This is an optimization exercise on Yosys and OpenROAD, whose aim is small area, not a production implementation.
At most, simulation tests tie the RTL to the original design; equivalence was not proved.
Some runs may be left out. An edit can pass the tests and still lose a function that they never use.
The RTL of runs 2 and 3 was laid out without a check of its function.
Power and IR drop assume default switching activity. The clock port is modelled as an ideal driver; clocking choices that lean on that would not hold on a real chip.

Figure 1. Finished layout with every layer on (run 1).
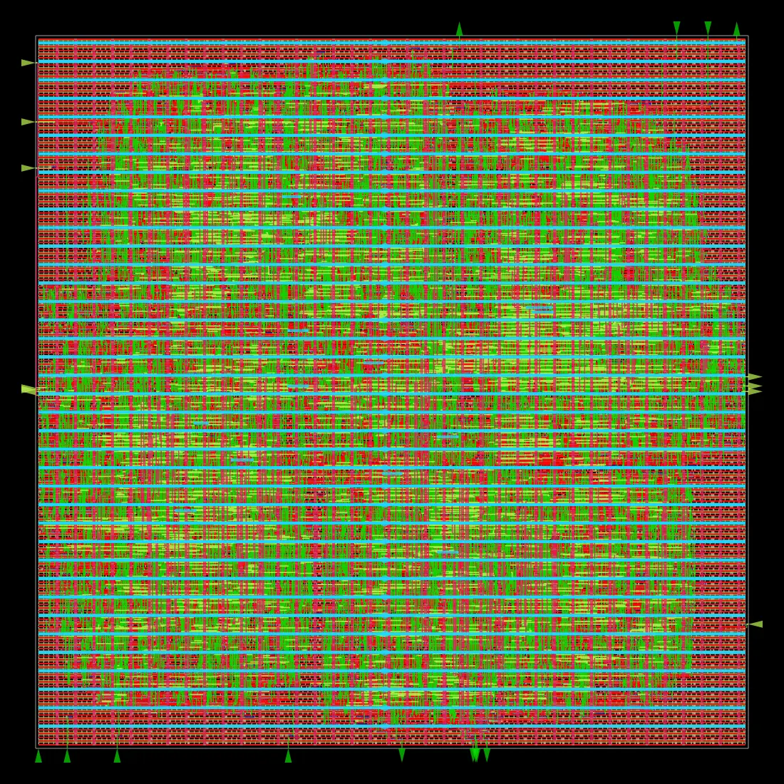
Figure 2. Cells colored by class (run 1).
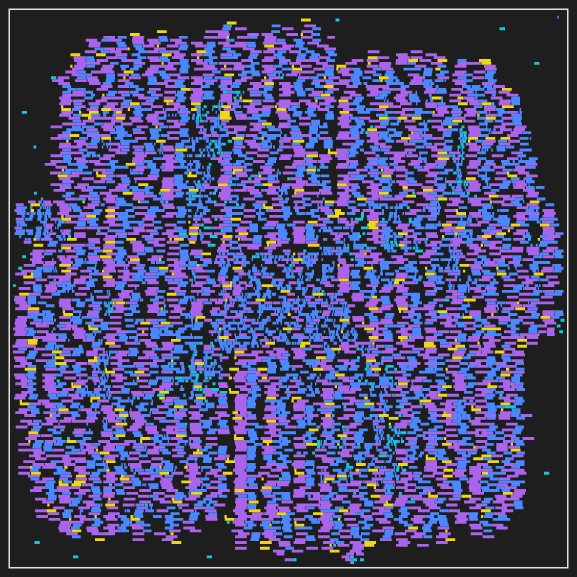
Figure 3. Routing congestion (run 1).
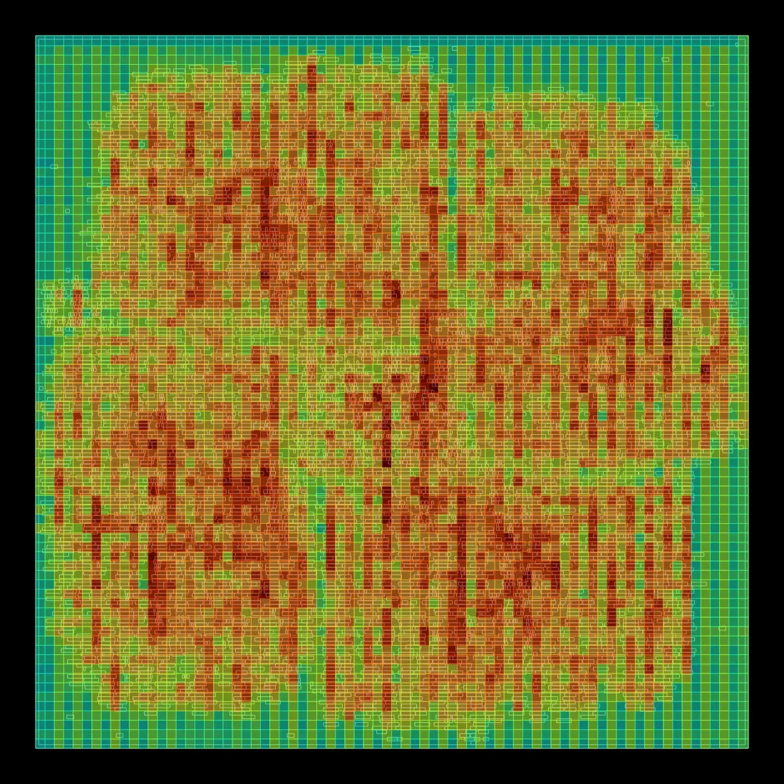
**flow/run.sh**
```bash
#!/bin/bash
# synth_recipe.tcl (not shown) runs the flow's synth.tcl, then flattens the netlist and writes it again
# the make line also repeats each setting of config.mk as NAME=value (left out here)
make -C /OpenROAD-flow-scripts/flow DESIGN_CONFIG=/design/flow/config.mk WORK_HOME=/design/flow/orfs CLKGATE_MAP_FILE= SYNTH_SCRIPT=/design/flow/synth_recipe.tcl finish
```
**flow/config.mk**
```make
export PLATFORM = sky130hd
export DESIGN_NAME = TopModule
export DESIGN_NICKNAME = TopModule
export VERILOG_FILES = /design/flow/design.v
export SDC_FILE = /design/flow/constraint.sdc
export NUM_CORES = 4
export LEC_CHECK = 0
export CAP_MARGIN = 20
export CORE_MARGIN = 2
export CORE_UTILIZATION = 45
export PLACE_DENSITY = 0.6
export SLEW_MARGIN = 20
```
**flow/constraint.sdc**
```tcl
create_clock -name core_clock -period 10.0 [get_ports {axis_clk}]
set_input_delay 2.0000 -clock core_clock [delete_from_list [all_inputs] [get_ports {axis_clk}]]
set_output_delay 2.0000 -clock core_clock [all_outputs]
set_load 0.01 [all_outputs]
```
**flow/design.v**
```verilog
`timescale 1ns / 1ps
module LineBuffer
               #(parameter LINE_W = 64)  
               (input clk,
               input reset,  
               input [7:0] input_data,  
               input is_valid_data,  
               input read_data,  
               output [23:0] output_data);   
localparam AW = $clog2(LINE_W);
reg [7:0] mem [LINE_W-1:0];  
reg [AW-1:0] wraddr;  
reg [AW-1:0] rdaddr;  
wire [AW-1:0] rdaddr1 = rdaddr + 1'b1;
wire [AW-1:0] rdaddr2 = rdaddr + 2'd2;
always@(posedge clk) begin
if(is_valid_data)
mem[wraddr]<=input_data;
end
always@(posedge clk) begin
if(reset)
wraddr<=0;
else if(is_valid_data)
wraddr<=wraddr+1'b1;
end
assign output_data={mem[rdaddr],mem[rdaddr1],mem[rdaddr2]};
always@(posedge clk)begin
if(reset)
rdaddr<=0;
else if(read_data)
rdaddr<=rdaddr+1'b1;
end
endmodule
`timescale 1ns / 1ps
module MulAcc
               (input clk,
               input [71:0] pixel_data,  
               input is_valid_pdata,  
               output reg is_valid_odata,  
               output reg [7:0] pixel_odata );  
integer i;
localparam [71:0] KERNEL = {8'd0, 8'hFF, 8'd0, 8'hFF, 8'd5, 8'hFF, 8'd0, 8'hFF, 8'd0};
reg [15:0] o_data_mult [8:0];  
reg [15:0] o_data_sum;  
reg [15:0] o_data_sumf;  
reg multdatavalid;
reg sumdatavalid;
always@(posedge clk)
begin
for(i=0;i<9;i=i+1)
begin
o_data_mult[i]<=$signed(KERNEL[i*8+:8])*$signed({1'b0,pixel_data[i*8+:8]});
end
multdatavalid<=is_valid_pdata;
end
always@(*) begin
o_data_sum=0;
for(i=0;i<9;i=i+1)
begin
o_data_sum=$signed(o_data_sum)+$signed(o_data_mult[i]);
end
end
always @(posedge clk)
begin
    if(o_data_sum[15])
    begin
        o_data_sumf<=-o_data_sum;
    end
    else begin
        o_data_sumf<=o_data_sum;
    end
    sumdatavalid<=multdatavalid;
end
always@(posedge clk) begin
pixel_odata<= o_data_sumf[7:0];
is_valid_odata<=sumdatavalid;
end
endmodule
`timescale 1ns / 1ps
module CntrLogic
                #(parameter LINE_W = 64)  
                ( input clk,   
                input reset,  
                input [7:0] input_data,  
                input is_valid_input,  
                output is_valid_output ,  
                output reg [71:0] output_data, 
                output reg intr_signal 
);
localparam AW = $clog2(LINE_W);
reg [AW-1:0]counter_pixel;  
reg [AW-1:0]counter_read;   
reg [1:0] current_buffer_write; 
reg [1:0]current_buffer_read;   
reg [3:0] linebuffer_read;  
reg [3:0] linebuffer_valid; 
reg read_buffer;  
reg [11:0] total_pixel_counter;
reg read_state;
wire [23:0] datalb0;  
wire [23:0] datalb1;  
wire [23:0] datalb2;  
wire [23:0] datalb3;  
localparam IDLE='b0,
            reading_state='b1;
assign is_valid_output=read_buffer;
always@(posedge clk) begin
if(reset)
total_pixel_counter<=0;
else begin
if(is_valid_input & !read_buffer)  
total_pixel_counter<=total_pixel_counter+1;  
else if(!is_valid_input & read_buffer)  
total_pixel_counter<=total_pixel_counter-1;  
end
end
always@(posedge clk) begin
if(reset) begin
read_state<=IDLE;   
read_buffer<=0;
intr_signal<='b0;
end
else 
begin
case(read_state)  
IDLE: begin
       intr_signal<='b0; 
      if(total_pixel_counter>=3*LINE_W)  
      begin
      read_buffer<=1;  
      read_state<=reading_state;  
      intr_signal<='b0;
      end
      end
reading_state: begin
             if(counter_read==LINE_W-1)  
             begin
             read_state<=IDLE;
             read_buffer<=0;
             intr_signal<='b1;
             end
             end
endcase
end
end
always@(posedge clk) begin
if(reset)
counter_pixel<=0;
else if(is_valid_input)
counter_pixel<=counter_pixel+'b1;
end
always@(posedge clk) begin
if(reset)
current_buffer_write<=0;
else if(counter_pixel==LINE_W-1 & is_valid_input)  
current_buffer_write<=current_buffer_write+'b1;
end
always@(*) begin
linebuffer_valid=0;
linebuffer_valid[current_buffer_write]=is_valid_input;
end
always@(posedge clk) begin
if(reset)
counter_read<=0;
else if(read_buffer)
counter_read<=counter_read+'b1;
end
always@(posedge clk) begin
if(reset)
current_buffer_read<=0;
else if(counter_read==LINE_W-1 & read_buffer )  
current_buffer_read<=current_buffer_read+1;
end
always@(*) begin
case(current_buffer_read)
0: begin
   output_data={datalb2,datalb1,datalb0};  
   end
1: begin
    output_data={datalb3,datalb2,datalb1}; 
    end
2: begin
    output_data={datalb0,datalb3,datalb2}; 
    end
default: begin  
   output_data={datalb1,datalb0,datalb3}; 
    end
endcase
end
always@(*) begin
if(current_buffer_read==2'b00) begin
linebuffer_read[0]=read_buffer;
linebuffer_read[1]=read_buffer;
linebuffer_read[2]=read_buffer;
linebuffer_read[3]=0;
end
else if(current_buffer_read==2'b01) begin
linebuffer_read[0]=0;
linebuffer_read[1]=read_buffer;
linebuffer_read[2]=read_buffer;
linebuffer_read[3]=read_buffer;
end 
else if(current_buffer_read==2'b10) begin
linebuffer_read[0]=read_buffer;
linebuffer_read[1]=0;
linebuffer_read[2]=read_buffer;
linebuffer_read[3]=read_buffer;
end
else begin  
linebuffer_read[0]=read_buffer;
linebuffer_read[1]=read_buffer;
linebuffer_read[2]=0;
linebuffer_read[3]=read_buffer;
end
end
LineBuffer #(.LINE_W(LINE_W)) line_buffer0( .clk(clk), 
              .reset(reset), 
              .input_data(input_data), 
              .is_valid_data(linebuffer_valid[0]),    
              .read_data(linebuffer_read[0]), 
              . output_data(datalb0));  
LineBuffer #(.LINE_W(LINE_W)) line_buffer1( .clk(clk), 
              .reset(reset), 
              .input_data(input_data), 
              .is_valid_data(linebuffer_valid[1]),  
              .read_data(linebuffer_read[1]), 
              . output_data(datalb1));  
LineBuffer #(.LINE_W(LINE_W)) line_buffer2( .clk(clk), 
              .reset(reset), 
              .input_data(input_data), 
              .is_valid_data(linebuffer_valid[2]),  
              .read_data(linebuffer_read[2]), 
              . output_data(datalb2));  
LineBuffer #(.LINE_W(LINE_W)) line_buffer3( .clk(clk), 
              .reset(reset), 
              .input_data(input_data), 
              .is_valid_data(linebuffer_valid[3]),  
              .read_data(linebuffer_read[3]), 
              . output_data(datalb3));  
endmodule
`timescale 1ns / 1ps
module TopModule(
input axis_clk,   
input axis_resetn,  
input i_datavalid,  
input [7:0] idata,  
output s_axis_ready, 
output o_datavalid,  
output [7:0] odata, 
input m_axis_ready, 
output intr
    );
localparam LINE_W = 64;  
wire [7:0] conv_data;
wire conv_data_valid;
wire [71:0] pixeldata;
wire pixeldata_valid;
assign s_axis_ready=1'b1;
assign o_datavalid=conv_data_valid;
assign odata=conv_data;
 CntrLogic #(.LINE_W(LINE_W)) UUT1 (  .clk(axis_clk),
            .reset(!axis_resetn),
          .input_data(idata),
           .is_valid_input(i_datavalid),
           .is_valid_output(pixeldata_valid) ,
          .output_data (pixeldata),
          .intr_signal(intr)
);
MulAcc UUT2 (. clk(axis_clk),
        .pixel_data(pixeldata),
        .is_valid_pdata(pixeldata_valid),
        . is_valid_odata(conv_data_valid),
        . pixel_odata(conv_data) );
endmodule
```
==> summary.txt, run 1 <==
Crit Path Category -> reg -> reg
Most frequent CP cell -> a21oi_1
Gpl congestion -> 0.8932
Worst Hold Class -> reg -> reg
Setup ws final -> 3389 ps
Hold-critical path depth -> 0
CP delay by family, top -> compound AO/OA/AOI/OAI gates
Antenna-violating nets left -> 0
Place WS -> 3469 ps
Root Driver -> clkbuf_16
Critical Path, Cell by Cell -> ha_4 -> buf_4 -> mux4_2 -> mux2i_1 -> a21oi_1 -> o31ai_1 -> o22ai_1 -> a211oi_1 -> a21oi_1 -> ha_1 -> ha_1 -> fa_1 -> a21o_1 -> a21oi_1 -> o21bai_1 -> a21oi_1 -> xnor2_1
Post-synthesis mux area share -> 35.59%
Sink Count -> 2241
Share of the synthesized area in the top cell type -> 50.36%
Worst Reg-to-Reg Cells -> 17
Sequential area share after synthesis -> 53.53%
Worst setup path startpoint -> UUT1.line_buffer2.rdaddr[1]
Post-synthesis xor/xnor area fraction -> 0.9386%
Clk cell area share -> 6.345%
GRT Util Overall -> 27.91%
P_comb -> 12.7 mW
Worst-path cell with the longest stage delay -> o31ai_1
Routed via count -> 72540
DP HPWL -> 253.0 mm
Post-Synth Adder-Cell Area -> 1.416%
RSZ-0062 raised after global routing -> no
Logic gate share of total power -> 38.1%
Htree depth -> 5
Max layer used -> met5
Layout fillers -> 21580
Met2 wire length -> 184.9 mm
Ranking of synthesized cells by area -> edfxtp_1, mux4_2, dfxtp_1
Sequential cell count -> 2241
Dominant cell type by area after synthesis -> edfxtp_1
First-pass GRT wire length -> 547.1 mm
FF-to-FF Start -> UUT1.line_buffer2.rdaddr[1]
WP data required -> 10810 ps
Final instance area -> 0.1350 mm2
Layout clock buffer count -> 341
Yosys warnings -> 4
Switch Pwr -> 11.20 mW
Status -> timing/DRC/antenna clean
Drt first-iter violations -> 10130
NonClk Buf Share -> 1.531%
DR WL met3 -> 41.03 mm
Slew @ Worst Pin -> 1304 ps
Post-synth top cells -> edfxtp_1, mux4_2, nor2_1, nand2_1, clkbuf_1
Buf+Inv Stages, Crit Path -> 1
Synthesized area -> 0.1221 mm2
Count leader, synth -> edfxtp_1
Register Area -> 0.06543 mm2
Critical path endpoint -> UUT2.o_data_mult[4][9]
Synthesized net count -> 6641
Syn Inst Count -> 6516
# IOs -> 23
CTS resizes -> 0
Routed length on met1 -> 144.9 mm
Non-Clock Buffer Count -> 236
Leading cell kind -> sequential cells
Simple-gate share of the synthesized area -> 3.923%
First drt pass iteration count -> 8
Part of the power in registers -> 32.8%
Cell count along the critical path -> 17
Multi-input logic area -> 0.05400 mm2
Commonest non-fill, non-tap cell in the layout -> edfxtp_1
Via density -> 7.076
Vias in the first global route -> 71590
Hold path start -> UUT2.sumdatavalid
#FFs+latches synth -> 2241
Met1 Use GR -> 38.29%
R2r setup slk -> 3390 ps
Worst vdd ir -> 584.1 uV
Power Density -> 246.0 mW/mm2
Wire per inst -> 37.91 um
Skew final -> 53.16 ps
Core Region -> 0.2703 mm2
Period utilization -> 66.11%
Total clock network power -> 9.66 mW
Initial Utilization -> 45.18%
Antenna violations before repair -> 23
PortBufs -> 20
CTS Buf Count -> 267
Placed cell area -> 0.1262 mm2
WP data arrival -> 7420 ps
Clock Tree Buf Depth -> 4
Slew Limit Headroom -> 12.56%
Switch share -> 33.73%
Synth unique cells -> 98
Logic inverters -> 116
Crit. End Element -> flop
Clock Latency Late Sink -> 880 ps
CTS tree -> yes
Fin. Hold Viols -> 0
Leak Pwr -> 40.13 nW
Multi-input gate share of total cell area -> 40.01%
Critical path startpoint category -> flop
EDFF count, synth -> 2048
Leading power group -> combinational logic
Well tap count -> 3570
Pin count of the biggest net entering global routing -> 129
Hold-fix buffers at CTS -> 0
CP max stage delay -> 930 ps
Synth Area in Compound Gates -> 1.970%
Flip-flop and latch power -> 10.9 mW
Clock transition at path regs -> 60 ps
Most frequent cells in the layout -> edfxtp_1, mux4_2, nand2_1, nor2_1, clkbuf_16
Critical path peak fanout -> 39
Hold Path End -> UUT2.is_valid_odata
GRT overflow -> 0
Max Cap Violations -> 0
Number of diodes -> 2
Clock share of power -> 29.1%
Worst R2R End -> UUT2.o_data_mult[4][9]
Final hold slack -> 311.7 ps
Maximum clock rate -> 0.1513 GHz
Largest family of logic cells by synthesized area -> multiplexers
Setup Viol. Count Final -> 0
Post-route DRC violation count -> 0
Mean post-synth cell area -> 18.74 um2
FFs w/ async S/R, synth -> 0%
Non-filler instance count after layout -> 10250
Layout Area Growth over Synthesis -> 10.53%
Postcts setup bufs -> 0
Main flop type after synthesis -> edfxtp_1
Fraction of area in registers -> 48.48%
Placed Cells -> 9764
Power Internal -> 22.01 mW
Setup tns final -> 0 ps
Met3 usage in global routing -> 5.828%
Die Wd -> 524.9 um
Final max-slew violation count -> 0
Multi-input comb cells -> 3612
Tmin final -> 6611 ps
Nets@finish -> 6599
Power Total -> 33.21 mW
Share of cells above drive strength 1 -> 39.26%
## Picture notes: Figure 1
final wirelength: 388.6 mm
# rows: 191
die area: 0.2755 mm2
DIE HEIGHT: 524.9 um

## Picture notes: Figure 2
[flops] purple | cells: 2241
[clock drivers and dummy loads] yellow | cells: 474
[combinational and other logic] blue | cells: 3728
[other buffers and delay cells] cyan | cells: 236

## Picture notes: Figure 3
met2 Use GR: 44.04%
global routing's busiest layer: met2
final core utilization: 49.94%

==> run 2: changes to the inputs <==
==> flow/design.v (replaced) <==
`timescale 1ns / 1ps
module LineBuffer
               #(parameter LINE_W = 64)  
               (input clk,
               input [7:0] input_data,
               input shift,
               output [7:0] tap1,           
               output [7:0] tap_r,          
               output [7:0] tap_c,          
               output [7:0] tap_l,          
               output [7:0] tap_w,          
               output [7:0] tap_t);         
localparam N = 2*LINE_W;
reg [8*N-1:0] chain;
always @(posedge clk)
  if (shift)
    chain <= {chain[8*N-9:0], input_data};
assign tap1  = chain[8*1-1 -: 8];
assign tap_r = chain[8*(LINE_W-1)-1 -: 8];
assign tap_c = chain[8*LINE_W-1 -: 8];
assign tap_l = chain[8*(LINE_W+1)-1 -: 8];
assign tap_w = chain[8*(N-1)-1 -: 8];
assign tap_t = chain[8*N-1 -: 8];
endmodule
`timescale 1ns / 1ps
module MulAcc
               (input [7:0] c,  
               input [7:0] l,   
               input [7:0] r,   
               input [7:0] t,   
               input [7:0] b,   
               output [7:0] pixel_odata);
wire [10:0] pos = {1'b0, c, 2'b00} + {3'b000, c};
wire [9:0]  neg = ({2'b00, l} + {2'b00, r}) + ({2'b00, t} + {2'b00, b});
wire        sgn = pos < {1'b0, neg};
wire [7:0]  low = pos[7:0] + ~neg[7:0] + {7'd0, ~sgn};
assign pixel_odata = low ^ {8{sgn}};
endmodule
`timescale 1ns / 1ps
module CntrLogic
                #(parameter LINE_W = 64)
                ( input clk,
                input reset,  
                input is_valid_input,
                output col_first,  
                output col_last,   
                output rows_ok     
);
localparam AW = $clog2(LINE_W);
reg [AW-1:0] col;
reg [1:0] rows;
assign col_first = (col == 0);
assign col_last  = (col == LINE_W-1);
assign rows_ok   = rows[1];
always @(posedge clk) begin
  if (reset) begin
    col <= 0;
    rows <= 0;
  end else if (is_valid_input) begin
    col <= col + 1'b1;
    if (col_last && !rows[1])
      rows <= rows + 1'b1;
  end
end
endmodule
`timescale 1ns / 1ps
module TopModule(
input axis_clk,
input axis_resetn,
input i_datavalid,
input [7:0] idata,
output s_axis_ready,
output o_datavalid,
output [7:0] odata,
input m_axis_ready,  
output intr
    );
localparam LINE_W = 64;
wire reset = !axis_resetn;
wire col_first, col_last, rows_ok;
wire [7:0] tap1, tap_r, tap_c, tap_l, tap_w, tap_t;
wire [7:0] result;
reg [7:0] odata_r;
reg       ovalid_r;
reg [7:0] last_px;   
reg       last_due;  
assign s_axis_ready = 1'b1;
assign o_datavalid = ovalid_r;
assign odata = odata_r;
assign intr = last_due;
CntrLogic #(.LINE_W(LINE_W)) ctrl (
  .clk(axis_clk), .reset(reset), .is_valid_input(i_datavalid),
  .col_first(col_first), .col_last(col_last), .rows_ok(rows_ok));
LineBuffer #(.LINE_W(LINE_W)) lines (
  .clk(axis_clk), .input_data(idata), .shift(i_datavalid),
  .tap1(tap1), .tap_r(tap_r), .tap_c(tap_c), .tap_l(tap_l),
  .tap_w(tap_w), .tap_t(tap_t));
MulAcc mac (
  .c(tap_c),
  .l(col_first ? tap1 : tap_l),
  .r(col_last ? tap_w : tap_r),
  .t(tap_t),
  .b(idata),
  .pixel_odata(result));
wire take = i_datavalid & rows_ok;
always @(posedge axis_clk) begin
  if (reset) begin
    ovalid_r <= 1'b0;
    last_due <= 1'b0;
  end else begin
    ovalid_r <= last_due | (take & !col_first);
    last_due <= take & col_last;
  end
end
always @(posedge axis_clk) begin
  if (take & col_first)
    last_px <= result;
  if (last_due)
    odata_r <= last_px;
  else
    odata_r <= result;
end
endmodule
==> flow/flow/run.sh (new file) <==
#!/bin/bash
# Standard ORFS layout; only the clock tree options differ (no dummy loads,
# larger sink clusters driven by clkbuf_16).
set -euo pipefail
export CTS_ARGS="-sink_clustering_enable -repair_clock_nets -sink_clustering_size 30 -sink_clustering_max_diameter 100 -dont_use_dummy_load -buf_list sky130_fd_sc_hd__clkbuf_16"
bash standard.sh > standard.log 2>&1
==> flow/standard.sh (new file) <==
#!/bin/bash
# synth_recipe.tcl (not shown) runs the flow's synth.tcl, then flattens the netlist and writes it again
# the make line also repeats each setting of config.mk as NAME=value (left out here)
make -C /OpenROAD-flow-scripts/flow DESIGN_CONFIG=/design/flow/config.mk WORK_HOME=/design/flow/orfs CLKGATE_MAP_FILE= SYNTH_SCRIPT=/design/flow/synth_recipe.tcl "${@:-finish}"
removed: flow/run.sh
==> run 2 against run 1 <==
Still clean. Fmax fell by 5.5%. Worst setup slack got worse by 390 ps. Critical path depth rose by 11. Clock power is 81% lower. Critical path type is now in -> reg. Largest cell class unchanged.
==> summary.txt, run 2 <==
Worst vdd ir -> 128.8 uV
Synthesized net count -> 1402
EDFF count, synth -> 1032
Post-route DRC violation count -> 0
Routed length on met1 -> 21.42 mm
Yosys warnings -> 3
Fin. Hold Viols -> 0
Multi-input gate share of total cell area -> 5.592%
Htree depth -> 2
Routed via count -> 11490
FF-to-FF Start -> ctrl.col[0]
Setup tns final -> 0 ps
Well tap count -> 969
Post-synthesis xor/xnor area fraction -> 0.9678%
Most frequent CP cell -> a21oi_1
Final instance area -> 0.03600 mm2
#FFs+latches synth -> 1050
Hold-critical path depth -> 0
Multi-input comb cells -> 262
Synth Area in Compound Gates -> 1.353%
Final core utilization -> 48.60%
Pin count of the biggest net entering global routing -> 215
Switch share -> 21.06%
Tmin final -> 6998 ps
Flip-flop and latch power -> 5.23 mW
Core Region -> 0.07407 mm2
Crit Path Category -> in -> reg
Sink Count -> 1050
Commonest non-fill, non-tap cell in the layout -> edfxtp_1
CP delay by family, top -> compound AO/OA/AOI/OAI gates
Global routing's busiest layer -> met1
Worst-path cell with the longest stage delay -> clkdlybuf4s50_1
Register Area -> 0.03135 mm2
CTS resizes -> 0
Initial Utilization -> 45.20%
Skew final -> 16.50 ps
Met1 Use GR -> 17.59%
Setup ws final -> 3002 ps
Logic inverters -> 24
Share of the synthesized area in the top cell type -> 92.55%
First-pass GRT wire length -> 62.13 mm
Layout fillers -> 5899
PortBufs -> 20
Buf+Inv Stages, Crit Path -> 2
WP data required -> 10490 ps
Post-synthesis mux area share -> 0.5643%
Leading cell kind -> sequential cells
Switch Pwr -> 1.662 mW
Post-synth top cells -> edfxtp_1, ha_1, nand2_1, xnor2_1, inv_1
Met2 Use GR -> 12.36%
Placed Cells -> 2336
Worst setup path startpoint -> idata[0]
# IOs -> 23
Clock transition at path regs -> 110 ps
Hold path start -> lines.chain[869]
Mean post-synth cell area -> 24.97 um2
Leading power group -> registers
Antenna-violating nets left -> 0
Sequential area share after synthesis -> 93.63%
Logic gate share of total power -> 10.0%
Slew @ Worst Pin -> 1127 ps
Postcts setup bufs -> 0
Nets@finish -> 1471
# rows -> 100
Share of cells above drive strength 1 -> 5.043%
Worst Reg-to-Reg Cells -> 35
Antenna violations before repair -> 1
DR WL met3 -> 1.831 mm
CP max stage delay -> 450 ps
Critical path peak fanout -> 10
Crit. End Element -> flop
Synthesized area -> 0.03348 mm2
Root Driver -> clkbuf_16
Status -> timing/DRC/antenna clean
DP HPWL -> 19.67 mm
Simple-gate share of the synthesized area -> 1.173%
Dominant cell type by area after synthesis -> edfxtp_1
CTS Buf Count -> 40
Count leader, synth -> edfxtp_1
Non-Clock Buffer Count -> 32
WP data arrival -> 7480 ps
GRT overflow -> 0
Critical path startpoint category -> primary input
Met2 wire length -> 14.85 mm
Syn Inst Count -> 1341
First drt pass iteration count -> 4
Max Cap Violations -> 0
Power Density -> 219.2 mW/mm2
Hold Path End -> lines.chain[877]
Post-Synth Adder-Cell Area -> 1.943%
Period utilization -> 69.98%
Maximum clock rate -> 0.1429 GHz
Most frequent cells in the layout -> edfxtp_1, ha_1, clkbuf_16, nand2_1, xnor2_1
P_comb -> 0.788 mW
NonClk Buf Share -> 0.9245%
Placed cell area -> 0.03498 mm2
R2r setup slk -> 3070 ps
Clock Latency Late Sink -> 590 ps
CTS tree -> yes
RSZ-0062 raised after global routing -> no
Layout clock buffer count -> 40
Part of the power in registers -> 66.3%
Max layer used -> met5
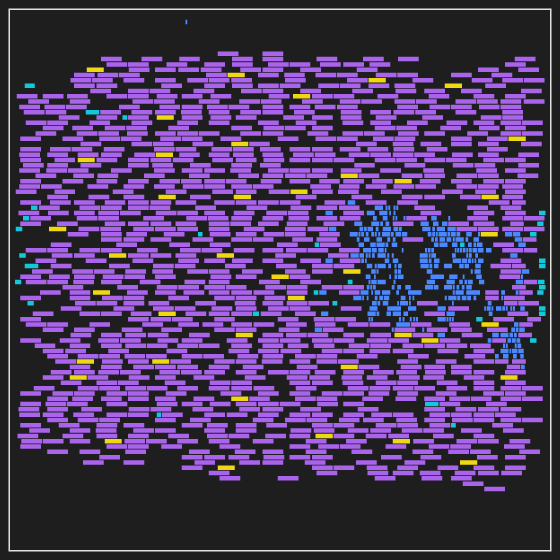
Figure 4: run 2, cells colored by class.
[other buffers and delay cells] cyan | cells: 32
[combinational and other logic] blue | cells: 286
[flops] purple | cells: 1050
[clock drivers] yellow | cells: 40

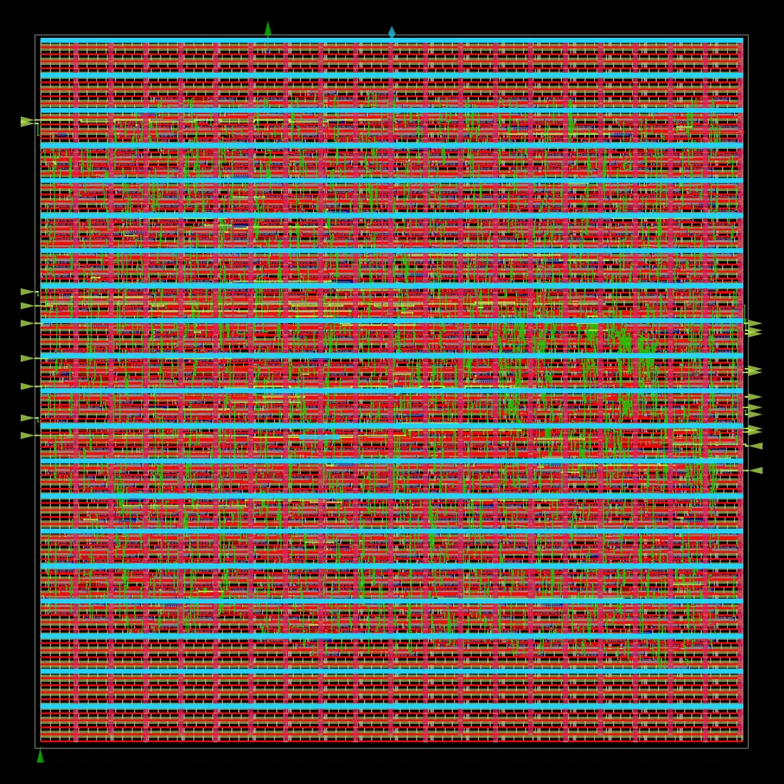
Figure 5: run 2, finished layout with every layer on.
DIE HEIGHT: 276.8 um
Die Wd: 276.8 um
die area: 0.07660 mm2

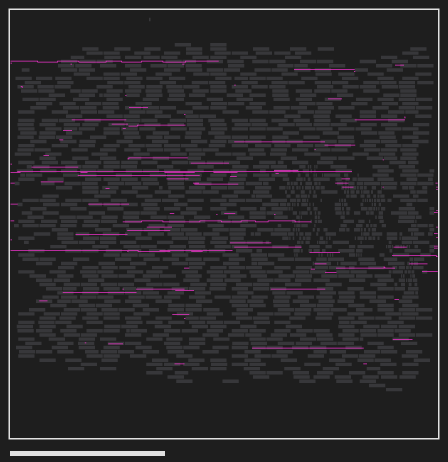
Figure 6: run 2, the metal 3 layer.
Bar = 100 um.
wire length on this layer: 1830 um
nets with wire on the layer: 52
met3 usage in global routing: 2.177%
final wirelength: 38.99 mm

==> run 3: changes to the inputs <==
--- a/flow/config.mk
+++ b/flow/config.mk
@@ -9,4 +9,4 @@
 export CORE_MARGIN = 2
-export CORE_UTILIZATION = 45
-export PLACE_DENSITY = 0.6
+export CORE_UTILIZATION = 60
+export PLACE_DENSITY = 0.75
 export SLEW_MARGIN = 20
==> run 3 against run 2 <==
Still clean. Clock skew is 7.0 ps higher. Combinational power shrank 1%. Via count is 0.84% higher. Synthesized cell count is the same. Hold slack lost 5.3 ps. Critical path type is now reg -> reg. Largest power group unchanged.
==> summary.txt, run 3 <==
Power Internal -> 6.223 mW
Gpl congestion -> 0.7442
Clock Latency Late Sink -> 600 ps
Post-synth top cells -> edfxtp_1, ha_1, nand2_1, xnor2_1, inv_1
Critical path peak fanout -> 10
Setup ws final -> 2534 ps
Drt first-iter violations -> 974
Synth Area in Compound Gates -> 1.353%
Synthesized net count -> 1402
Post-synthesis mux area share -> 0.5643%
Crit. End Element -> flop
Critical path startpoint category -> flop
Dominant cell type by area after synthesis -> edfxtp_1
Wire per inst -> 18.36 um
CP delay by family, top -> compound AO/OA/AOI/OAI gates
Setup tns final -> 0 ps
CTS Buf Count -> 40
Part of the power in registers -> 66.5%
Routed length on met1 -> 20.49 mm
Die Wd -> 240.2 um
Post-synthesis xor/xnor area fraction -> 0.9678%
PortBufs -> 20
Clock share of power -> 23.6%
Total clock network power -> 1.85 mW
DR WL met3 -> 1.536 mm
Number of flip-flops in the largest register -> 1024
Slew Limit Headroom -> 32.73%
Sequential cell count -> 1050
Commonest non-fill, non-tap cell in the layout -> edfxtp_1
Logic gate share of total power -> 9.9%
FFs w/ async S/R, synth -> 0%
Synthesized area -> 0.03348 mm2
Antenna violations before repair -> 1
Pin count of the biggest net entering global routing -> 233
Postcts setup bufs -> 0
Multi-input comb cells -> 262
First-pass GRT wire length -> 60.38 mm
Final hold slack -> 409.1 ps
Yosys warnings -> 3
Biggest regs -> lines.chain: 1024 flops, last_px: 8 flops, odata_r: 8 flops
Met2 wire length -> 16.65 mm
Synth unique cells -> 39
Post-route DRC violation count -> 0
Worst Reg-to-Reg Cells -> 32
RSZ-0062 raised after global routing -> no
Largest family of logic cells by synthesized area -> adder cells
Leading cell kind -> sequential cells
Layout fillers -> 3501
Fraction of area in registers -> 87.70%
CTS resizes -> 0
CTS tree -> yes
DP HPWL -> 19.43 mm
Slew @ Worst Pin -> 1008 ps
#FFs+latches synth -> 1050
Met2 Use GR -> 18.90%
Placed cell area -> 0.03469 mm2
Maximum clock rate -> 0.1339 GHz
Via density -> 5.378
Place WS -> 1985 ps
DIE HEIGHT -> 240.2 um
Nets@finish -> 1469
Most frequent cells in the layout -> edfxtp_1, ha_1, clkbuf_16, nand2_1, xnor2_1
FF-to-FF Start -> ctrl.col[0]
Root Driver -> clkbuf_16
Ranking of synthesized cells by area -> edfxtp_1, ha_1, dfxtp_1
Final max-slew violation count -> 0
First drt pass iteration count -> 5
Simple-gate share of the synthesized area -> 1.173%
Logic inverters -> 24
Number of diodes -> 0
Vias in the first global route -> 10960
Setup Viol. Count Final -> 0
Non-Clock Buffer Count -> 30
CP max stage delay -> 840 ps
Hold Path End -> lines.chain[492]
R2r setup slk -> 2530 ps
NonClk Buf Share -> 1.001%
Count leader, synth -> edfxtp_1
Clock transition at path regs -> 110 ps
Max layer used -> met4
Period utilization -> 74.66%
Placed Cells -> 2112
Sequential area share after synthesis -> 93.63%
Most frequent CP cell -> ha_1
Crit Path Category -> reg -> reg
Global routing's busiest layer -> met1
WP data arrival -> 7940 ps
Leak Pwr -> 11.91 nW
Worst-path cell with the longest stage delay -> o2111ai_1
Tmin final -> 7466 ps
Power Density -> 220.0 mW/mm2
Switch share -> 20.88%
# IOs -> 23
# rows -> 86
Buf+Inv Stages, Crit Path -> 2
Hold-critical path depth -> 0
Post-Synth Adder-Cell Area -> 1.943%
Status -> timing/DRC/antenna clean
GRT Util Overall -> 13.74%
Syn Inst Count -> 1341
Cell count along the critical path -> 32
Flip-flop and latch power -> 5.23 mW
Register Area -> 0.03135 mm2
Hold-fix buffers at CTS -> 0
Clock Tree Buf Depth -> 3
Critical path endpoint -> odata_r[6]
Antenna-violating nets left -> 0
Main flop type after synthesis -> edfxtp_1
WP data required -> 10480 ps
Htree depth -> 2
EDFF count, synth -> 1032
Max Cap Violations -> 0
Switch Pwr -> 1.642 mW
Hold path start -> lines.chain[484]
Share of cells above drive strength 1 -> 4.908%
Worst vdd ir -> 187.2 uV
Worst R2R End -> odata_r[6]
GRT overflow -> 0
Layout Area Growth over Synthesis -> 6.763%
Well tap count -> 748
Fin. Hold Viols -> 0
Mean post-synth cell area -> 24.97 um2
Leading power group -> registers
Share of the synthesized area in the top cell type -> 92.55%
Worst Hold Class -> reg -> reg
Skew final -> 23.51 ps
Sink Count -> 1050
Power Total -> 7.865 mW
Largest register by flop count -> lines.chain
Layout clock buffer count -> 40
Met1 Use GR -> 23.09%
Multi-input gate share of total cell area -> 5.632%
Worst setup path startpoint -> ctrl.col[0]
Multi-input logic area -> 0.002013 mm2
P_comb -> 0.779 mW
Clk cell area share -> 2.800%
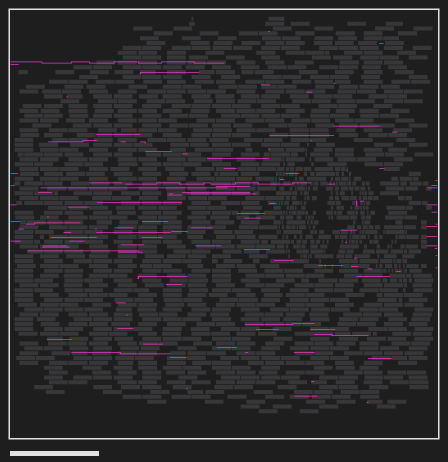
Figure 7: run 3, the metal 3 layer.
Bar = 50 um.
main direction: horizontal
share of all routed wire: 3.9%
wire length on this layer: 1540 um
nets with wire on the layer: 56
longest straight run: 105 um
met3 usage in global routing: 2.067%
final wirelength: 39.56 mm
routed via count: 11580

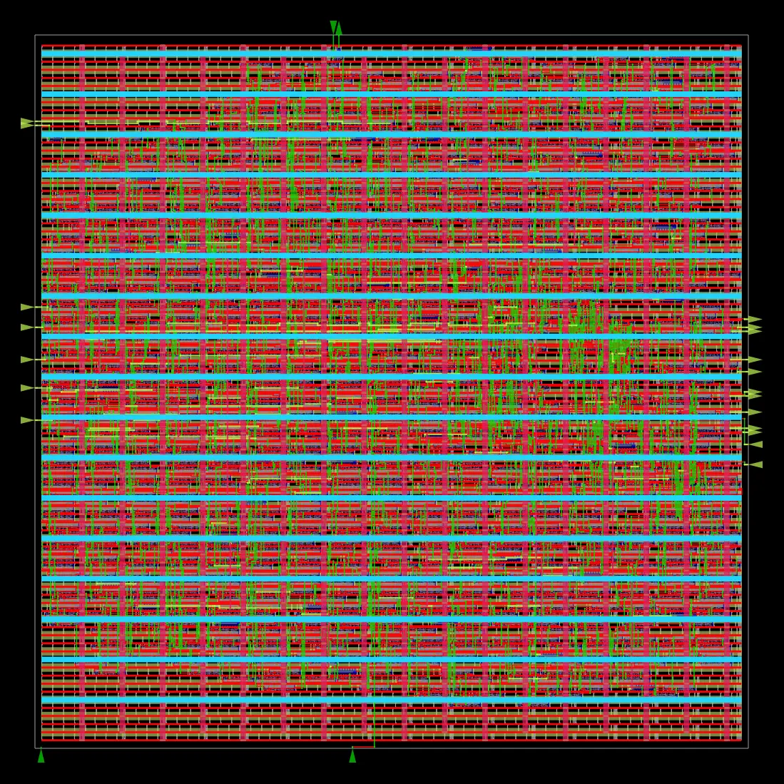
Figure 8: run 3, finished layout with every layer on.
non-filler instance count after layout: 2154
die area: 0.05771 mm2
final instance area: 0.03575 mm2
final core utilization: 64.89%

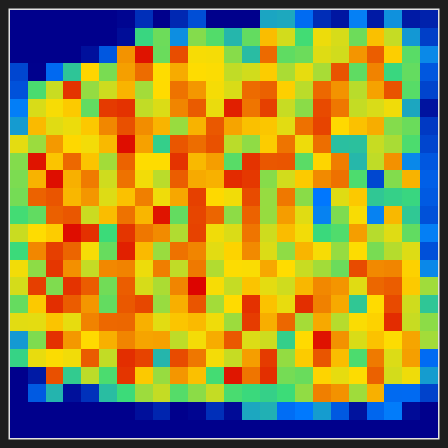
Figure 9: run 3, local utilization.
The die is cut into 24 by 24 equal tiles; dark blue is low, red is high, 0 to 100% covered.
fullest tile: 100%
tiles over 75% full: 40%
nearly empty tiles: 10%
Core Region: 0.05509 mm2
Initial Utilization: 60.78%

==> run 4: changes to the inputs <==
--- a/flow/design.v
+++ b/flow/design.v
@@ -34,5 +34,4 @@
 wire [9:0]  neg = ({2'b00, l} + {2'b00, r}) + ({2'b00, t} + {2'b00, b});
-wire        sgn = pos < {1'b0, neg};
-wire [7:0]  low = pos[7:0] + ~neg[7:0] + {7'd0, ~sgn};
-assign pixel_odata = low ^ {8{sgn}};
+wire [11:0] s   = {1'b0, pos} - {2'b00, neg};
+assign pixel_odata = s[11] ? -s[7:0] : s[7:0];
 endmodule
==> flow/run.sh (new file) <==
#!/bin/bash
# synth_recipe.tcl (not shown) runs the flow's synth.tcl, then flattens the netlist and writes it again
# the make line also repeats each setting of config.mk as NAME=value (left out here)
make -C /OpenROAD-flow-scripts/flow DESIGN_CONFIG=/design/flow/config.mk WORK_HOME=/design/flow/orfs CLKGATE_MAP_FILE= SYNTH_SCRIPT=/design/flow/synth_recipe.tcl finish
--- a/flow/config.mk
+++ b/flow/config.mk
@@ -9,4 +9,4 @@
 export CORE_MARGIN = 2
-export CORE_UTILIZATION = 60
-export PLACE_DENSITY = 0.75
+export CORE_UTILIZATION = 45
+export PLACE_DENSITY = 0.6
 export SLEW_MARGIN = 20
removed: flow/flow/run.sh
removed: flow/standard.sh
==> run 4 against run 3 <==
Synthesized cell count about the same. Final cell count up 16%. Still clean. Flip-flop and latch count stayed put. Utilization down 13 points. Area after synthesis increased by 0.15%. Hold slack better by 0.85 ps. Cell area up 6.7%. Routed wire length grew 2.1%. Highest routed layer unchanged.
==> summary.txt, run 4 <==
Worst setup path startpoint -> ctrl.col[0]
Number of flip-flops in the largest register -> 1024
Switch share -> 22.31%
WP data required -> 10520 ps
Placed cell area -> 0.03503 mm2
Ranking of synthesized cells by area -> edfxtp_1, ha_1, dfxtp_1
Pin count of the biggest net entering global routing -> 205
Clk cell area share -> 8.163%
Logic gate share of total power -> 11.6%
P_comb -> 1.15 mW
Crit. End Element -> flop
Buf+Inv Stages, Crit Path -> 3
Via density -> 4.751
Wire per inst -> 16.12 um
Root Driver -> clkbuf_16
Largest register by flop count -> lines.chain
Layout clock buffer count -> 122
Share of the synthesized area in the top cell type -> 92.42%
Multi-input logic area -> 0.002028 mm2
FFs w/ async S/R, synth -> 0%
Dominant cell type by area after synthesis -> edfxtp_1
RSZ-0062 raised after global routing -> no
Placed Cells -> 2332
Max Cap Violations -> 0
Tmin final -> 6723 ps
Critical path startpoint category -> flop
#FFs+latches synth -> 1050
Met2 wire length -> 15.66 mm
WP data arrival -> 7250 ps
Commonest non-fill, non-tap cell in the layout -> edfxtp_1
Multi-input comb cells -> 252
Antenna violations before repair -> 2
DIE HEIGHT -> 277.0 um
Layout Area Growth over Synthesis -> 13.77%
Clock share of power -> 35.6%
Synth unique cells -> 50
Skew final -> 29.27 ps
Die Wd -> 277.0 um
Power Internal -> 7.730 mW
Status -> timing/DRC/antenna clean
Postcts setup bufs -> 0
Yosys warnings -> 3
Gpl congestion -> 0.7517
Slew Limit Headroom -> 29.60%
Layout fillers -> 5735
Non-filler instance count after layout -> 2507
Sequential area share after synthesis -> 93.49%
First drt pass iteration count -> 4
Period utilization -> 67.23%
Share of cells above drive strength 1 -> 10.99%
Post-route DRC violation count -> 0
Post-synthesis xor/xnor area fraction -> 0.8358%
R2r setup slk -> 3280 ps
Multi-input gate share of total cell area -> 5.317%
Worst Hold Class -> reg -> reg
Critical path endpoint -> odata_r[7]
Number of diodes -> 0
Non-Clock Buffer Count -> 26
Most frequent CP cell -> ha_1
Htree depth -> 3
Syn Inst Count -> 1342
NonClk Buf Share -> 0.8199%
Die area -> 0.07672 mm2
Clock Latency Late Sink -> 640 ps
PortBufs -> 20
Power Total -> 9.949 mW
Antenna-violating nets left -> 0
CP delay by family, top -> adder cells
CTS tree -> yes
Most frequent cells in the layout -> edfxtp_1, clkbuf_16, ha_1, nand2_1, inv_1
Slew @ Worst Pin -> 1056 ps
Hold-fix buffers at CTS -> 0
Flip-flop and latch power -> 5.25 mW
Synth Area in Compound Gates -> 1.153%
Hold path start -> lines.chain[418]
Switch Pwr -> 2.219 mW
GRT overflow -> 0
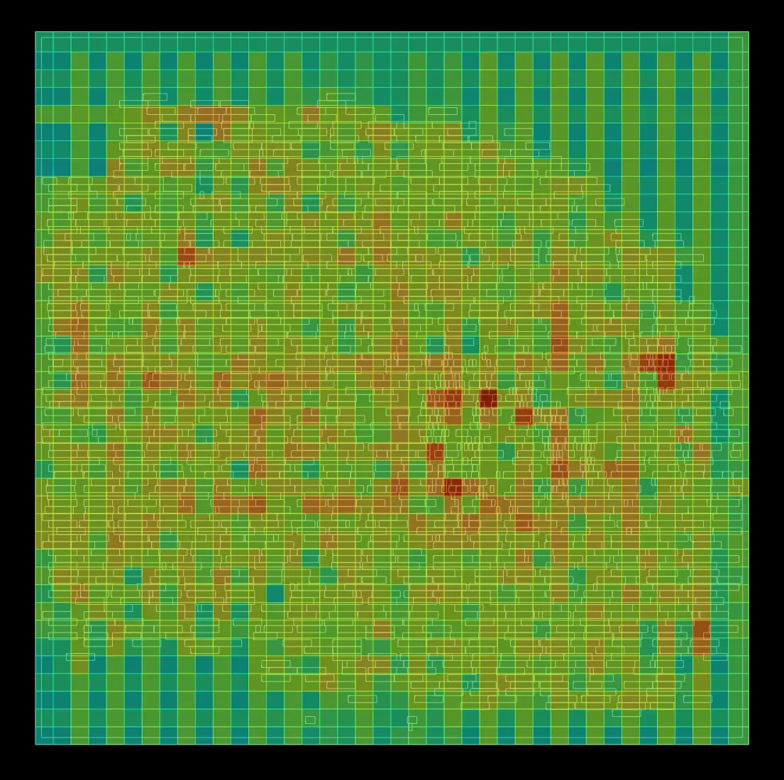
Figure 10: run 4, routing congestion.
met2 Use GR: 12.78%
met1 Use GR: 17.87%
GRT Util Overall: 10.55%
final core utilization: 51.50%
global routing's busiest layer: met1

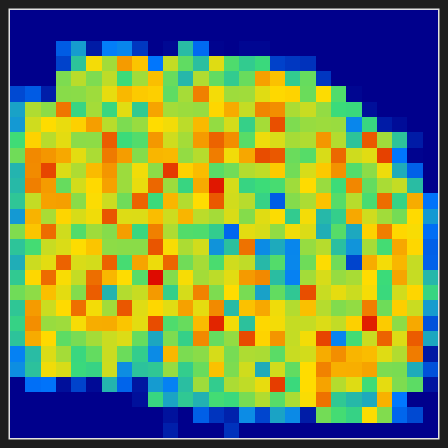
Figure 11: run 4, local utilization.
The die is cut into 28 by 28 equal tiles; dark blue is low, red is high, 0 to 100% covered.
mean over tiles: 48%
fullest tile: 99%
emptiest ninth of the die: north-east
tiles over 75% full: 20%
Initial Utilization: 45.27%
Core Region: 0.07407 mm2

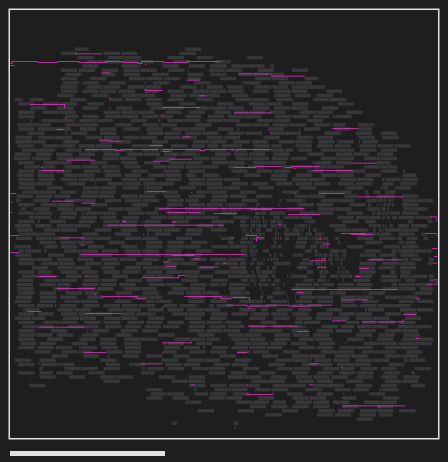
Figure 12: run 4, the metal 3 layer.
Bar = 100 um.
longest straight run: 106 um
share of all routed wire: 4.6%
nets with wire on the layer: 61
main direction: horizontal
wire length on this layer: 1860 um
final wirelength: 40.41 mm
met3 usage in global routing: 2.733%

==> run 5: a larger rewrite; changed files in full <==
removed: flow/run.sh
==> flow/design.v <==
`timescale 1ns / 1ps
module LineBuffer
               #(parameter LINE_W = 64)  
               (input clk,
               input [7:0] input_data,
               input shift,
               output [7:0] tap1,           
               output [7:0] tap_r,          
               output [7:0] tap_c,          
               output [7:0] tap_l,          
               output [7:0] tap_w,          
               output [7:0] tap_t);         
localparam N = 2*LINE_W;
reg [8*N-1:0] chain;
always @(posedge clk)
  if (shift)
    chain <= {chain[8*N-9:0], input_data};
assign tap1  = chain[8*1-1 -: 8];
assign tap_r = chain[8*(LINE_W-1)-1 -: 8];
assign tap_c = chain[8*LINE_W-1 -: 8];
assign tap_l = chain[8*(LINE_W+1)-1 -: 8];
assign tap_w = chain[8*(N-1)-1 -: 8];
assign tap_t = chain[8*N-1 -: 8];
endmodule
`timescale 1ns / 1ps
module MulAcc
               (input [7:0] c,  
               input [7:0] l,   
               input [7:0] r,   
               input [7:0] t,   
               input [7:0] b,   
               output [7:0] pixel_odata);
wire w1 = c[0] ^ c[2];
wire w2 = c[0] & c[2];
wire w3 = c[1] ^ c[3];
wire w4 = c[1] & c[3];
wire w5 = c[2] ^ c[4];
wire w6 = c[2] & c[4];
wire w7 = c[3] ^ c[5];
wire w8 = c[3] & c[5];
wire w9 = c[4] ^ c[6];
wire w10 = c[4] & c[6];
wire w11 = c[5] ^ c[7];
wire w12 = c[5] & c[7];
wire w13 = c[0] ^ ~l[0];
wire w14 = c[0] & ~l[0];
wire w15 = c[1] ^ ~l[1] ^ ~r[1];
wire w16 = (c[1] & ~l[1]) | (~r[1] & (c[1] ^ ~l[1]));
wire w17 = ~l[2] ^ ~r[2] ^ ~t[2];
wire w18 = (~l[2] & ~r[2]) | (~t[2] & (~l[2] ^ ~r[2]));
wire w19 = ~b[2] ^ 1'b1;
wire w20 = ~b[2] & 1'b1;
wire w21 = ~l[3] ^ ~r[3] ^ ~t[3];
wire w22 = (~l[3] & ~r[3]) | (~t[3] & (~l[3] ^ ~r[3]));
wire w23 = ~b[3] ^ w2 ^ w3;
wire w24 = (~b[3] & w2) | (w3 & (~b[3] ^ w2));
wire w25 = ~l[4] ^ ~r[4] ^ ~t[4];
wire w26 = (~l[4] & ~r[4]) | (~t[4] & (~l[4] ^ ~r[4]));
wire w27 = ~b[4] ^ w4 ^ w5;
wire w28 = (~b[4] & w4) | (w5 & (~b[4] ^ w4));
wire w29 = ~l[5] ^ ~r[5] ^ ~t[5];
wire w30 = (~l[5] & ~r[5]) | (~t[5] & (~l[5] ^ ~r[5]));
wire w31 = ~b[5] ^ w6 ^ w7;
wire w32 = (~b[5] & w6) | (w7 & (~b[5] ^ w6));
wire w33 = ~l[6] ^ ~r[6] ^ ~t[6];
wire w34 = (~l[6] & ~r[6]) | (~t[6] & (~l[6] ^ ~r[6]));
wire w35 = ~b[6] ^ w8 ^ w9;
wire w36 = (~b[6] & w8) | (w9 & (~b[6] ^ w8));
wire w37 = ~l[7] ^ ~r[7] ^ ~t[7];
wire w38 = (~l[7] & ~r[7]) | (~t[7] & (~l[7] ^ ~r[7]));
wire w39 = ~b[7] ^ w10 ^ w11;
wire w40 = (~b[7] & w10) | (w11 & (~b[7] ^ w10));
wire w41 = ~r[0] ^ ~t[0];
wire w42 = ~r[0] & ~t[0];
wire w43 = ~t[1] ^ ~b[1] ^ w14;
wire w44 = (~t[1] & ~b[1]) | (w14 & (~t[1] ^ ~b[1]));
wire w45 = w1 ^ w16 ^ w17;
wire w46 = (w1 & w16) | (w17 & (w1 ^ w16));
wire w47 = w18 ^ w20 ^ w21;
wire w48 = (w18 & w20) | (w21 & (w18 ^ w20));
wire w49 = w22 ^ w24 ^ w25;
wire w50 = (w22 & w24) | (w25 & (w22 ^ w24));
wire w51 = w26 ^ w28 ^ w29;
wire w52 = (w26 & w28) | (w29 & (w26 ^ w28));
wire w53 = w30 ^ w32 ^ w33;
wire w54 = (w30 & w32) | (w33 & (w30 ^ w32));
wire w55 = w34 ^ w36 ^ w37;
wire w56 = (w34 & w36) | (w37 & (w34 ^ w36));
wire w57 = c[6] ^ w12 ^ w38;
wire w58 = (c[6] & w12) | (w38 & (c[6] ^ w12));
wire w59 = ~b[0] ^ w13;
wire w60 = ~b[0] & w13;
wire w61 = w15 ^ w42 ^ w43;
wire w62 = (w15 & w42) | (w43 & (w15 ^ w42));
wire w63 = w19 ^ w44 ^ w45;
wire w64 = (w19 & w44) | (w45 & (w19 ^ w44));
wire w65 = w23 ^ w46 ^ w47;
wire w66 = (w23 & w46) | (w47 & (w23 ^ w46));
wire w67 = w27 ^ w48 ^ w49;
wire w68 = (w27 & w48) | (w49 & (w27 ^ w48));
wire w69 = w31 ^ w50 ^ w51;
wire w70 = (w31 & w50) | (w51 & (w31 ^ w50));
wire w71 = w35 ^ w52 ^ w53;
wire w72 = (w35 & w52) | (w53 & (w35 ^ w52));
wire w73 = w39 ^ w54 ^ w55;
wire w74 = (w39 & w54) | (w55 & (w39 ^ w54));
wire w75 = w40 ^ w56 ^ w57;
wire w76 = (w40 & w56) | (w57 & (w40 ^ w56));
wire w77 = c[7] ^ w58;
wire w78 = c[7] & w58;
wire w79 = w41 ^ w59;
wire w80 = w41 & w59;
wire w81 = w60 ^ w61 ^ w80;
wire w82 = (w60 & w61) | (w80 & (w60 ^ w61));
wire w83 = w62 ^ w63 ^ w82;
wire w84 = (w62 & w63) | (w82 & (w62 ^ w63));
wire w85 = w64 ^ w65 ^ w84;
wire w86 = (w64 & w65) | (w84 & (w64 ^ w65));
wire w87 = w66 ^ w67 ^ w86;
wire w88 = (w66 & w67) | (w86 & (w66 ^ w67));
wire w89 = w68 ^ w69 ^ w88;
wire w90 = (w68 & w69) | (w88 & (w68 ^ w69));
wire w91 = w70 ^ w71 ^ w90;
wire w92 = (w70 & w71) | (w90 & (w70 ^ w71));
wire w93 = w72 ^ w73 ^ w92;
wire w94 = (w72 & w73) | (w92 & (w72 ^ w73));
wire w95 = w74 ^ w75 ^ w94;
wire w96 = (w74 & w75) | (w94 & (w74 ^ w75));
wire w97 = w76 ^ w77 ^ w96;
wire w98 = (w76 & w77) | (w96 & (w76 ^ w77));
wire w99 = 1'b1 ^ w78 ^ w98;
wire w100 = (1'b1 & w78) | (w98 & (1'b1 ^ w78));
wire w101 = 1'b1 ^ w100;
wire w102 = 1'b1 & w100;
wire [7:0] s = {w93, w91, w89, w87, w85, w83, w81, w79};
wire neg = w101;
wire [7:0] below;
assign below[0] = 1'b0;
genvar i;
generate for (i = 1; i < 8; i = i + 1) begin : g_neg
  assign below[i] = below[i-1] | s[i-1];
end endgenerate
assign pixel_odata = s ^ ({8{neg}} & below);
endmodule
`timescale 1ns / 1ps
module CntrLogic
                #(parameter LINE_W = 64)
                ( input clk,
                input reset,  
                input is_valid_input,
                output col_first,  
                output col_last,   
                output rows_ok     
);
localparam AW = $clog2(LINE_W);
reg [AW-1:0] col;
reg [1:0] rows;
assign col_first = (col == 0);
assign col_last  = (col == LINE_W-1);
assign rows_ok   = rows[1];
always @(posedge clk) begin
  if (reset) begin
    col <= 0;
    rows <= 0;
  end else if (is_valid_input) begin
    col <= col + 1'b1;
    if (col_last && !rows[1])
      rows <= rows + 1'b1;
  end
end
endmodule
`timescale 1ns / 1ps
module TopModule(
input axis_clk,
input axis_resetn,
input i_datavalid,
input [7:0] idata,
output s_axis_ready,
output o_datavalid,
output [7:0] odata,
input m_axis_ready,  
output intr
    );
localparam LINE_W = 64;
wire reset = !axis_resetn;
wire col_first, col_last, rows_ok;
wire [7:0] tap1, tap_r, tap_c, tap_l, tap_w, tap_t;
wire [7:0] result;
reg [7:0] odata_r;
reg       ovalid_r;
reg [7:0] last_px;   
reg       last_due;  
assign s_axis_ready = 1'b1;
assign o_datavalid = ovalid_r;
assign odata = odata_r;
assign intr = last_due;
CntrLogic #(.LINE_W(LINE_W)) ctrl (
  .clk(axis_clk), .reset(reset), .is_valid_input(i_datavalid),
  .col_first(col_first), .col_last(col_last), .rows_ok(rows_ok));
LineBuffer #(.LINE_W(LINE_W)) lines (
  .clk(axis_clk), .input_data(idata), .shift(i_datavalid),
  .tap1(tap1), .tap_r(tap_r), .tap_c(tap_c), .tap_l(tap_l),
  .tap_w(tap_w), .tap_t(tap_t));
MulAcc mac (
  .c(tap_c),
  .l(col_first ? tap1 : tap_l),
  .r(col_last ? tap_w : tap_r),
  .t(tap_t),
  .b(idata),
  .pixel_odata(result));
wire take = i_datavalid & rows_ok;
always @(posedge axis_clk) begin
  if (reset) begin
    ovalid_r <= 1'b0;
    last_due <= 1'b0;
  end else begin
    ovalid_r <= last_due | (take & !col_first);
    last_due <= take & col_last;
  end
end
always @(posedge axis_clk) begin
  if (take & col_first)
    last_px <= result;
  if (last_due)
    odata_r <= last_px;
  else
    odata_r <= result;
end
endmodule
==> flow/flow/run.sh <==
#!/bin/bash
# Standard ORFS layout; only the clock tree options differ (no dummy loads,
# larger sink clusters driven by clkbuf_16).
set -euo pipefail
export CTS_ARGS="-sink_clustering_enable -repair_clock_nets -sink_clustering_size 30 -sink_clustering_max_diameter 100 -dont_use_dummy_load -buf_list sky130_fd_sc_hd__clkbuf_16"
export BUFFER_PORTS_ARGS="-buffer_cell sky130_fd_sc_hd__buf_1"
bash standard.sh > standard.log 2>&1
==> flow/standard.sh <==
#!/bin/bash
# synth_recipe.tcl (not shown) runs the flow's synth.tcl, then flattens the netlist and writes it again
# the make line also repeats each setting of config.mk as NAME=value (left out here)
make -C /OpenROAD-flow-scripts/flow DESIGN_CONFIG=/design/flow/config.mk WORK_HOME=/design/flow/orfs CLKGATE_MAP_FILE= SYNTH_SCRIPT=/design/flow/synth_recipe.tcl "${@:-finish}"
==> run 5 against run 4 <==
Largest cell class unchanged. First-iteration DRC count is 19% higher. Still clean. Flip-flop and latch count did not move. Total power down 22%. Highest routed layer unchanged.
==> summary.txt, run 5 <==
Biggest regs -> lines.chain: 1024 flops, last_px: 8 flops, odata_r: 8 flops
Post-Synth Adder-Cell Area -> 2.681%
Yosys warnings -> 3
Setup tns final -> 0 ps
Max layer used -> met4
CP delay by family, top -> adder cells
Hold-critical path depth -> 0
Most frequent cells in the layout -> edfxtp_1, inv_1, clkbuf_16, fa_1, buf_1
Core Region -> 0.07296 mm2
Sequential area share after synthesis -> 94.60%
Htree depth -> 2
Final core utilization -> 48.73%
Logic gate share of total power -> 8.1%
Via density -> 4.780
Post-synthesis mux area share -> 0.6570%
Total clock network power -> 1.89 mW
Part of the power in registers -> 67.6%
Clock Tree Buf Depth -> 3
RSZ-0062 raised after global routing -> no
Wire per inst -> 16.67 um
Layout clock buffer count -> 41
Commonest non-fill, non-tap cell in the layout -> edfxtp_1
Leading cell kind -> sequential cells
Mean post-synth cell area -> 26.64 um2
Maximum clock rate -> 0.1567 GHz
Power Internal -> 6.150 mW
Crit. End Element -> flop
Multi-input logic area -> 0.001587 mm2
Drt first-iter violations -> 1258
Root Driver -> clkbuf_16
# rows -> 99
WP data required -> 10470 ps
Worst setup path startpoint -> ctrl.col[2]
Logic inverters -> 46
Leak Pwr -> 11.72 nW
Post-synthesis xor/xnor area fraction -> 0.2907%
Clock Latency Late Sink -> 590 ps
Sequential cell count -> 1050
Fraction of area in registers -> 88.17%
Final instance area -> 0.03556 mm2
Syn Inst Count -> 1244
Clock transition at path regs -> 110 ps
Worst R2R End -> odata_r[5]
Most frequent CP cell -> fa_1
Critical Path, Cell by Cell -> nor4_1 -> and2_1 -> mux2_2 -> fa_1 -> inv_1 -> fa_1 -> fa_1 -> inv_1 -> fa_1 -> fa_1 -> fa_1 -> inv_1 -> fa_1 -> fa_1 -> inv_1 -> fa_1 -> nand3b_1 -> and2_1 -> and3_1 -> a221o_1
Initial Utilization -> 45.42%
Place WS -> 3247 ps
Well tap count -> 959
P_comb -> 0.628 mW
Clock share of power -> 24.3%
Met2 Use GR -> 12.00%
Synth unique cells -> 40
Hold path start -> lines.chain[34]
Register Area -> 0.03135 mm2
Fin. Hold Viols -> 0
First drt pass iteration count -> 4
CTS Buf Count -> 41
Synthesized net count -> 1306
Power Total -> 7.746 mW
Non-Clock Buffer Count -> 30
Routed via count -> 10860
#FFs+latches synth -> 1050
Largest register by flop count -> lines.chain
Synth Area in Compound Gates -> 0.3171%
Critical path peak fanout -> 10
Slew Limit Headroom -> 36.04%
Clk cell area share -> 2.886%
Vias in the first global route -> 10200
GRT overflow -> 0
Count leader, synth -> edfxtp_1
PortBufs -> 20
Antenna-violating nets left -> 0
FF-to-FF Start -> ctrl.col[2]
Max Cap Violations -> 0
Leading power group -> registers
Share of the synthesized area in the top cell type -> 93.51%
DP HPWL -> 19.03 mm
Switch Pwr -> 1.596 mW
Tmin final -> 6381 ps
Worst Reg-to-Reg Cells -> 20
Period utilization -> 63.81%
Placed Cells -> 2227
Antenna violations before repair -> 0
Largest family of logic cells by synthesized area -> adder cells
Gpl congestion -> 0.7346
Skew final -> 53.20 ps
FFs w/ async S/R, synth -> 0%
Status -> timing/DRC/antenna clean
Multi-input comb cells -> 143
GRT Util Overall -> 9.918%
Synthesized area -> 0.03314 mm2
Worst-path cell with the longest stage delay -> and2_1
Slew @ Worst Pin -> 959.4 ps
Cell count along the critical path -> 20
Final max-slew violation count -> 0
Met1 Use GR -> 17.68%
Pin count of the biggest net entering global routing -> 216
Setup ws final -> 3619 ps
CP max stage delay -> 580 ps
Main flop type after synthesis -> edfxtp_1
CTS tree -> yes
Hold Path End -> lines.chain[42]
DR WL met3 -> 1.477 mm
Layout Area Growth over Synthesis -> 7.291%
Nets@finish -> 1374
Crit Path Category -> reg -> reg
Final wirelength -> 37.86 mm
Routed length on met1 -> 21.00 mm
Hold-fix buffers at CTS -> 0
First-pass GRT wire length -> 58.89 mm
Simple-gate share of the synthesized area -> 0.8306%
Postcts setup bufs -> 0
Met3 usage in global routing -> 1.818%
Switch share -> 20.61%
Number of flip-flops in the largest register -> 1024
Power Density -> 217.9 mW/mm2
WP data arrival -> 6850 ps
Sink Count -> 1050
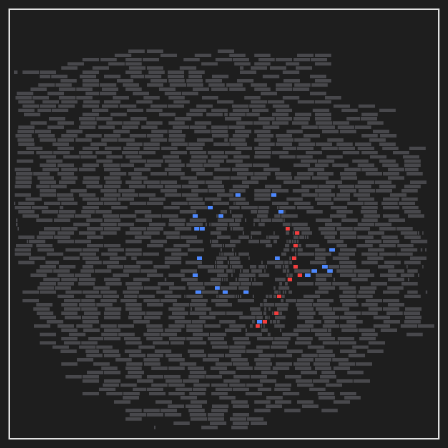
Figure 13: run 5, gate families picked out.
[XOR/XNOR gates] red | cells: 11
[multiplexers] blue | cells: 21 | where: center

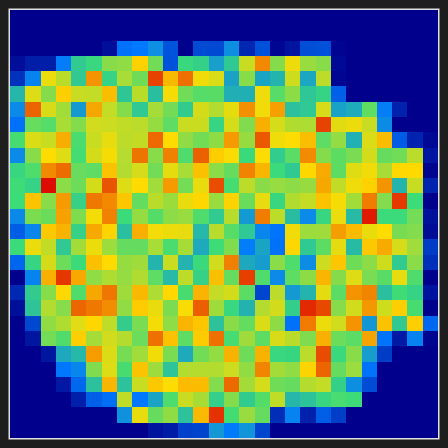
Figure 14: run 5, local utilization.
The die is cut into 28 by 28 equal tiles; dark blue is low, red is high, 0 to 100% covered.
tiles over 75% full: 16%
nearly empty tiles: 21%
emptiest ninth of the die: north-east

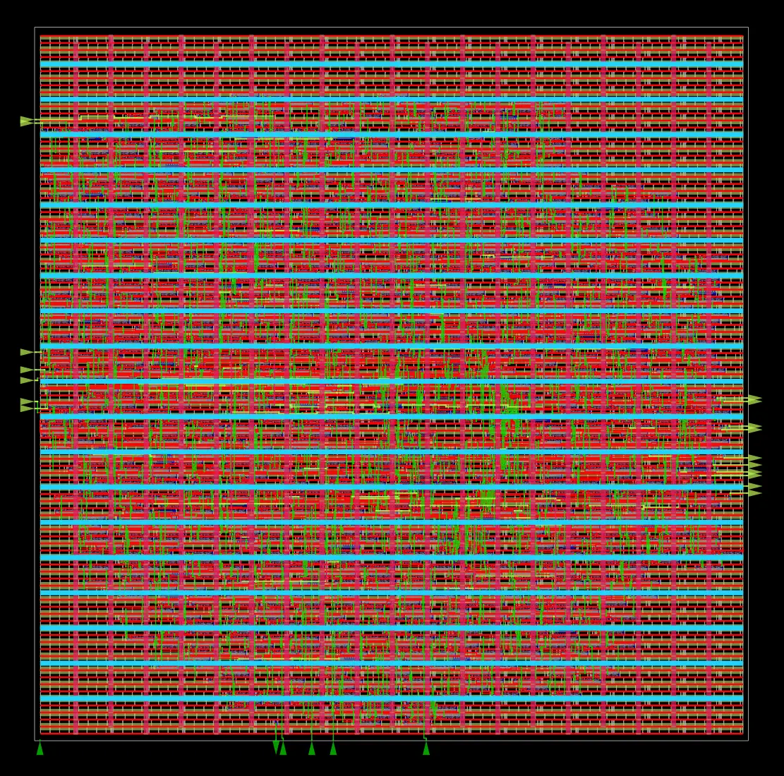
Figure 15: run 5, finished layout with every layer on.
non-filler instance count after layout: 2271
Die Wd: 275.4 um
DIE HEIGHT: 275.4 um

==> run 6: changes to the inputs <==
--- a/flow/flow/run.sh
+++ b/flow/flow/run.sh
@@ -5,3 +5,2 @@
 export CTS_ARGS="-sink_clustering_enable -repair_clock_nets -sink_clustering_size 30 -sink_clustering_max_diameter 100 -dont_use_dummy_load -buf_list sky130_fd_sc_hd__clkbuf_16"
-export BUFFER_PORTS_ARGS="-buffer_cell sky130_fd_sc_hd__buf_1"
 bash standard.sh > standard.log 2>&1
==> run 6 against run 5 <==
Still clean. Cell area up 0.20%. Register-to-register slack gained 110 ps. Flip-flop and latch count unchanged. Largest power group unchanged.
==> summary.txt, run 6 <==
Htree depth -> 2
Final max-slew violation count -> 0
Hold path start -> lines.chain[689]
Core Region -> 0.07296 mm2
NonClk Buf Share -> 0.8780%
Switch share -> 20.44%
Max Cap Violations -> 0
Count leader, synth -> edfxtp_1
Synth unique cells -> 40
P_comb -> 0.646 mW
Worst vdd ir -> 115.9 uV
CTS tree -> yes
PortBufs -> 20
Largest register by flop count -> lines.chain
GRT overflow -> 0
Simple-gate share of the synthesized area -> 0.8306%
Nets@finish -> 1374
Critical path peak fanout -> 7
Main flop type after synthesis -> edfxtp_1
Flip-flop and latch power -> 5.22 mW
Synthesized net count -> 1306
Crit Path Category -> in -> reg
Power Internal -> 6.153 mW
Leading power group -> registers
Logic gate share of total power -> 8.4%
Post-route DRC violation count -> 0
Number of diodes -> 1
Routed via count -> 10850
Worst-path cell with the longest stage delay -> fa_1
Met2 wire length -> 14.94 mm
Largest family of logic cells by synthesized area -> adder cells
Leak Pwr -> 11.76 nW
EDFF count, synth -> 1032
Crit. End Element -> flop
First drt pass iteration count -> 4
Hold-critical path depth -> 0
DIE HEIGHT -> 275.4 um
Synth Area in Compound Gates -> 0.3171%
Post-synthesis mux area share -> 0.6570%
Drt first-iter violations -> 1112
Critical path endpoint -> odata_r[5]
Met1 Use GR -> 18.10%
Skew final -> 39.43 ps
Placed cell area -> 0.03462 mm2
Status -> timing/DRC/antenna clean
Die area -> 0.07583 mm2
Fin. Hold Viols -> 0
Die Wd -> 275.4 um
Worst Reg-to-Reg Cells -> 20
Power Total -> 7.735 mW
Antenna violations before repair -> 0
Share of the synthesized area in the top cell type -> 93.51%
Setup tns final -> 0 ps
FFs w/ async S/R, synth -> 0%
Pin count of the biggest net entering global routing -> 214
Layout Area Growth over Synthesis -> 7.502%
Initial Utilization -> 45.42%
Post-synth top cells -> edfxtp_1, inv_1, fa_1, dfxtp_1
Clock share of power -> 24.1%
Layout clock buffer count -> 40
GRT Util Overall -> 10.13%
Multi-input logic area -> 0.001587 mm2
Place WS -> 2909 ps
First-pass GRT wire length -> 59.95 mm
Routed length on met1 -> 21.41 mm
Postcts setup bufs -> 0
Multi-input gate share of total cell area -> 4.453%
FF-to-FF Start -> ctrl.col[2]
Wire per inst -> 16.96 um
Via density -> 4.778
Dominant cell type by area after synthesis -> edfxtp_1
Clock Tree Buf Depth -> 3
Post-synthesis xor/xnor area fraction -> 0.2907%
Gpl congestion -> 0.7310
Critical path startpoint category -> primary input
Yosys warnings -> 3
Root Driver -> clkbuf_16
Buf+Inv Stages, Crit Path -> 5
Clock transition at path regs -> 110 ps
Clk cell area share -> 2.810%
Slew @ Worst Pin -> 1082 ps
Most frequent cells in the layout -> edfxtp_1, inv_1, clkbuf_16, fa_1, clkdlybuf4s50_1
Slew Limit Headroom -> 27.88%
# IOs -> 23
Number of flip-flops in the largest register -> 1024
Vias in the first global route -> 10370
Placed Cells -> 2229
Total clock network power -> 1.86 mW
Worst setup path startpoint -> idata[1]
WP data arrival -> 6930 ps
Cell count along the critical path -> 18
WP data required -> 10470 ps
Mean post-synth cell area -> 26.64 um2
Multi-input comb cells -> 143
Final hold slack -> 405.1 ps
Part of the power in registers -> 67.5%
Antenna-violating nets left -> 0
Commonest non-fill, non-tap cell in the layout -> edfxtp_1
Sink Count -> 1050
Met3 usage in global routing -> 1.809%
Layout fillers -> 5668
Hold-fix buffers at CTS -> 0
Non-Clock Buffer Count -> 31
CTS resizes -> 0
Setup ws final -> 3536 ps
Met2 Use GR -> 12.23%
Post-Synth Adder-Cell Area -> 2.681%
Global routing's busiest layer -> met1
Share of cells above drive strength 1 -> 5.038%
Well tap count -> 959
Worst Hold Class -> reg -> reg
Max layer used -> met4
Most frequent CP cell -> fa_1
Leading cell kind -> sequential cells
Tmin final -> 6464 ps
DR WL met3 -> 1.384 mm
RSZ-0062 raised after global routing -> no
Ranking of synthesized cells by area -> edfxtp_1, fa_1, dfxtp_1
Sequential cell count -> 1050
Period utilization -> 64.64%
Synthesized area -> 0.03314 mm2
Biggest regs -> lines.chain: 1024 flops, last_px: 8 flops, odata_r: 8 flops
Fraction of area in registers -> 88.00%
Register Area -> 0.03135 mm2
Switch Pwr -> 1.581 mW
Hold Path End -> lines.chain[697]
DP HPWL -> 19.43 mm
R2r setup slk -> 3730 ps
Worst R2R End -> odata_r[5]
CP delay by family, top -> adder cells
CP max stage delay -> 490 ps
Power Density -> 217.1 mW/mm2
Critical Path, Cell by Cell -> clkdlybuf4s50_1 -> inv_1 -> fa_1 -> fa_1 -> inv_1 -> fa_1 -> fa_1 -> fa_1 -> fa_1 -> inv_1 -> fa_1 -> fa_1 -> inv_1 -> fa_1 -> nand3b_1 -> and2_1 -> and3_1 -> a221o_1
Logic inverters -> 46
Syn Inst Count -> 1244
Maximum clock rate -> 0.1547 GHz
#FFs+latches synth -> 1050
Clock Latency Late Sink -> 600 ps
CTS Buf Count -> 40
Setup Viol. Count Final -> 0
Sequential area share after synthesis -> 94.60%
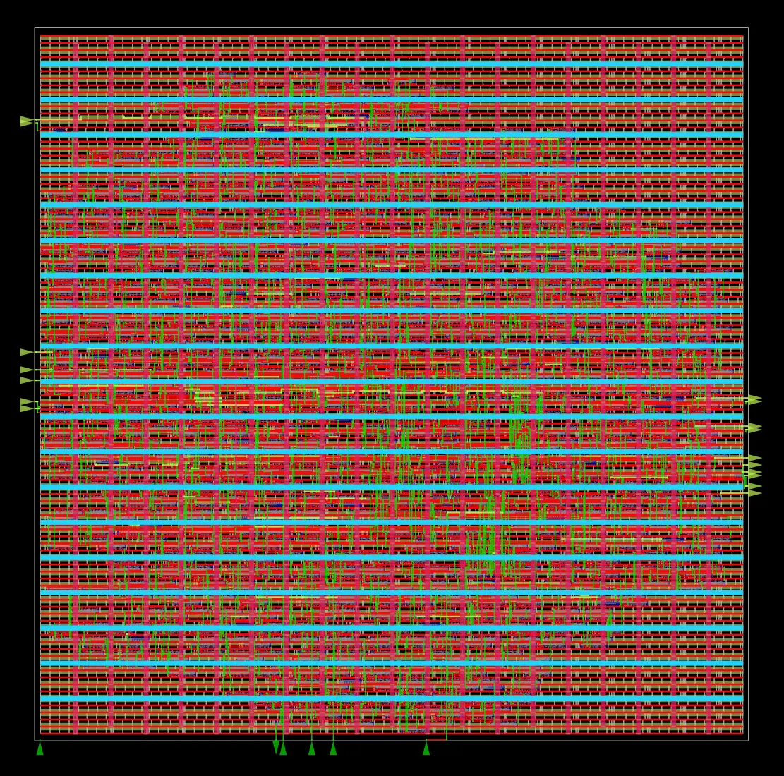
Figure 16: run 6, finished layout with every layer on.
final wirelength: 38.49 mm
final core utilization: 48.83%
final instance area: 0.03563 mm2
# rows: 99
non-filler instance count after layout: 2270

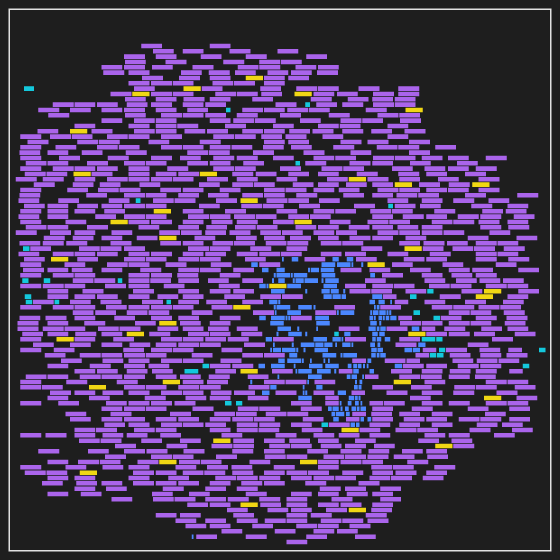
Figure 17: run 6, cells colored by class.
[combinational and other logic] blue | cells: 189
[other buffers and delay cells] cyan | cells: 31
[flops] purple | cells: 1050
[clock drivers] yellow | cells: 40

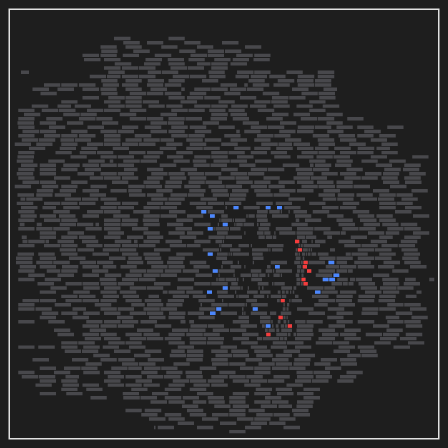
Figure 18: run 6, gate families picked out.
[multiplexers] blue | cells: 21 | where: center
[XOR/XNOR gates] red | cells: 11

==> run 7: changes to the inputs <==
==> flow/flow/run.sh (replaced) <==
#!/bin/bash
# Standard ORFS layout; only the clock tree options differ (no dummy loads,
# larger sink clusters driven by clkbuf_16).
set -euo pipefail
export CTS_ARGS="-sink_clustering_enable -repair_clock_nets -sink_clustering_size 34 -sink_clustering_max_diameter 100 -dont_use_dummy_load -buf_list sky130_fd_sc_hd__clkbuf_16"
export BUFFER_PORTS_ARGS=""
bash standard.sh > standard.log 2>&1
==> run 7 against run 6 <==
Clock power is 3% lower. Flip-flop and latch count stayed put. Still clean. Sequential power hardly changed. First-iteration DRC count is 14% higher. Combinational power hardly changed. Clock skew is 30 ps higher. Fmax is 0.16% higher. Global-route usage hardly changed. Total power is 0.82% lower.
==> summary.txt, run 7 <==
NonClk Buf Share -> 0.8799%
Mean post-synth cell area -> 26.64 um2
Slew @ Worst Pin -> 1084 ps
Post-Synth Adder-Cell Area -> 2.681%
Multi-input logic area -> 0.001587 mm2
Post-synthesis mux area share -> 0.6570%
Fin. Hold Viols -> 0
EDFF count, synth -> 1032
Hold-critical path depth -> 0
Global routing's busiest layer -> met1
Ranking of synthesized cells by area -> edfxtp_1, fa_1, dfxtp_1
CTS resizes -> 0
DR WL met3 -> 1.491 mm
P_comb -> 0.645 mW
Layout fillers -> 5676
Htree depth -> 2
Final max-slew violation count -> 0
Multi-input comb cells -> 143
Cell count along the critical path -> 18
Largest family of logic cells by synthesized area -> adder cells
Hold-fix buffers at CTS -> 0
Share of cells above drive strength 1 -> 4.820%
Fraction of area in registers -> 88.19%
Power Internal -> 6.103 mW
PortBufs -> 20
Crit. End Element -> flop
DP HPWL -> 19.43 mm
CTS tree -> yes
Share of the synthesized area in the top cell type -> 93.51%
Setup tns final -> 0 ps
Part of the power in registers -> 68.1%
WP data required -> 10480 ps
Slew Limit Headroom -> 27.75%
Gpl congestion -> 0.7310
RSZ-0062 raised after global routing -> no
Synthesized net count -> 1306
Worst Hold Class -> reg -> reg
Final hold slack -> 353.7 ps
Crit Path Category -> in -> reg
Worst vdd ir -> 156.5 uV
WP data arrival -> 6930 ps
# rows -> 99
Leading power group -> registers
Worst Reg-to-Reg Cells -> 20
Clock share of power -> 23.5%
Met2 Use GR -> 12.31%
Antenna violations before repair -> 1
Flip-flop and latch power -> 5.22 mW
Clock Tree Buf Depth -> 3
Synth Area in Compound Gates -> 0.3171%
Max Cap Violations -> 0
Antenna-violating nets left -> 0
CP max stage delay -> 490 ps
First drt pass iteration count -> 4
Simple-gate share of the synthesized area -> 0.8306%
Layout Area Growth over Synthesis -> 7.268%
Core Region -> 0.07296 mm2
Number of diodes -> 0
Power Total -> 7.671 mW
Status -> timing/DRC/antenna clean
Final core utilization -> 48.72%
Setup Viol. Count Final -> 0
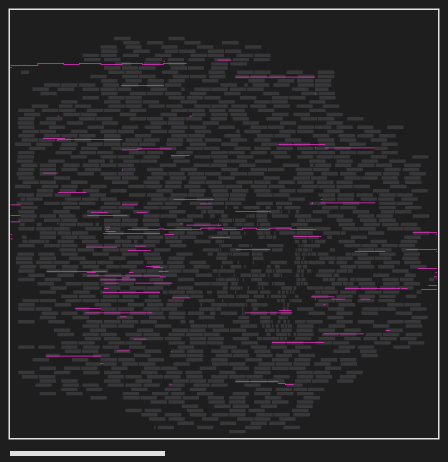
Figure 19: run 7, the metal 3 layer.
Bar = 100 um.
share of all routed wire: 3.9%
nets with wire on the layer: 46
longest straight run: 51.1 um
main direction: horizontal
wire length on this layer: 1490 um
met3 usage in global routing: 1.670%
routed via count: 10890
final wirelength: 38.35 mm

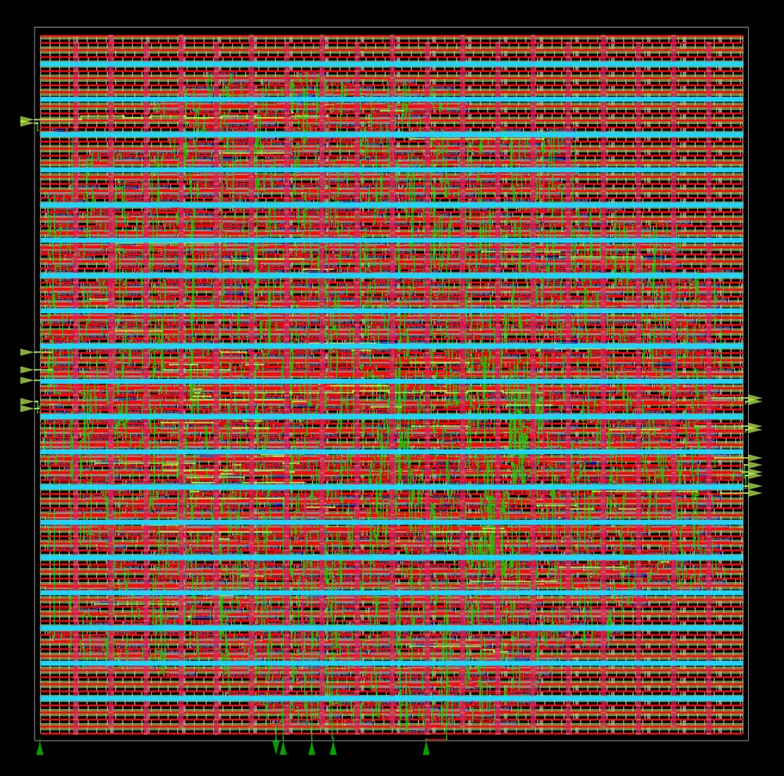
Figure 20: run 7, finished layout with every layer on.
# IOs: 23
die area: 0.07583 mm2

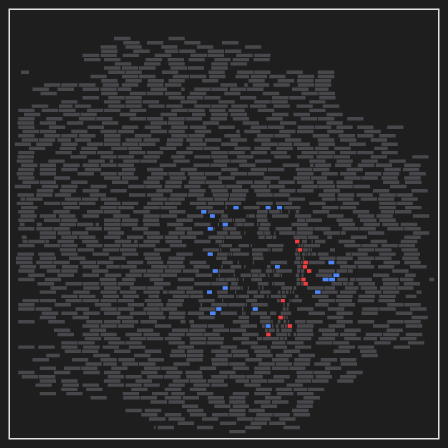
Figure 21: run 7, gate families picked out.
[XOR/XNOR gates] red | cells: 11
[multiplexers] blue | cells: 21 | where: center
commonest non-fill, non-tap cell in the layout: edfxtp_1
multi-input gate share of total cell area: 4.463%
non-filler instance count after layout: 2266

==> run 8: a larger rewrite; changed files in full <==
==> flow/design.v <==
`timescale 1ns / 1ps
module LineBuffer
               #(parameter LINE_W = 64)  
               (input clk,
               input [7:0] input_data,
               input shift,
               output [7:0] tap1,           
               output [7:0] tap_r,          
               output [7:0] tap_c,          
               output [7:0] tap_l,          
               output [7:0] tap_w,          
               output [7:0] tap_t);         
localparam N = 2*LINE_W;
reg [8*N-1:0] chain;
always @(posedge clk)
  if (shift)
    chain <= {chain[8*N-9:0], input_data};
assign tap1  = chain[8*1-1 -: 8];
assign tap_r = chain[8*(LINE_W-1)-1 -: 8];
assign tap_c = chain[8*LINE_W-1 -: 8];
assign tap_l = chain[8*(LINE_W+1)-1 -: 8];
assign tap_w = chain[8*(N-1)-1 -: 8];
assign tap_t = chain[8*N-1 -: 8];
endmodule
`timescale 1ns / 1ps
module MulAcc
               (input [7:0] c,  
               input [7:0] l,   
               input [7:0] r,   
               input [7:0] t,   
               input [7:0] b,   
               output [7:0] pixel_odata);
wire w1 = l[0] ^ r[0];
wire w2 = l[0] & r[0];
wire w3 = l[1] ^ r[1] ^ t[1];
wire w4 = (l[1] & r[1]) | (t[1] & (l[1] ^ r[1]));
wire w5 = l[2] ^ r[2] ^ t[2];
wire w6 = (l[2] & r[2]) | (t[2] & (l[2] ^ r[2]));
wire w7 = l[3] ^ r[3] ^ t[3];
wire w8 = (l[3] & r[3]) | (t[3] & (l[3] ^ r[3]));
wire w9 = l[4] ^ r[4] ^ t[4];
wire w10 = (l[4] & r[4]) | (t[4] & (l[4] ^ r[4]));
wire w11 = l[5] ^ r[5] ^ t[5];
wire w12 = (l[5] & r[5]) | (t[5] & (l[5] ^ r[5]));
wire w13 = l[6] ^ r[6] ^ t[6];
wire w14 = (l[6] & r[6]) | (t[6] & (l[6] ^ r[6]));
wire w15 = l[7] ^ r[7] ^ t[7];
wire w16 = (l[7] & r[7]) | (t[7] & (l[7] ^ r[7]));
wire w17 = t[0] ^ b[0];
wire w18 = t[0] & b[0];
wire w19 = b[1] ^ w2 ^ w3;
wire w20 = (b[1] & w2) | (w3 & (b[1] ^ w2));
wire w21 = b[2] ^ w4 ^ w5;
wire w22 = (b[2] & w4) | (w5 & (b[2] ^ w4));
wire w23 = b[3] ^ w6 ^ w7;
wire w24 = (b[3] & w6) | (w7 & (b[3] ^ w6));
wire w25 = b[4] ^ w8 ^ w9;
wire w26 = (b[4] & w8) | (w9 & (b[4] ^ w8));
wire w27 = b[5] ^ w10 ^ w11;
wire w28 = (b[5] & w10) | (w11 & (b[5] ^ w10));
wire w29 = b[6] ^ w12 ^ w13;
wire w30 = (b[6] & w12) | (w13 & (b[6] ^ w12));
wire w31 = b[7] ^ w14 ^ w15;
wire w32 = (b[7] & w14) | (w15 & (b[7] ^ w14));
wire w33 = w1 ^ w17;
wire w34 = w1 & w17;
wire w35 = w18 ^ w19 ^ w34;
wire w36 = (w18 & w19) | (w34 & (w18 ^ w19));
wire w37 = w20 ^ w21 ^ w36;
wire w38 = (w20 & w21) | (w36 & (w20 ^ w21));
wire w39 = w22 ^ w23 ^ w38;
wire w40 = (w22 & w23) | (w38 & (w22 ^ w23));
wire w41 = w24 ^ w25 ^ w40;
wire w42 = (w24 & w25) | (w40 & (w24 ^ w25));
wire w43 = w26 ^ w27 ^ w42;
wire w44 = (w26 & w27) | (w42 & (w26 ^ w27));
wire w45 = w28 ^ w29 ^ w44;
wire w46 = (w28 & w29) | (w44 & (w28 ^ w29));
wire w47 = w30 ^ w31 ^ w46;
wire w48 = (w30 & w31) | (w46 & (w30 ^ w31));
wire w49 = w16 ^ w32 ^ w48;
wire w50 = (w16 & w32) | (w48 & (w16 ^ w32));
wire w51 = c[0] ^ ~w33;
wire w52 = c[0] & ~w33;
wire w53 = c[1] ^ ~w35;
wire w54 = c[1] & ~w35;
wire w55 = c[0] ^ c[2] ^ ~w37;
wire w56 = (c[0] & c[2]) | (~w37 & (c[0] ^ c[2]));
wire w57 = c[1] ^ c[3] ^ ~w39;
wire w58 = (c[1] & c[3]) | (~w39 & (c[1] ^ c[3]));
wire w59 = c[2] ^ c[4] ^ ~w41;
wire w60 = (c[2] & c[4]) | (~w41 & (c[2] ^ c[4]));
wire w61 = c[3] ^ c[5] ^ ~w43;
wire w62 = (c[3] & c[5]) | (~w43 & (c[3] ^ c[5]));
wire w63 = c[4] ^ c[6] ^ ~w45;
wire w64 = (c[4] & c[6]) | (~w45 & (c[4] ^ c[6]));
wire w65 = c[5] ^ c[7] ^ ~w47;
wire w66 = (c[5] & c[7]) | (~w47 & (c[5] ^ c[7]));
wire w67 = c[6] ^ ~w49;
wire w68 = c[6] & ~w49;
wire w69 = c[7] ^ ~w50;
wire w70 = c[7] & ~w50;
wire w71 = 1'b1 ^ w51;
wire w72 = 1'b1 & w51;
wire w73 = w52 ^ w53 ^ w72;
wire w74 = (w52 & w53) | (w72 & (w52 ^ w53));
wire w75 = w54 ^ w55 ^ w74;
wire w76 = (w54 & w55) | (w74 & (w54 ^ w55));
wire w77 = w56 ^ w57 ^ w76;
wire w78 = (w56 & w57) | (w76 & (w56 ^ w57));
wire w79 = w58 ^ w59 ^ w78;
wire w80 = (w58 & w59) | (w78 & (w58 ^ w59));
wire w81 = w60 ^ w61 ^ w80;
wire w82 = (w60 & w61) | (w80 & (w60 ^ w61));
wire w83 = w62 ^ w63 ^ w82;
wire w84 = (w62 & w63) | (w82 & (w62 ^ w63));
wire w85 = w64 ^ w65 ^ w84;
wire w86 = (w64 & w65) | (w84 & (w64 ^ w65));
wire w87 = w66 ^ w67 ^ w86;
wire w88 = (w66 & w67) | (w86 & (w66 ^ w67));
wire w89 = w68 ^ w69 ^ w88;
wire w90 = (w68 & w69) | (w88 & (w68 ^ w69));
wire w91 = 1'b1 ^ w70 ^ w90;
wire w92 = (1'b1 & w70) | (w90 & (1'b1 ^ w70));
wire w93 = 1'b1 ^ w92;
wire w94 = 1'b1 & w92;
wire [7:0] s = {w85, w83, w81, w79, w77, w75, w73, w71};
wire neg = w93;
wire [7:0] below;
assign below[0] = 1'b0;
genvar i;
generate for (i = 1; i < 8; i = i + 1) begin : g_neg
  assign below[i] = below[i-1] | s[i-1];
end endgenerate
assign pixel_odata = s ^ ({8{neg}} & below);
endmodule
`timescale 1ns / 1ps
module CntrLogic
                ( input clk,
                input reset,  
                input is_valid_input,
                output col_first,  
                output col_last,   
                output rows_ok     
);
reg [5:0] col;
reg [1:0] rows;
wire fb = col[5] ^ col[4] ^ (col[4:0] == 5'd0);
assign col_first = (col == 6'b000000);
assign col_last  = (col == 6'b100000);
assign rows_ok   = rows[1];
always @(posedge clk) begin
  if (reset) begin
    col <= 0;
    rows <= 0;
  end else if (is_valid_input) begin
    col <= {col[4:0], fb};
    if (col_last && !rows[1])
      rows <= rows + 1'b1;
  end
end
endmodule
`timescale 1ns / 1ps
module TopModule(
input axis_clk,
input axis_resetn,
input i_datavalid,
input [7:0] idata,
output s_axis_ready,
output o_datavalid,
output [7:0] odata,
input m_axis_ready,  
output intr
    );
localparam LINE_W = 64;
wire reset = !axis_resetn;
wire col_first, col_last, rows_ok;
wire [7:0] tap1, tap_r, tap_c, tap_l, tap_w, tap_t;
wire [7:0] result;
reg [7:0] odata_r;
reg       ovalid_r;
reg [7:0] last_px;   
reg       last_due;  
assign s_axis_ready = 1'b1;
assign o_datavalid = ovalid_r;
assign odata = odata_r;
assign intr = last_due;
CntrLogic ctrl (
  .clk(axis_clk), .reset(reset), .is_valid_input(i_datavalid),
  .col_first(col_first), .col_last(col_last), .rows_ok(rows_ok));
LineBuffer #(.LINE_W(LINE_W)) lines (
  .clk(axis_clk), .input_data(idata), .shift(i_datavalid),
  .tap1(tap1), .tap_r(tap_r), .tap_c(tap_c), .tap_l(tap_l),
  .tap_w(tap_w), .tap_t(tap_t));
MulAcc mac (
  .c(tap_c),
  .l(col_first ? tap1 : tap_l),
  .r(col_last ? tap_w : tap_r),
  .t(tap_t),
  .b(idata),
  .pixel_odata(result));
wire take = i_datavalid & rows_ok;
always @(posedge axis_clk) begin
  if (reset) begin
    ovalid_r <= 1'b0;
    last_due <= 1'b0;
  end else begin
    ovalid_r <= last_due | (take & !col_first);
    last_due <= take & col_last;
  end
end
always @(posedge axis_clk) begin
  if (take & col_first)
    last_px <= result;
  if (last_due)
    odata_r <= last_px;
  else
    odata_r <= result;
end
endmodule
==> flow/flow/run.sh <==
#!/bin/bash
# Standard ORFS layout with two changes: the clock tree uses clkbuf_16 only,
# with sink clusters of up to 32 flip-flops and no dummy loads, and the
# port buffers are buf_1.
set -euo pipefail
export CTS_ARGS="-sink_clustering_enable -repair_clock_nets -sink_clustering_size 32 -sink_clustering_max_diameter 100 -dont_use_dummy_load -buf_list sky130_fd_sc_hd__clkbuf_16"
export BUFFER_PORTS_ARGS="-buffer_cell sky130_fd_sc_hd__buf_1"
bash standard.sh > standard.log 2>&1
==> flow/config.mk <==
export PLATFORM = sky130hd
export DESIGN_NAME = TopModule
export DESIGN_NICKNAME = TopModule
export VERILOG_FILES = /design/flow/design.v
export SDC_FILE = /design/flow/constraint.sdc
export NUM_CORES = 4
export LEC_CHECK = 0
export CAP_MARGIN = 20
export CORE_MARGIN = 2
export CORE_UTILIZATION = 65
export PLACE_DENSITY = 0.8
export SLEW_MARGIN = 20
==> run 8 against run 7 <==
Utilization is 21 points higher. Clock-buffer cell count up 1. Critical path type is now reg -> reg. Flip-flop and latch count unchanged. Synthesized cell count decreased by 1.0%. Clock power about the same. Routed wire length increased by 1.2%. Fmax fell by 8.1%. Still clean. Worst setup slack worse by 570 ps. Sequential power is essentially flat. Sequential share of layout area rose by 1.3 points. Combinational power is 17% higher. Global-route usage is 4.8 points higher.
==> summary.txt, run 8 <==
Simple-gate share of the synthesized area -> 0.6472%
Vias in the first global route -> 10370
Synthesized net count -> 1291
Share of the synthesized area in the top cell type -> 93.74%
Flip-flop and latch power -> 5.25 mW
First drt pass iteration count -> 5
Final hold slack -> 407.4 ps
Die Wd -> 229.5 um
Cell count along the critical path -> 24
Share of cells above drive strength 1 -> 5.255%
Worst Hold Class -> reg -> reg
Drt first-iter violations -> 1026
Status -> timing/DRC/antenna clean
Clock Latency Late Sink -> 590 ps
Largest register by flop count -> lines.chain
Initial Utilization -> 65.89%
Max Cap Violations -> 0
Clock share of power -> 23.1%
Dominant cell type by area after synthesis -> edfxtp_1
WP data required -> 10510 ps
Htree depth -> 2
Placed cell area -> 0.03406 mm2
Setup Viol. Count Final -> 0
EDFF count, synth -> 1032
Via density -> 5.441
Post-route DRC violation count -> 0
Post-synthesis xor/xnor area fraction -> 0.2120%
Worst Reg-to-Reg Cells -> 24
#FFs+latches synth -> 1050
Routed via count -> 10700
Hold-critical path depth -> 0
Commonest non-fill, non-tap cell in the layout -> edfxtp_1
Leak Pwr -> 11.64 nW
CTS tree -> yes
# rows -> 82
Register Area -> 0.03135 mm2
Worst R2R End -> odata_r[6]
Tmin final -> 7021 ps
Layout Area Growth over Synthesis -> 5.942%
Crit Path Category -> reg -> reg
Syn Inst Count -> 1231
Buf+Inv Stages, Crit Path -> 5
Clock transition at path regs -> 110 ps
Power Internal -> 6.178 mW
Slew @ Worst Pin -> 1014 ps
CTS resizes -> 0
Synthesized area -> 0.03306 mm2
Max layer used -> met4
DP HPWL -> 19.37 mm
Fin. Hold Viols -> 0
GRT Util Overall -> 14.87%
Final wirelength -> 38.81 mm
First-pass GRT wire length -> 59.24 mm
Critical path startpoint category -> flop
Non-Clock Buffer Count -> 29
Placed Cells -> 1928
Largest family of logic cells by synthesized area -> adder cells
Hold-fix buffers at CTS -> 0
FF-to-FF Start -> ctrl.col[0]
Met1 Use GR -> 25.00%
CTS Buf Count -> 38
WP data arrival -> 7530 ps
Antenna-violating nets left -> 0
Post-synth top cells -> edfxtp_1, inv_1, fa_1, dfxtp_1, mux2_2
Antenna violations before repair -> 2
Switch share -> 20.88%
Critical path endpoint -> odata_r[6]
Pin count of the biggest net entering global routing -> 211
Hold Path End -> lines.chain[794]
Most frequent cells in the layout -> edfxtp_1, inv_1, clkbuf_16, fa_1, buf_1
GRT overflow -> 0
Postcts setup bufs -> 0
P_comb -> 0.756 mW
# IOs -> 23
Well tap count -> 672
Place WS -> 2734 ps
Number of diodes -> 0
Leading power group -> registers
Multi-input gate share of total cell area -> 4.309%
Post-Synth Adder-Cell Area -> 2.612%
Biggest regs -> lines.chain: 1024 flops, last_px: 8 flops, odata_r: 8 flops
Clock Tree Buf Depth -> 3
Met2 Use GR -> 20.84%
Met3 usage in global routing -> 2.104%
FFs w/ async S/R, synth -> 0%
Setup tns final -> 0 ps
Global routing's busiest layer -> met1
Leading cell kind -> sequential cells
Total clock network power -> 1.80 mW
Wire per inst -> 19.74 um
Hold path start -> lines.chain[786]
Mean post-synth cell area -> 26.85 um2
Power Total -> 7.809 mW
Met2 wire length -> 17.01 mm
Layout fillers -> 2825
Slew Limit Headroom -> 32.43%
Critical Path, Cell by Cell -> nor4_4 -> nand2_2 -> mux2_2 -> fa_1 -> inv_1 -> fa_1 -> fa_1 -> inv_1 -> fa_1 -> fa_1 -> inv_1 -> fa_1 -> fa_1 -> inv_1 -> fa_1 -> fa_1 -> fa_1 -> inv_1 -> ha_1 -> ha_1 -> a211oi_4 -> nand2_4 -> or4_1 -> o211ai_1
Final max-slew violation count -> 0
Routed length on met1 -> 19.28 mm
Gpl congestion -> 0.7217
Clk cell area share -> 2.715%
Period utilization -> 70.21%
Nets@finish -> 1356
Sequential area share after synthesis -> 94.83%
Switch Pwr -> 1.631 mW
Worst vdd ir -> 164.5 uV
Part of the power in registers -> 67.2%
Non-filler instance count after layout -> 1966
CP max stage delay -> 530 ps
Synth Area in Compound Gates -> 0.2384%
Crit. End Element -> flop
Most frequent CP cell -> fa_1
Synth unique cells -> 34
Power Density -> 223.0 mW/mm2
Main flop type after synthesis -> edfxtp_1
NonClk Buf Share -> 0.5466%
Sequential cell count -> 1050
Post-synthesis mux area share -> 0.8440%
Ranking of synthesized cells by area -> edfxtp_1, fa_1, dfxtp_1
Count leader, synth -> edfxtp_1
Yosys warnings -> 3
Root Driver -> clkbuf_16
Layout clock buffer count -> 38
Sink Count -> 1050
Multi-input logic area -> 0.001509 mm2
Worst-path cell with the longest stage delay -> fa_1
DR WL met3 -> 1.683 mm
PortBufs -> 20
Worst setup path startpoint -> ctrl.col[0]
Logic gate share of total power -> 9.7%
CP delay by family, top -> adder cells
Skew final -> 23.70 ps
RSZ-0062 raised after global routing -> no
R2r setup slk -> 2980 ps
Maximum clock rate -> 0.1424 GHz
Setup ws final -> 2979 ps
Logic inverters -> 48
Multi-input comb cells -> 129
Critical path peak fanout -> 9
Number of flip-flops in the largest register -> 1024
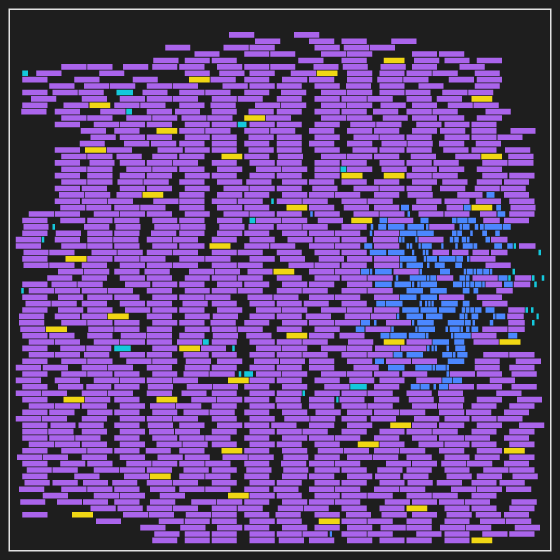
Figure 22: run 8, cells colored by class.
[combinational and other logic] blue | cells: 177
[flops] purple | cells: 1050
[clock drivers] yellow | cells: 38
[other buffers and delay cells] cyan | cells: 29
final instance area: 0.03502 mm2
Core Region: 0.05017 mm2
fraction of area in registers: 89.51%

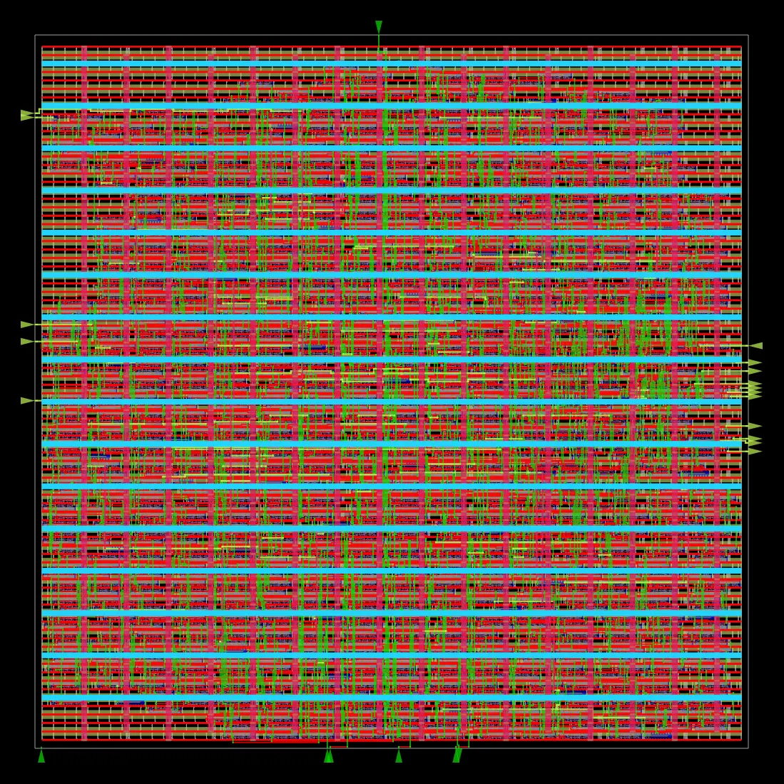
Figure 23: run 8, finished layout with every layer on.
DIE HEIGHT: 229.5 um
die area: 0.05268 mm2
final core utilization: 69.81%

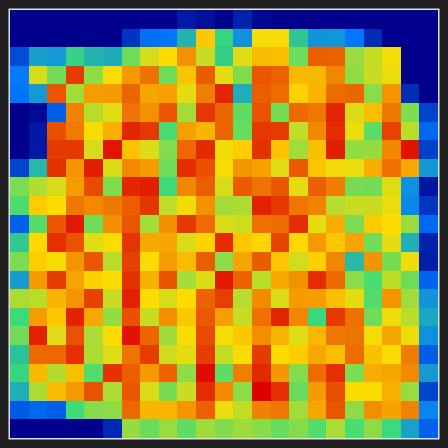
Figure 24: run 8, local utilization.
The die is cut into 23 by 23 equal tiles; dark blue is low, red is high, 0 to 100% covered.
nearly empty tiles: 7.9%
mean over tiles: 65%
fullest tile: 100%

==> run 9: changes to the inputs <==
--- a/flow/config.mk
+++ b/flow/config.mk
@@ -9,4 +9,4 @@
 export CORE_MARGIN = 2
-export CORE_UTILIZATION = 65
-export PLACE_DENSITY = 0.8
+export CORE_UTILIZATION = 45
+export PLACE_DENSITY = 0.6
 export SLEW_MARGIN = 20
==> run 9 against run 8 <==
Clock power is 3% higher. Combinational power is 2% lower. Flip-flop and latch count stayed put. Sequential share of layout area is 1.0 points lower. Final cell count is 15% higher. Fmax is 0.93% higher. Hold slack worse by 31 ps. Critical path type unchanged. Largest cell class unchanged. Highest routed layer is now met5.
==> summary.txt, run 9 <==
WP data required -> 10520 ps
Power Internal -> 6.193 mW
Tmin final -> 6956 ps
Placed cell area -> 0.03443 mm2
Crit Path Category -> reg -> reg
Final wirelength -> 37.30 mm
Drt first-iter violations -> 1143
# rows -> 99
Well tap count -> 959
Period utilization -> 69.56%
Dominant cell type by area after synthesis -> edfxtp_1
Sequential area share after synthesis -> 94.83%
NonClk Buf Share -> 0.6179%
Crit. End Element -> flop
Antenna violations before repair -> 2
Hold Path End -> lines.chain[219]
Logic inverters -> 48
Skew final -> 40.39 ps
Final max-slew violation count -> 0
CTS Buf Count -> 39
Multi-input logic area -> 0.001509 mm2
Status -> timing/DRC/antenna clean
Simple-gate share of the synthesized area -> 0.6472%
PortBufs -> 20
Buf+Inv Stages, Crit Path -> 5
Met2 Use GR -> 12.01%
Sink Count -> 1050
Critical Path, Cell by Cell -> nor4_4 -> nand2_2 -> mux2_2 -> fa_1 -> inv_1 -> fa_1 -> fa_1 -> inv_1 -> fa_1 -> fa_1 -> inv_1 -> fa_1 -> fa_1 -> inv_1 -> fa_1 -> fa_1 -> fa_1 -> inv_1 -> ha_1 -> ha_1 -> a211oi_4 -> nand2_4 -> or4_1 -> o211ai_1
Worst Hold Class -> reg -> reg
Synthesized net count -> 1291
Placed Cells -> 2216
P_comb -> 0.739 mW
Routed length on met1 -> 20.70 mm
Leading power group -> registers
Cell count along the critical path -> 24
Number of diodes -> 1
Mean post-synth cell area -> 26.85 um2
Most frequent CP cell -> fa_1
Antenna-violating nets left -> 0
Fraction of area in registers -> 88.47%
Worst vdd ir -> 166.6 uV
RSZ-0062 raised after global routing -> no
Non-filler instance count after layout -> 2257
Setup ws final -> 3044 ps
Synth unique cells -> 34
Switch share -> 20.95%
Power Total -> 7.833 mW
Hold-fix buffers at CTS -> 0
Pin count of the biggest net entering global routing -> 201
R2r setup slk -> 3040 ps
Critical path peak fanout -> 9
Non-Clock Buffer Count -> 31
Largest register by flop count -> lines.chain
Synthesized area -> 0.03306 mm2
Count leader, synth -> edfxtp_1
Logic gate share of total power -> 9.4%
Die area -> 0.07565 mm2
Place WS -> 2766 ps
Commonest non-fill, non-tap cell in the layout -> edfxtp_1
Switch Pwr -> 1.641 mW
Htree depth -> 2
Vias in the first global route -> 10130
Ranking of synthesized cells by area -> edfxtp_1, fa_1, dfxtp_1
Clk cell area share -> 2.754%
Layout clock buffer count -> 39
Final core utilization -> 48.65%
Maximum clock rate -> 0.1438 GHz
Setup tns final -> 0 ps
Critical path endpoint -> odata_r[6]
Leading cell kind -> sequential cells
Slew @ Worst Pin -> 1035 ps
Setup Viol. Count Final -> 0
Flip-flop and latch power -> 5.24 mW
FFs w/ async S/R, synth -> 0%
Gpl congestion -> 0.6916
Layout fillers -> 5735
Clock Tree Buf Depth -> 3
Worst Reg-to-Reg Cells -> 24
Layout Area Growth over Synthesis -> 7.195%
Via density -> 4.747
CP max stage delay -> 530 ps
Largest family of logic cells by synthesized area -> adder cells
Worst setup path startpoint -> ctrl.col[0]
WP data arrival -> 7480 ps
Multi-input gate share of total cell area -> 4.258%
Leak Pwr -> 11.67 nW
Routed via count -> 10710
Clock share of power -> 23.6%
Part of the power in registers -> 67.0%
Core Region -> 0.07283 mm2
First drt pass iteration count -> 5
Post-synth top cells -> edfxtp_1, inv_1, fa_1, dfxtp_1, mux2_2
Worst-path cell with the longest stage delay -> fa_1
Clock transition at path regs -> 110 ps
Post-synthesis mux area share -> 0.8440%
Met2 wire length -> 14.35 mm
Power Density -> 221.1 mW/mm2
# IOs -> 23
Clock Latency Late Sink -> 580 ps
CTS tree -> yes
Share of the synthesized area in the top cell type -> 93.74%
Worst R2R End -> odata_r[6]
Share of cells above drive strength 1 -> 5.474%
Post-route DRC violation count -> 0
EDFF count, synth -> 1032
Biggest regs -> lines.chain: 1024 flops, last_px: 8 flops, odata_r: 8 flops
Multi-input comb cells -> 129
Max layer used -> met5
Met3 usage in global routing -> 1.894%
Critical path startpoint category -> flop
Die Wd -> 275.0 um
Hold-critical path depth -> 0
Sequential cell count -> 1050
Final instance area -> 0.03544 mm2
DP HPWL -> 18.00 mm
Post-synthesis xor/xnor area fraction -> 0.2120%
DR WL met3 -> 1.435 mm
Slew Limit Headroom -> 31.03%
Final hold slack -> 376.7 ps
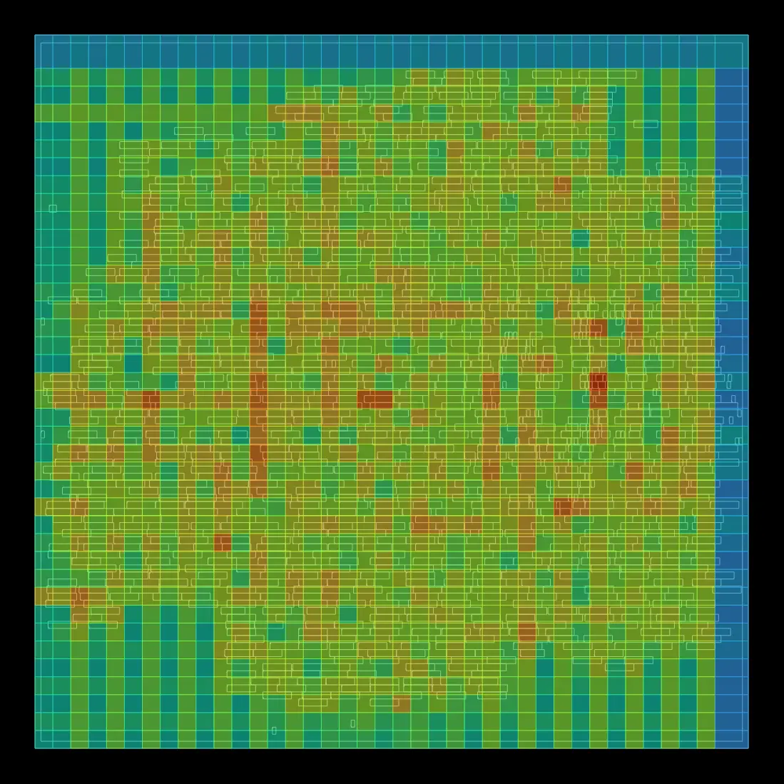
Figure 25: run 9, routing congestion.
met1 Use GR: 17.36%
GRT Util Overall: 9.835%
wire per inst: 16.53 um

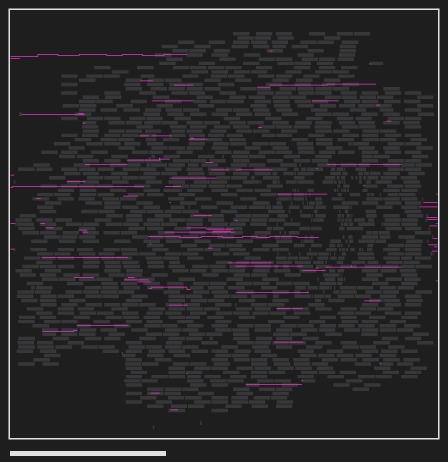
Figure 26: run 9, the metal 3 layer.
Bar = 100 um.
wire length on this layer: 1440 um
nets with wire on the layer: 46
main direction: horizontal

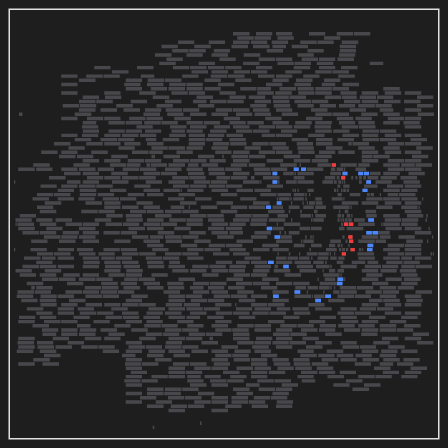
Figure 27: run 9, gate families picked out.
[XOR/XNOR gates] red | cells: 8 | where: east
[multiplexers] blue | cells: 26 | where: east

==> run 10: changes to the inputs <==
==> flow/flow/run.sh (replaced) <==
#!/bin/bash
# Standard ORFS layout with two changes: the clock tree uses clkbuf_16 only,
# with sink clusters of up to 32 flip-flops and no dummy loads, and the
# port buffers are buf_1.
set -euo pipefail
export CTS_ARGS="-sink_clustering_enable -repair_clock_nets -sink_clustering_size 34 -sink_clustering_max_diameter 100 -dont_use_dummy_load -buf_list sky130_fd_sc_hd__clkbuf_16"
export BUFFER_PORTS_ARGS="-buffer_cell sky130_fd_sc_hd__buf_1"
bash standard.sh > standard.log 2>&1
--- a/flow/config.mk
+++ b/flow/config.mk
@@ -9,4 +9,4 @@
 export CORE_MARGIN = 2
-export CORE_UTILIZATION = 45
-export PLACE_DENSITY = 0.6
+export CORE_UTILIZATION = 65
+export PLACE_DENSITY = 0.8
 export SLEW_MARGIN = 20
==> run 10 against run 9 <==
Synthesized cell count unchanged. Clock-buffer cell count down 3. Clock skew down 18 ps. Routed wire length up 4.4%. Register-to-register slack worse by 30 ps. Die area down 30%. Global-route usage up 5.1 points. Sequential share of layout area up 1.2 points. Fmax down 0.39%. Critical endpoint unchanged. Largest cell class unchanged. Largest power group unchanged. Highest routed layer is now met4.
==> summary.txt, run 10 <==
Post-synthesis xor/xnor area fraction -> 0.2120%
Flip-flop and latch power -> 5.25 mW
Biggest regs -> lines.chain: 1024 flops, last_px: 8 flops, odata_r: 8 flops
Critical path startpoint category -> flop
NonClk Buf Share -> 0.5473%
Yosys warnings -> 3
Slew Limit Headroom -> 32.34%
Slew @ Worst Pin -> 1015 ps
Main flop type after synthesis -> edfxtp_1
Setup ws final -> 3017 ps
Fin. Hold Viols -> 0
Fraction of area in registers -> 89.64%
Initial Utilization -> 65.89%
Layout clock buffer count -> 36
Maximum clock rate -> 0.1432 GHz
Max Cap Violations -> 0
Clock Tree Buf Depth -> 3
WP data required -> 10510 ps
Routed length on met1 -> 19.24 mm
CP delay by family, top -> adder cells
Simple-gate share of the synthesized area -> 0.6472%
CP max stage delay -> 530 ps
Cell count along the critical path -> 24
Worst R2R End -> odata_r[6]
DR WL met3 -> 1.617 mm
P_comb -> 0.758 mW
Hold-fix buffers at CTS -> 0
Vias in the first global route -> 10350
GRT overflow -> 0
Synthesized area -> 0.03306 mm2
Leading power group -> registers
R2r setup slk -> 3020 ps
Post-route DRC violation count -> 0
Tmin final -> 6983 ps
Switch Pwr -> 1.623 mW
DP HPWL -> 19.37 mm
Die area -> 0.05268 mm2
Place WS -> 2734 ps
Via density -> 5.454
Placed cell area -> 0.03406 mm2
Largest family of logic cells by synthesized area -> adder cells
Well tap count -> 672
Status -> timing/DRC/antenna clean
Worst-path cell with the longest stage delay -> fa_1
Crit Path Category -> reg -> reg
Switch share -> 20.89%
Drt first-iter violations -> 1195
CTS tree -> yes
Syn Inst Count -> 1231
Clock share of power -> 22.7%
Power Density -> 222.1 mW/mm2
Critical path endpoint -> odata_r[6]
Leading cell kind -> sequential cells
Clock Latency Late Sink -> 590 ps
Clock transition at path regs -> 120 ps
Post-synthesis mux area share -> 0.8440%
Core Region -> 0.05017 mm2
Power Total -> 7.768 mW
EDFF count, synth -> 1032
Part of the power in registers -> 67.6%
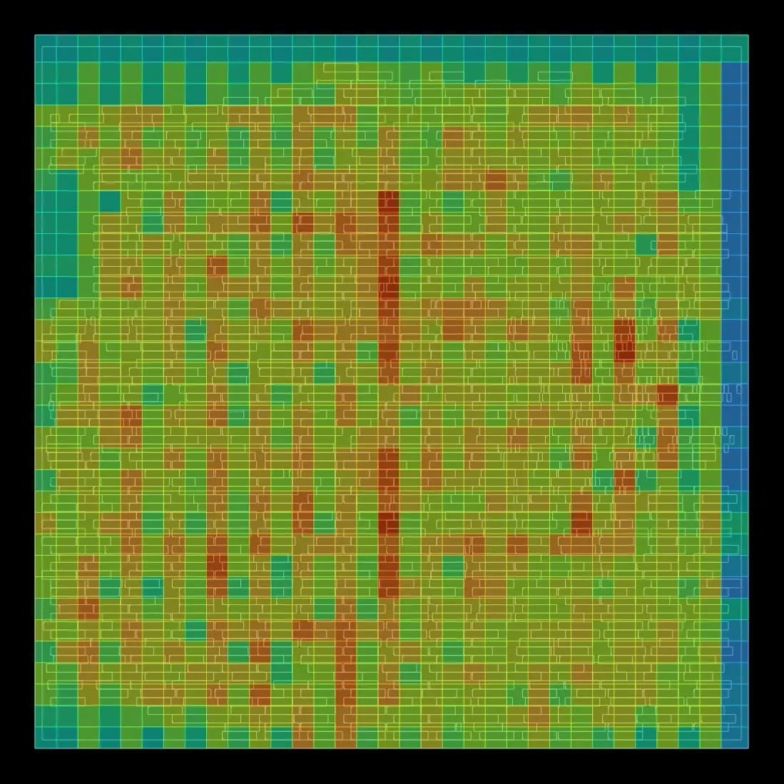
Figure 28: run 10, routing congestion.
met3 usage in global routing: 2.652%
met2 Use GR: 21.16%

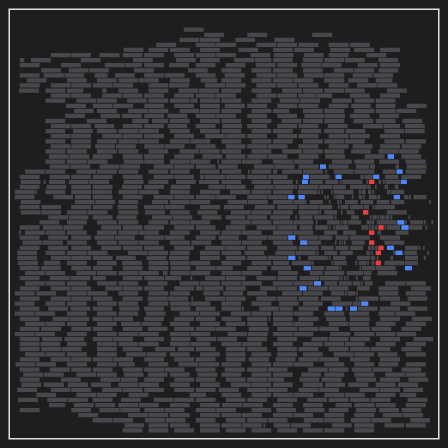
Figure 29: run 10, gate families picked out.
[XOR/XNOR gates] red | cells: 8 | where: east
[multiplexers] blue | cells: 26 | where: east
multi-input gate share of total cell area: 4.314%
non-filler instance count after layout: 1965

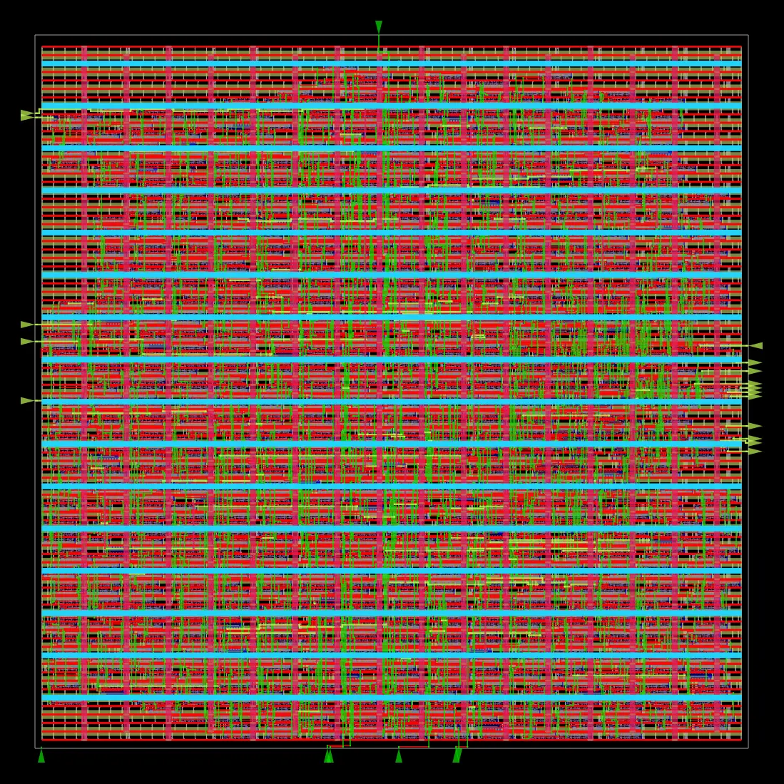
Figure 30: run 10, finished layout with every layer on.
final wirelength: 38.92 mm
final instance area: 0.03497 mm2
final core utilization: 69.71%
# rows: 82
Die Wd: 229.5 um

--- run 11: outline of the changes from run 10 ---
flow/design.v: 220 -> 216 lines; modules unchanged: 3
  MulAcc: edited, 111 -> 107 lines
--- a/flow/flow/run.sh
+++ b/flow/flow/run.sh
@@ -1,5 +1,5 @@
 #!/bin/bash
 # Standard ORFS layout with two changes: the clock tree uses clkbuf_16 only,
-# with sink clusters of up to 32 flip-flops and no dummy loads, and the
+# with sink clusters of up to 34 flip-flops and no dummy loads, and the
 # port buffers are buf_1.
 set -euo pipefail
--- a/flow/config.mk
+++ b/flow/config.mk
@@ -6,7 +6,7 @@
 export NUM_CORES = 4
 export LEC_CHECK = 0
-export CAP_MARGIN = 20
+export CAP_MARGIN = 5
 export CORE_MARGIN = 2
 export CORE_UTILIZATION = 65
 export PLACE_DENSITY = 0.8
-export SLEW_MARGIN = 20
+export SLEW_MARGIN = 5
==> run 11 against run 10 <==
Register-to-register slack gained 420 ps. First-iteration DRC count shrank 10%. Cell area shrank 0.36%. Via count shrank 0.82%. Non-clock buffer count shrank 1.
==> summary.txt, run 11 <==
#FFs+latches synth -> 1050
P_comb -> 0.536 mW
# IOs -> 23
Synthesized area -> 0.03295 mm2
Count leader, synth -> edfxtp_1
RSZ-0062 raised after global routing -> no
FF-to-FF Start -> ctrl.col[0]
Switch Pwr -> 1.530 mW
Initial Utilization -> 65.81%
Syn Inst Count -> 1221
Place WS -> 3210 ps
Max layer used -> met4
Clk cell area share -> 2.585%
Clock Tree Buf Depth -> 3
Leading cell kind -> sequential cells
Power Internal -> 6.009 mW
Logic inverters -> 36
Antenna violations before repair -> 0
Final core utilization -> 69.60%
Root Driver -> clkbuf_16
Placed cell area -> 0.03395 mm2
DR WL met3 -> 1.470 mm
Layout Area Growth over Synthesis -> 5.765%
Drt first-iter violations -> 1070
PortBufs -> 20
Met2 Use GR -> 22.73%
Power Density -> 216.3 mW/mm2
Layout clock buffer count -> 36
Sequential cell count -> 1050
Synth unique cells -> 34
DIE HEIGHT -> 229.1 um
Simple-gate share of the synthesized area -> 0.6494%
Hold Path End -> lines.chain[1013]
Skew final -> 28.80 ps
Placed Cells -> 1917
Worst Reg-to-Reg Cells -> 19
Largest register by flop count -> lines.chain
Worst Hold Class -> reg -> reg
Slew Limit Headroom -> 22.19%
Hold path start -> lines.chain[1005]
Via density -> 5.442
CTS Buf Count -> 36
Sequential area share after synthesis -> 95.15%
Status -> timing/DRC/antenna clean
Tmin final -> 6560 ps
Worst R2R End -> last_px[3]
Synthesized net count -> 1276
GRT Util Overall -> 15.60%
R2r setup slk -> 3440 ps
WP data required -> 10360 ps
First-pass GRT wire length -> 61.33 mm
Critical path startpoint category -> flop
Clock Latency Late Sink -> 610 ps
Number of flip-flops in the largest register -> 1024
Flip-flop and latch power -> 5.24 mW
Crit. End Element -> flop
Period utilization -> 65.60%
Setup tns final -> 0 ps
Share of the synthesized area in the top cell type -> 94.06%
CTS resizes -> 0
Non-filler instance count after layout -> 1953
CP delay by family, top -> adder cells
Setup ws final -> 3440 ps
Antenna-violating nets left -> 0
Post-Synth Adder-Cell Area -> 2.408%
Die area -> 0.05251 mm2
Multi-input gate share of total cell area -> 4.143%
Wire per inst -> 20.52 um
Max Cap Violations -> 0
Worst vdd ir -> 207.2 uV
Largest family of logic cells by synthesized area -> adder cells
GRT overflow -> 0
Part of the power in registers -> 69.5%
Die Wd -> 229.1 um
Critical Path, Cell by Cell -> nor4_4 -> nand2_2 -> mux2i_1 -> fa_1 -> inv_1 -> fa_1 -> fa_1 -> fa_1 -> fa_1 -> fa_1 -> fa_1 -> fa_1 -> fa_1 -> inv_1 -> fa_1 -> a21oi_1 -> o21ai_2 -> o21a_1 -> nor2_1
DP HPWL -> 19.84 mm
Yosys warnings -> 3
Switch share -> 20.30%
Commonest non-fill, non-tap cell in the layout -> edfxtp_1
CP max stage delay -> 540 ps
Post-route DRC violation count -> 0
Critical path peak fanout -> 10
Slew @ Worst Pin -> 1167 ps
Layout fillers -> 2872
Setup Viol. Count Final -> 0
Biggest regs -> lines.chain: 1024 flops, last_px: 8 flops, odata_r: 8 flops
Multi-input logic area -> 0.001444 mm2
Total clock network power -> 1.76 mW
Logic gate share of total power -> 7.1%
Sink Count -> 1050
WP data arrival -> 6920 ps
Most frequent CP cell -> fa_1
Htree depth -> 2
Global routing's busiest layer -> met1
Worst-path cell with the longest stage delay -> fa_1
Routed length on met1 -> 19.82 mm
Most frequent cells in the layout -> edfxtp_1, inv_1, clkbuf_16, fa_1, buf_1
Hold-fix buffers at CTS -> 0
Nets@finish -> 1338
Hold-critical path depth -> 0
Clock transition at path regs -> 120 ps
Synth Area in Compound Gates -> 0.4481%
Crit Path Category -> reg -> reg
Vias in the first global route -> 10360
Main flop type after synthesis -> edfxtp_1
Register Area -> 0.03135 mm2
First drt pass iteration count -> 4
Multi-input comb cells -> 131
Clock share of power -> 23.4%
FFs w/ async S/R, synth -> 0%
Maximum clock rate -> 0.1524 GHz
# rows -> 82
Postcts setup bufs -> 0
Non-Clock Buffer Count -> 28
EDFF count, synth -> 1032
Met1 Use GR -> 25.26%
Met2 wire length -> 18.08 mm
Final hold slack -> 403.2 ps
Worst setup path startpoint -> ctrl.col[0]
Buf+Inv Stages, Crit Path -> 2
CTS tree -> yes
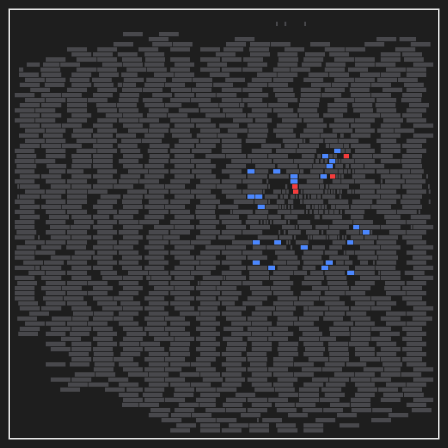
Figure 31: run 11, gate families picked out.
[multiplexers] blue | cells: 23
[XOR/XNOR gates] red | cells: 4

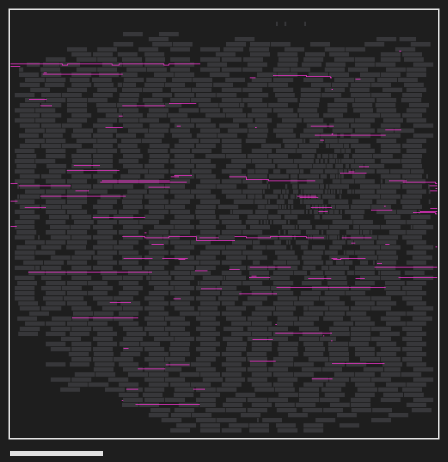
Figure 32: run 11, the metal 3 layer.
Bar = 50 um.
wire length on this layer: 1470 um
main direction: horizontal
final wirelength: 40.09 mm
met3 usage in global routing: 2.403%
routed via count: 10630

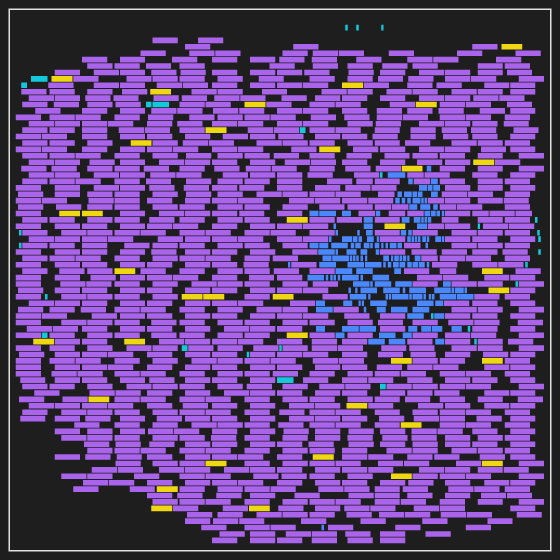
Figure 33: run 11, cells colored by class.
[clock drivers] yellow | cells: 36
[flops] purple | cells: 1050
[other buffers and delay cells] cyan | cells: 28
[combinational and other logic] blue | cells: 167
final instance area: 0.03485 mm2
fraction of area in registers: 89.96%


==> screenshots <==
Local utilization.
Plate I
The die is cut into 28 by 28 equal tiles; dark blue is low, red is high, 0 to 100% covered.
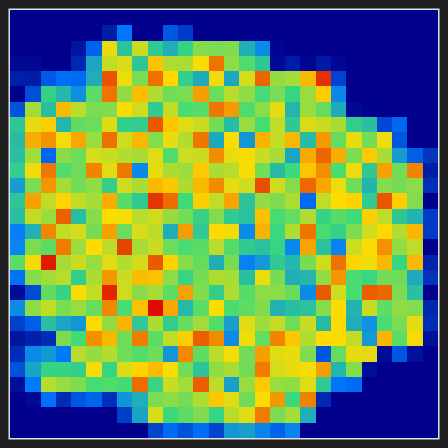
Plate II
The die is cut into 26 by 26 equal tiles; dark blue is low, red is high, 0 to 100% covered.
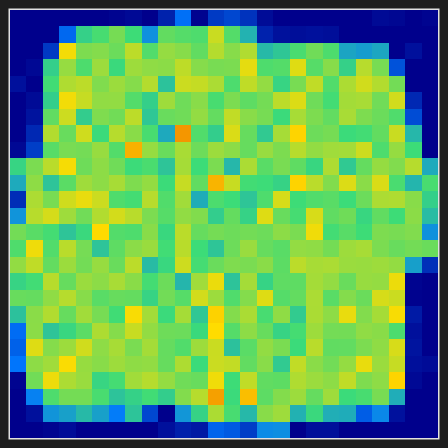
Plate III
The die is cut into 28 by 28 equal tiles; dark blue is low, red is high, 0 to 100% covered.
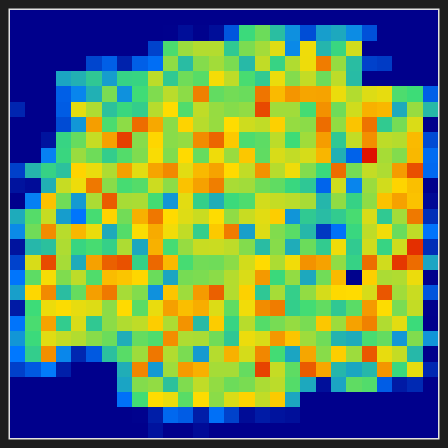
Plate IV
The die is cut into 23 by 23 equal tiles; dark blue is low, red is high, 0 to 100% covered.
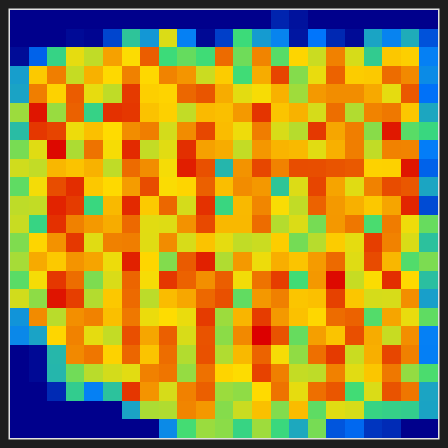
Plate V
The die is cut into 28 by 28 equal tiles; dark blue is low, red is high, 0 to 100% covered.
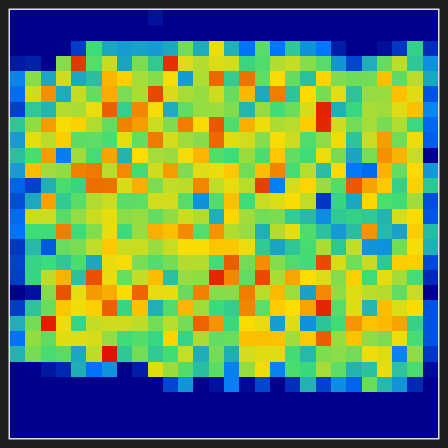
Plate VI
The die is cut into 23 by 23 equal tiles; dark blue is low, red is high, 0 to 100% covered.
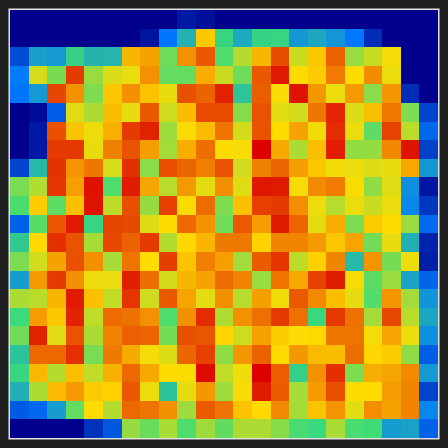
- run 6 = Plate I
- run 10 = Plate VI
- run 1 = Plate II
- run 2 = Plate V
- run 11 = Plate IV
- run 9 = Plate III

Key to Plate II:
nearly empty tiles: 12%
fullest tile: 83%
tiles over 75% full: 1.6%
mean over tiles: 47%


==> gallery <==
Routing congestion.
picture 1
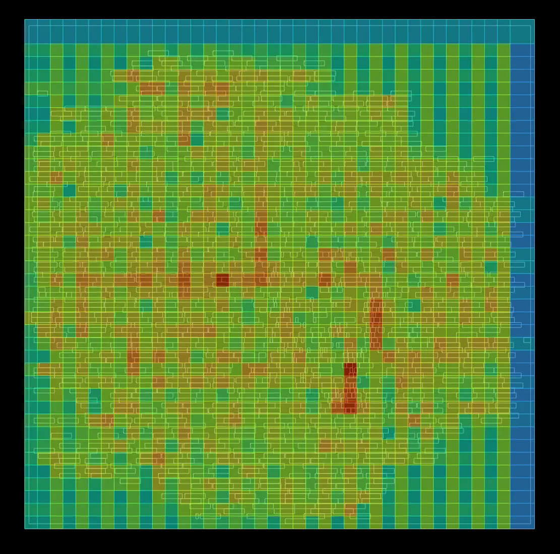
picture 2
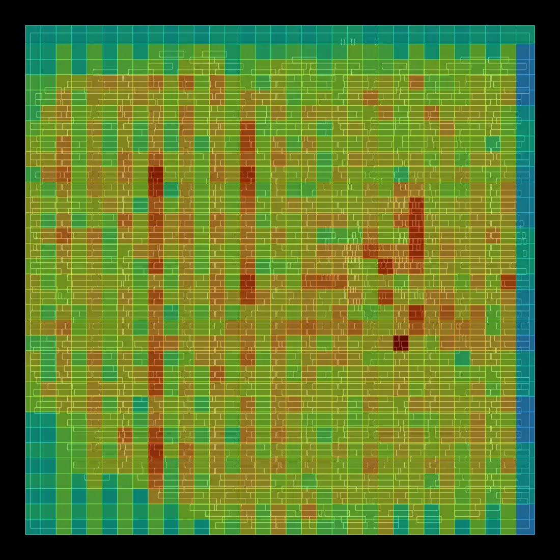
picture 3
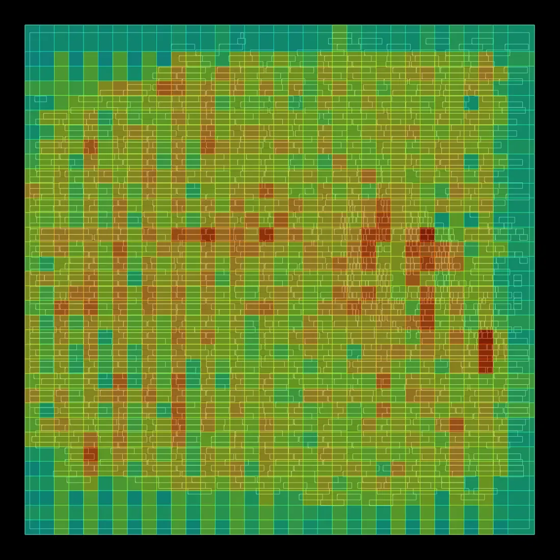
picture 4
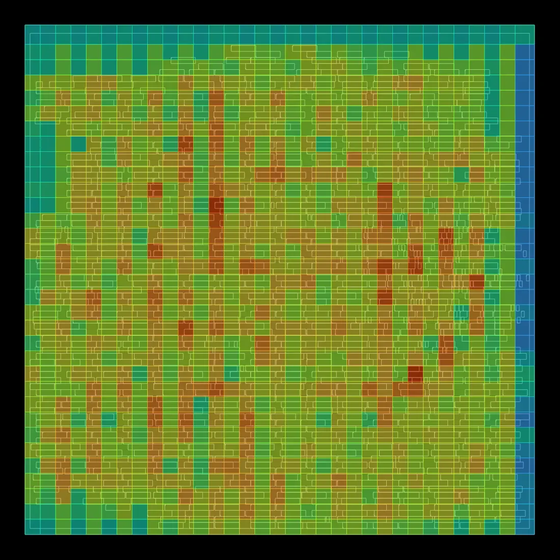
picture 5
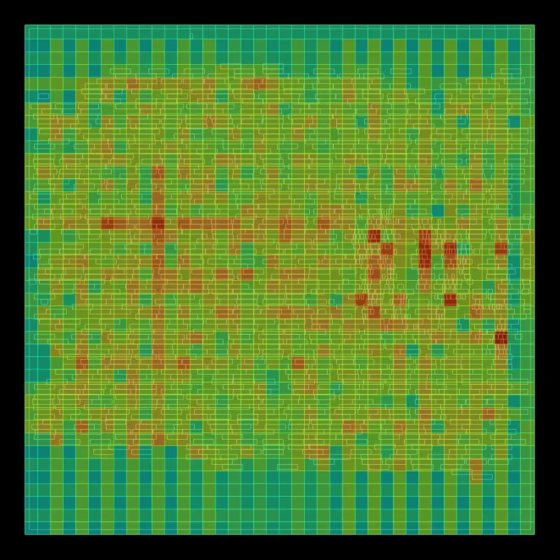
Picture 3 comes from run 3.
Picture 4 comes from run 8.
Picture 2 comes from run 11.
Picture 5 comes from run 2.
Picture 1 comes from run 6.

-- separate check: timing with driven ports --
Ports are ideal in the flow. The routed layouts listed here were re-timed in OpenROAD.
Step 1 (the two cells are an assumption about what drives the block):
set clk [get_ports {axis_clk}]
set_driving_cell -lib_cell sky130_fd_sc_hd__clkbuf_16 $clk
set_driving_cell -lib_cell sky130_fd_sc_hd__buf_2 [delete_from_list [all_inputs] $clk]
Step 2, shift: input delay + t, output delay - t, t = (earliest + latest rising clock arrival at the registers) / 2. This alone moves slack from input paths to output paths.
Three values: no drivers, after step 1, after step 2; two values: the first two.
run | t, ns | slack for setup (ns) | latest minus earliest clock arrival (ns) | worst data-port slew with drivers (ns)
run 1 | 0.942 | 3.389 / 3.389 / 3.389 | 0.053 / 0.053 | 0.05
run 2 | 0.641 | 3.002 / 3.017 / 2.376 | 0.020 / 0.020 | 0.11
run 3 | 0.636 | 2.534 / 2.534 / 1.926 | 0.032 / 0.032 | 0.08
run 4 | 0.682 | 3.277 / 3.277 / 2.877 | 0.032 / 0.031 | 0.07
run 5 | 0.627 | 3.619 / 3.619 / 3.235 | 0.059 / 0.059 | 0.08
run 6 | 0.635 | 3.536 / 3.532 / 2.896 | 0.047 / 0.047 | 0.07
run 7 | 0.637 | 3.546 / 3.544 / 2.906 | 0.084 / 0.083 | 0.07
run 8 | 0.635 | 2.979 / 2.979 / 2.704 | 0.032 / 0.031 | 0.08
run 9 | 0.631 | 3.044 / 3.044 / 2.775 | 0.050 / 0.051 | 0.10
run 10 | 0.641 | 3.017 / 3.017 / 2.702 | 0.035 / 0.035 | 0.08
run 11 | 0.646 | 3.440 / 3.440 / 3.236 | 0.042 / 0.042 | 0.08
After both steps setup and hold are still met in every run listed.
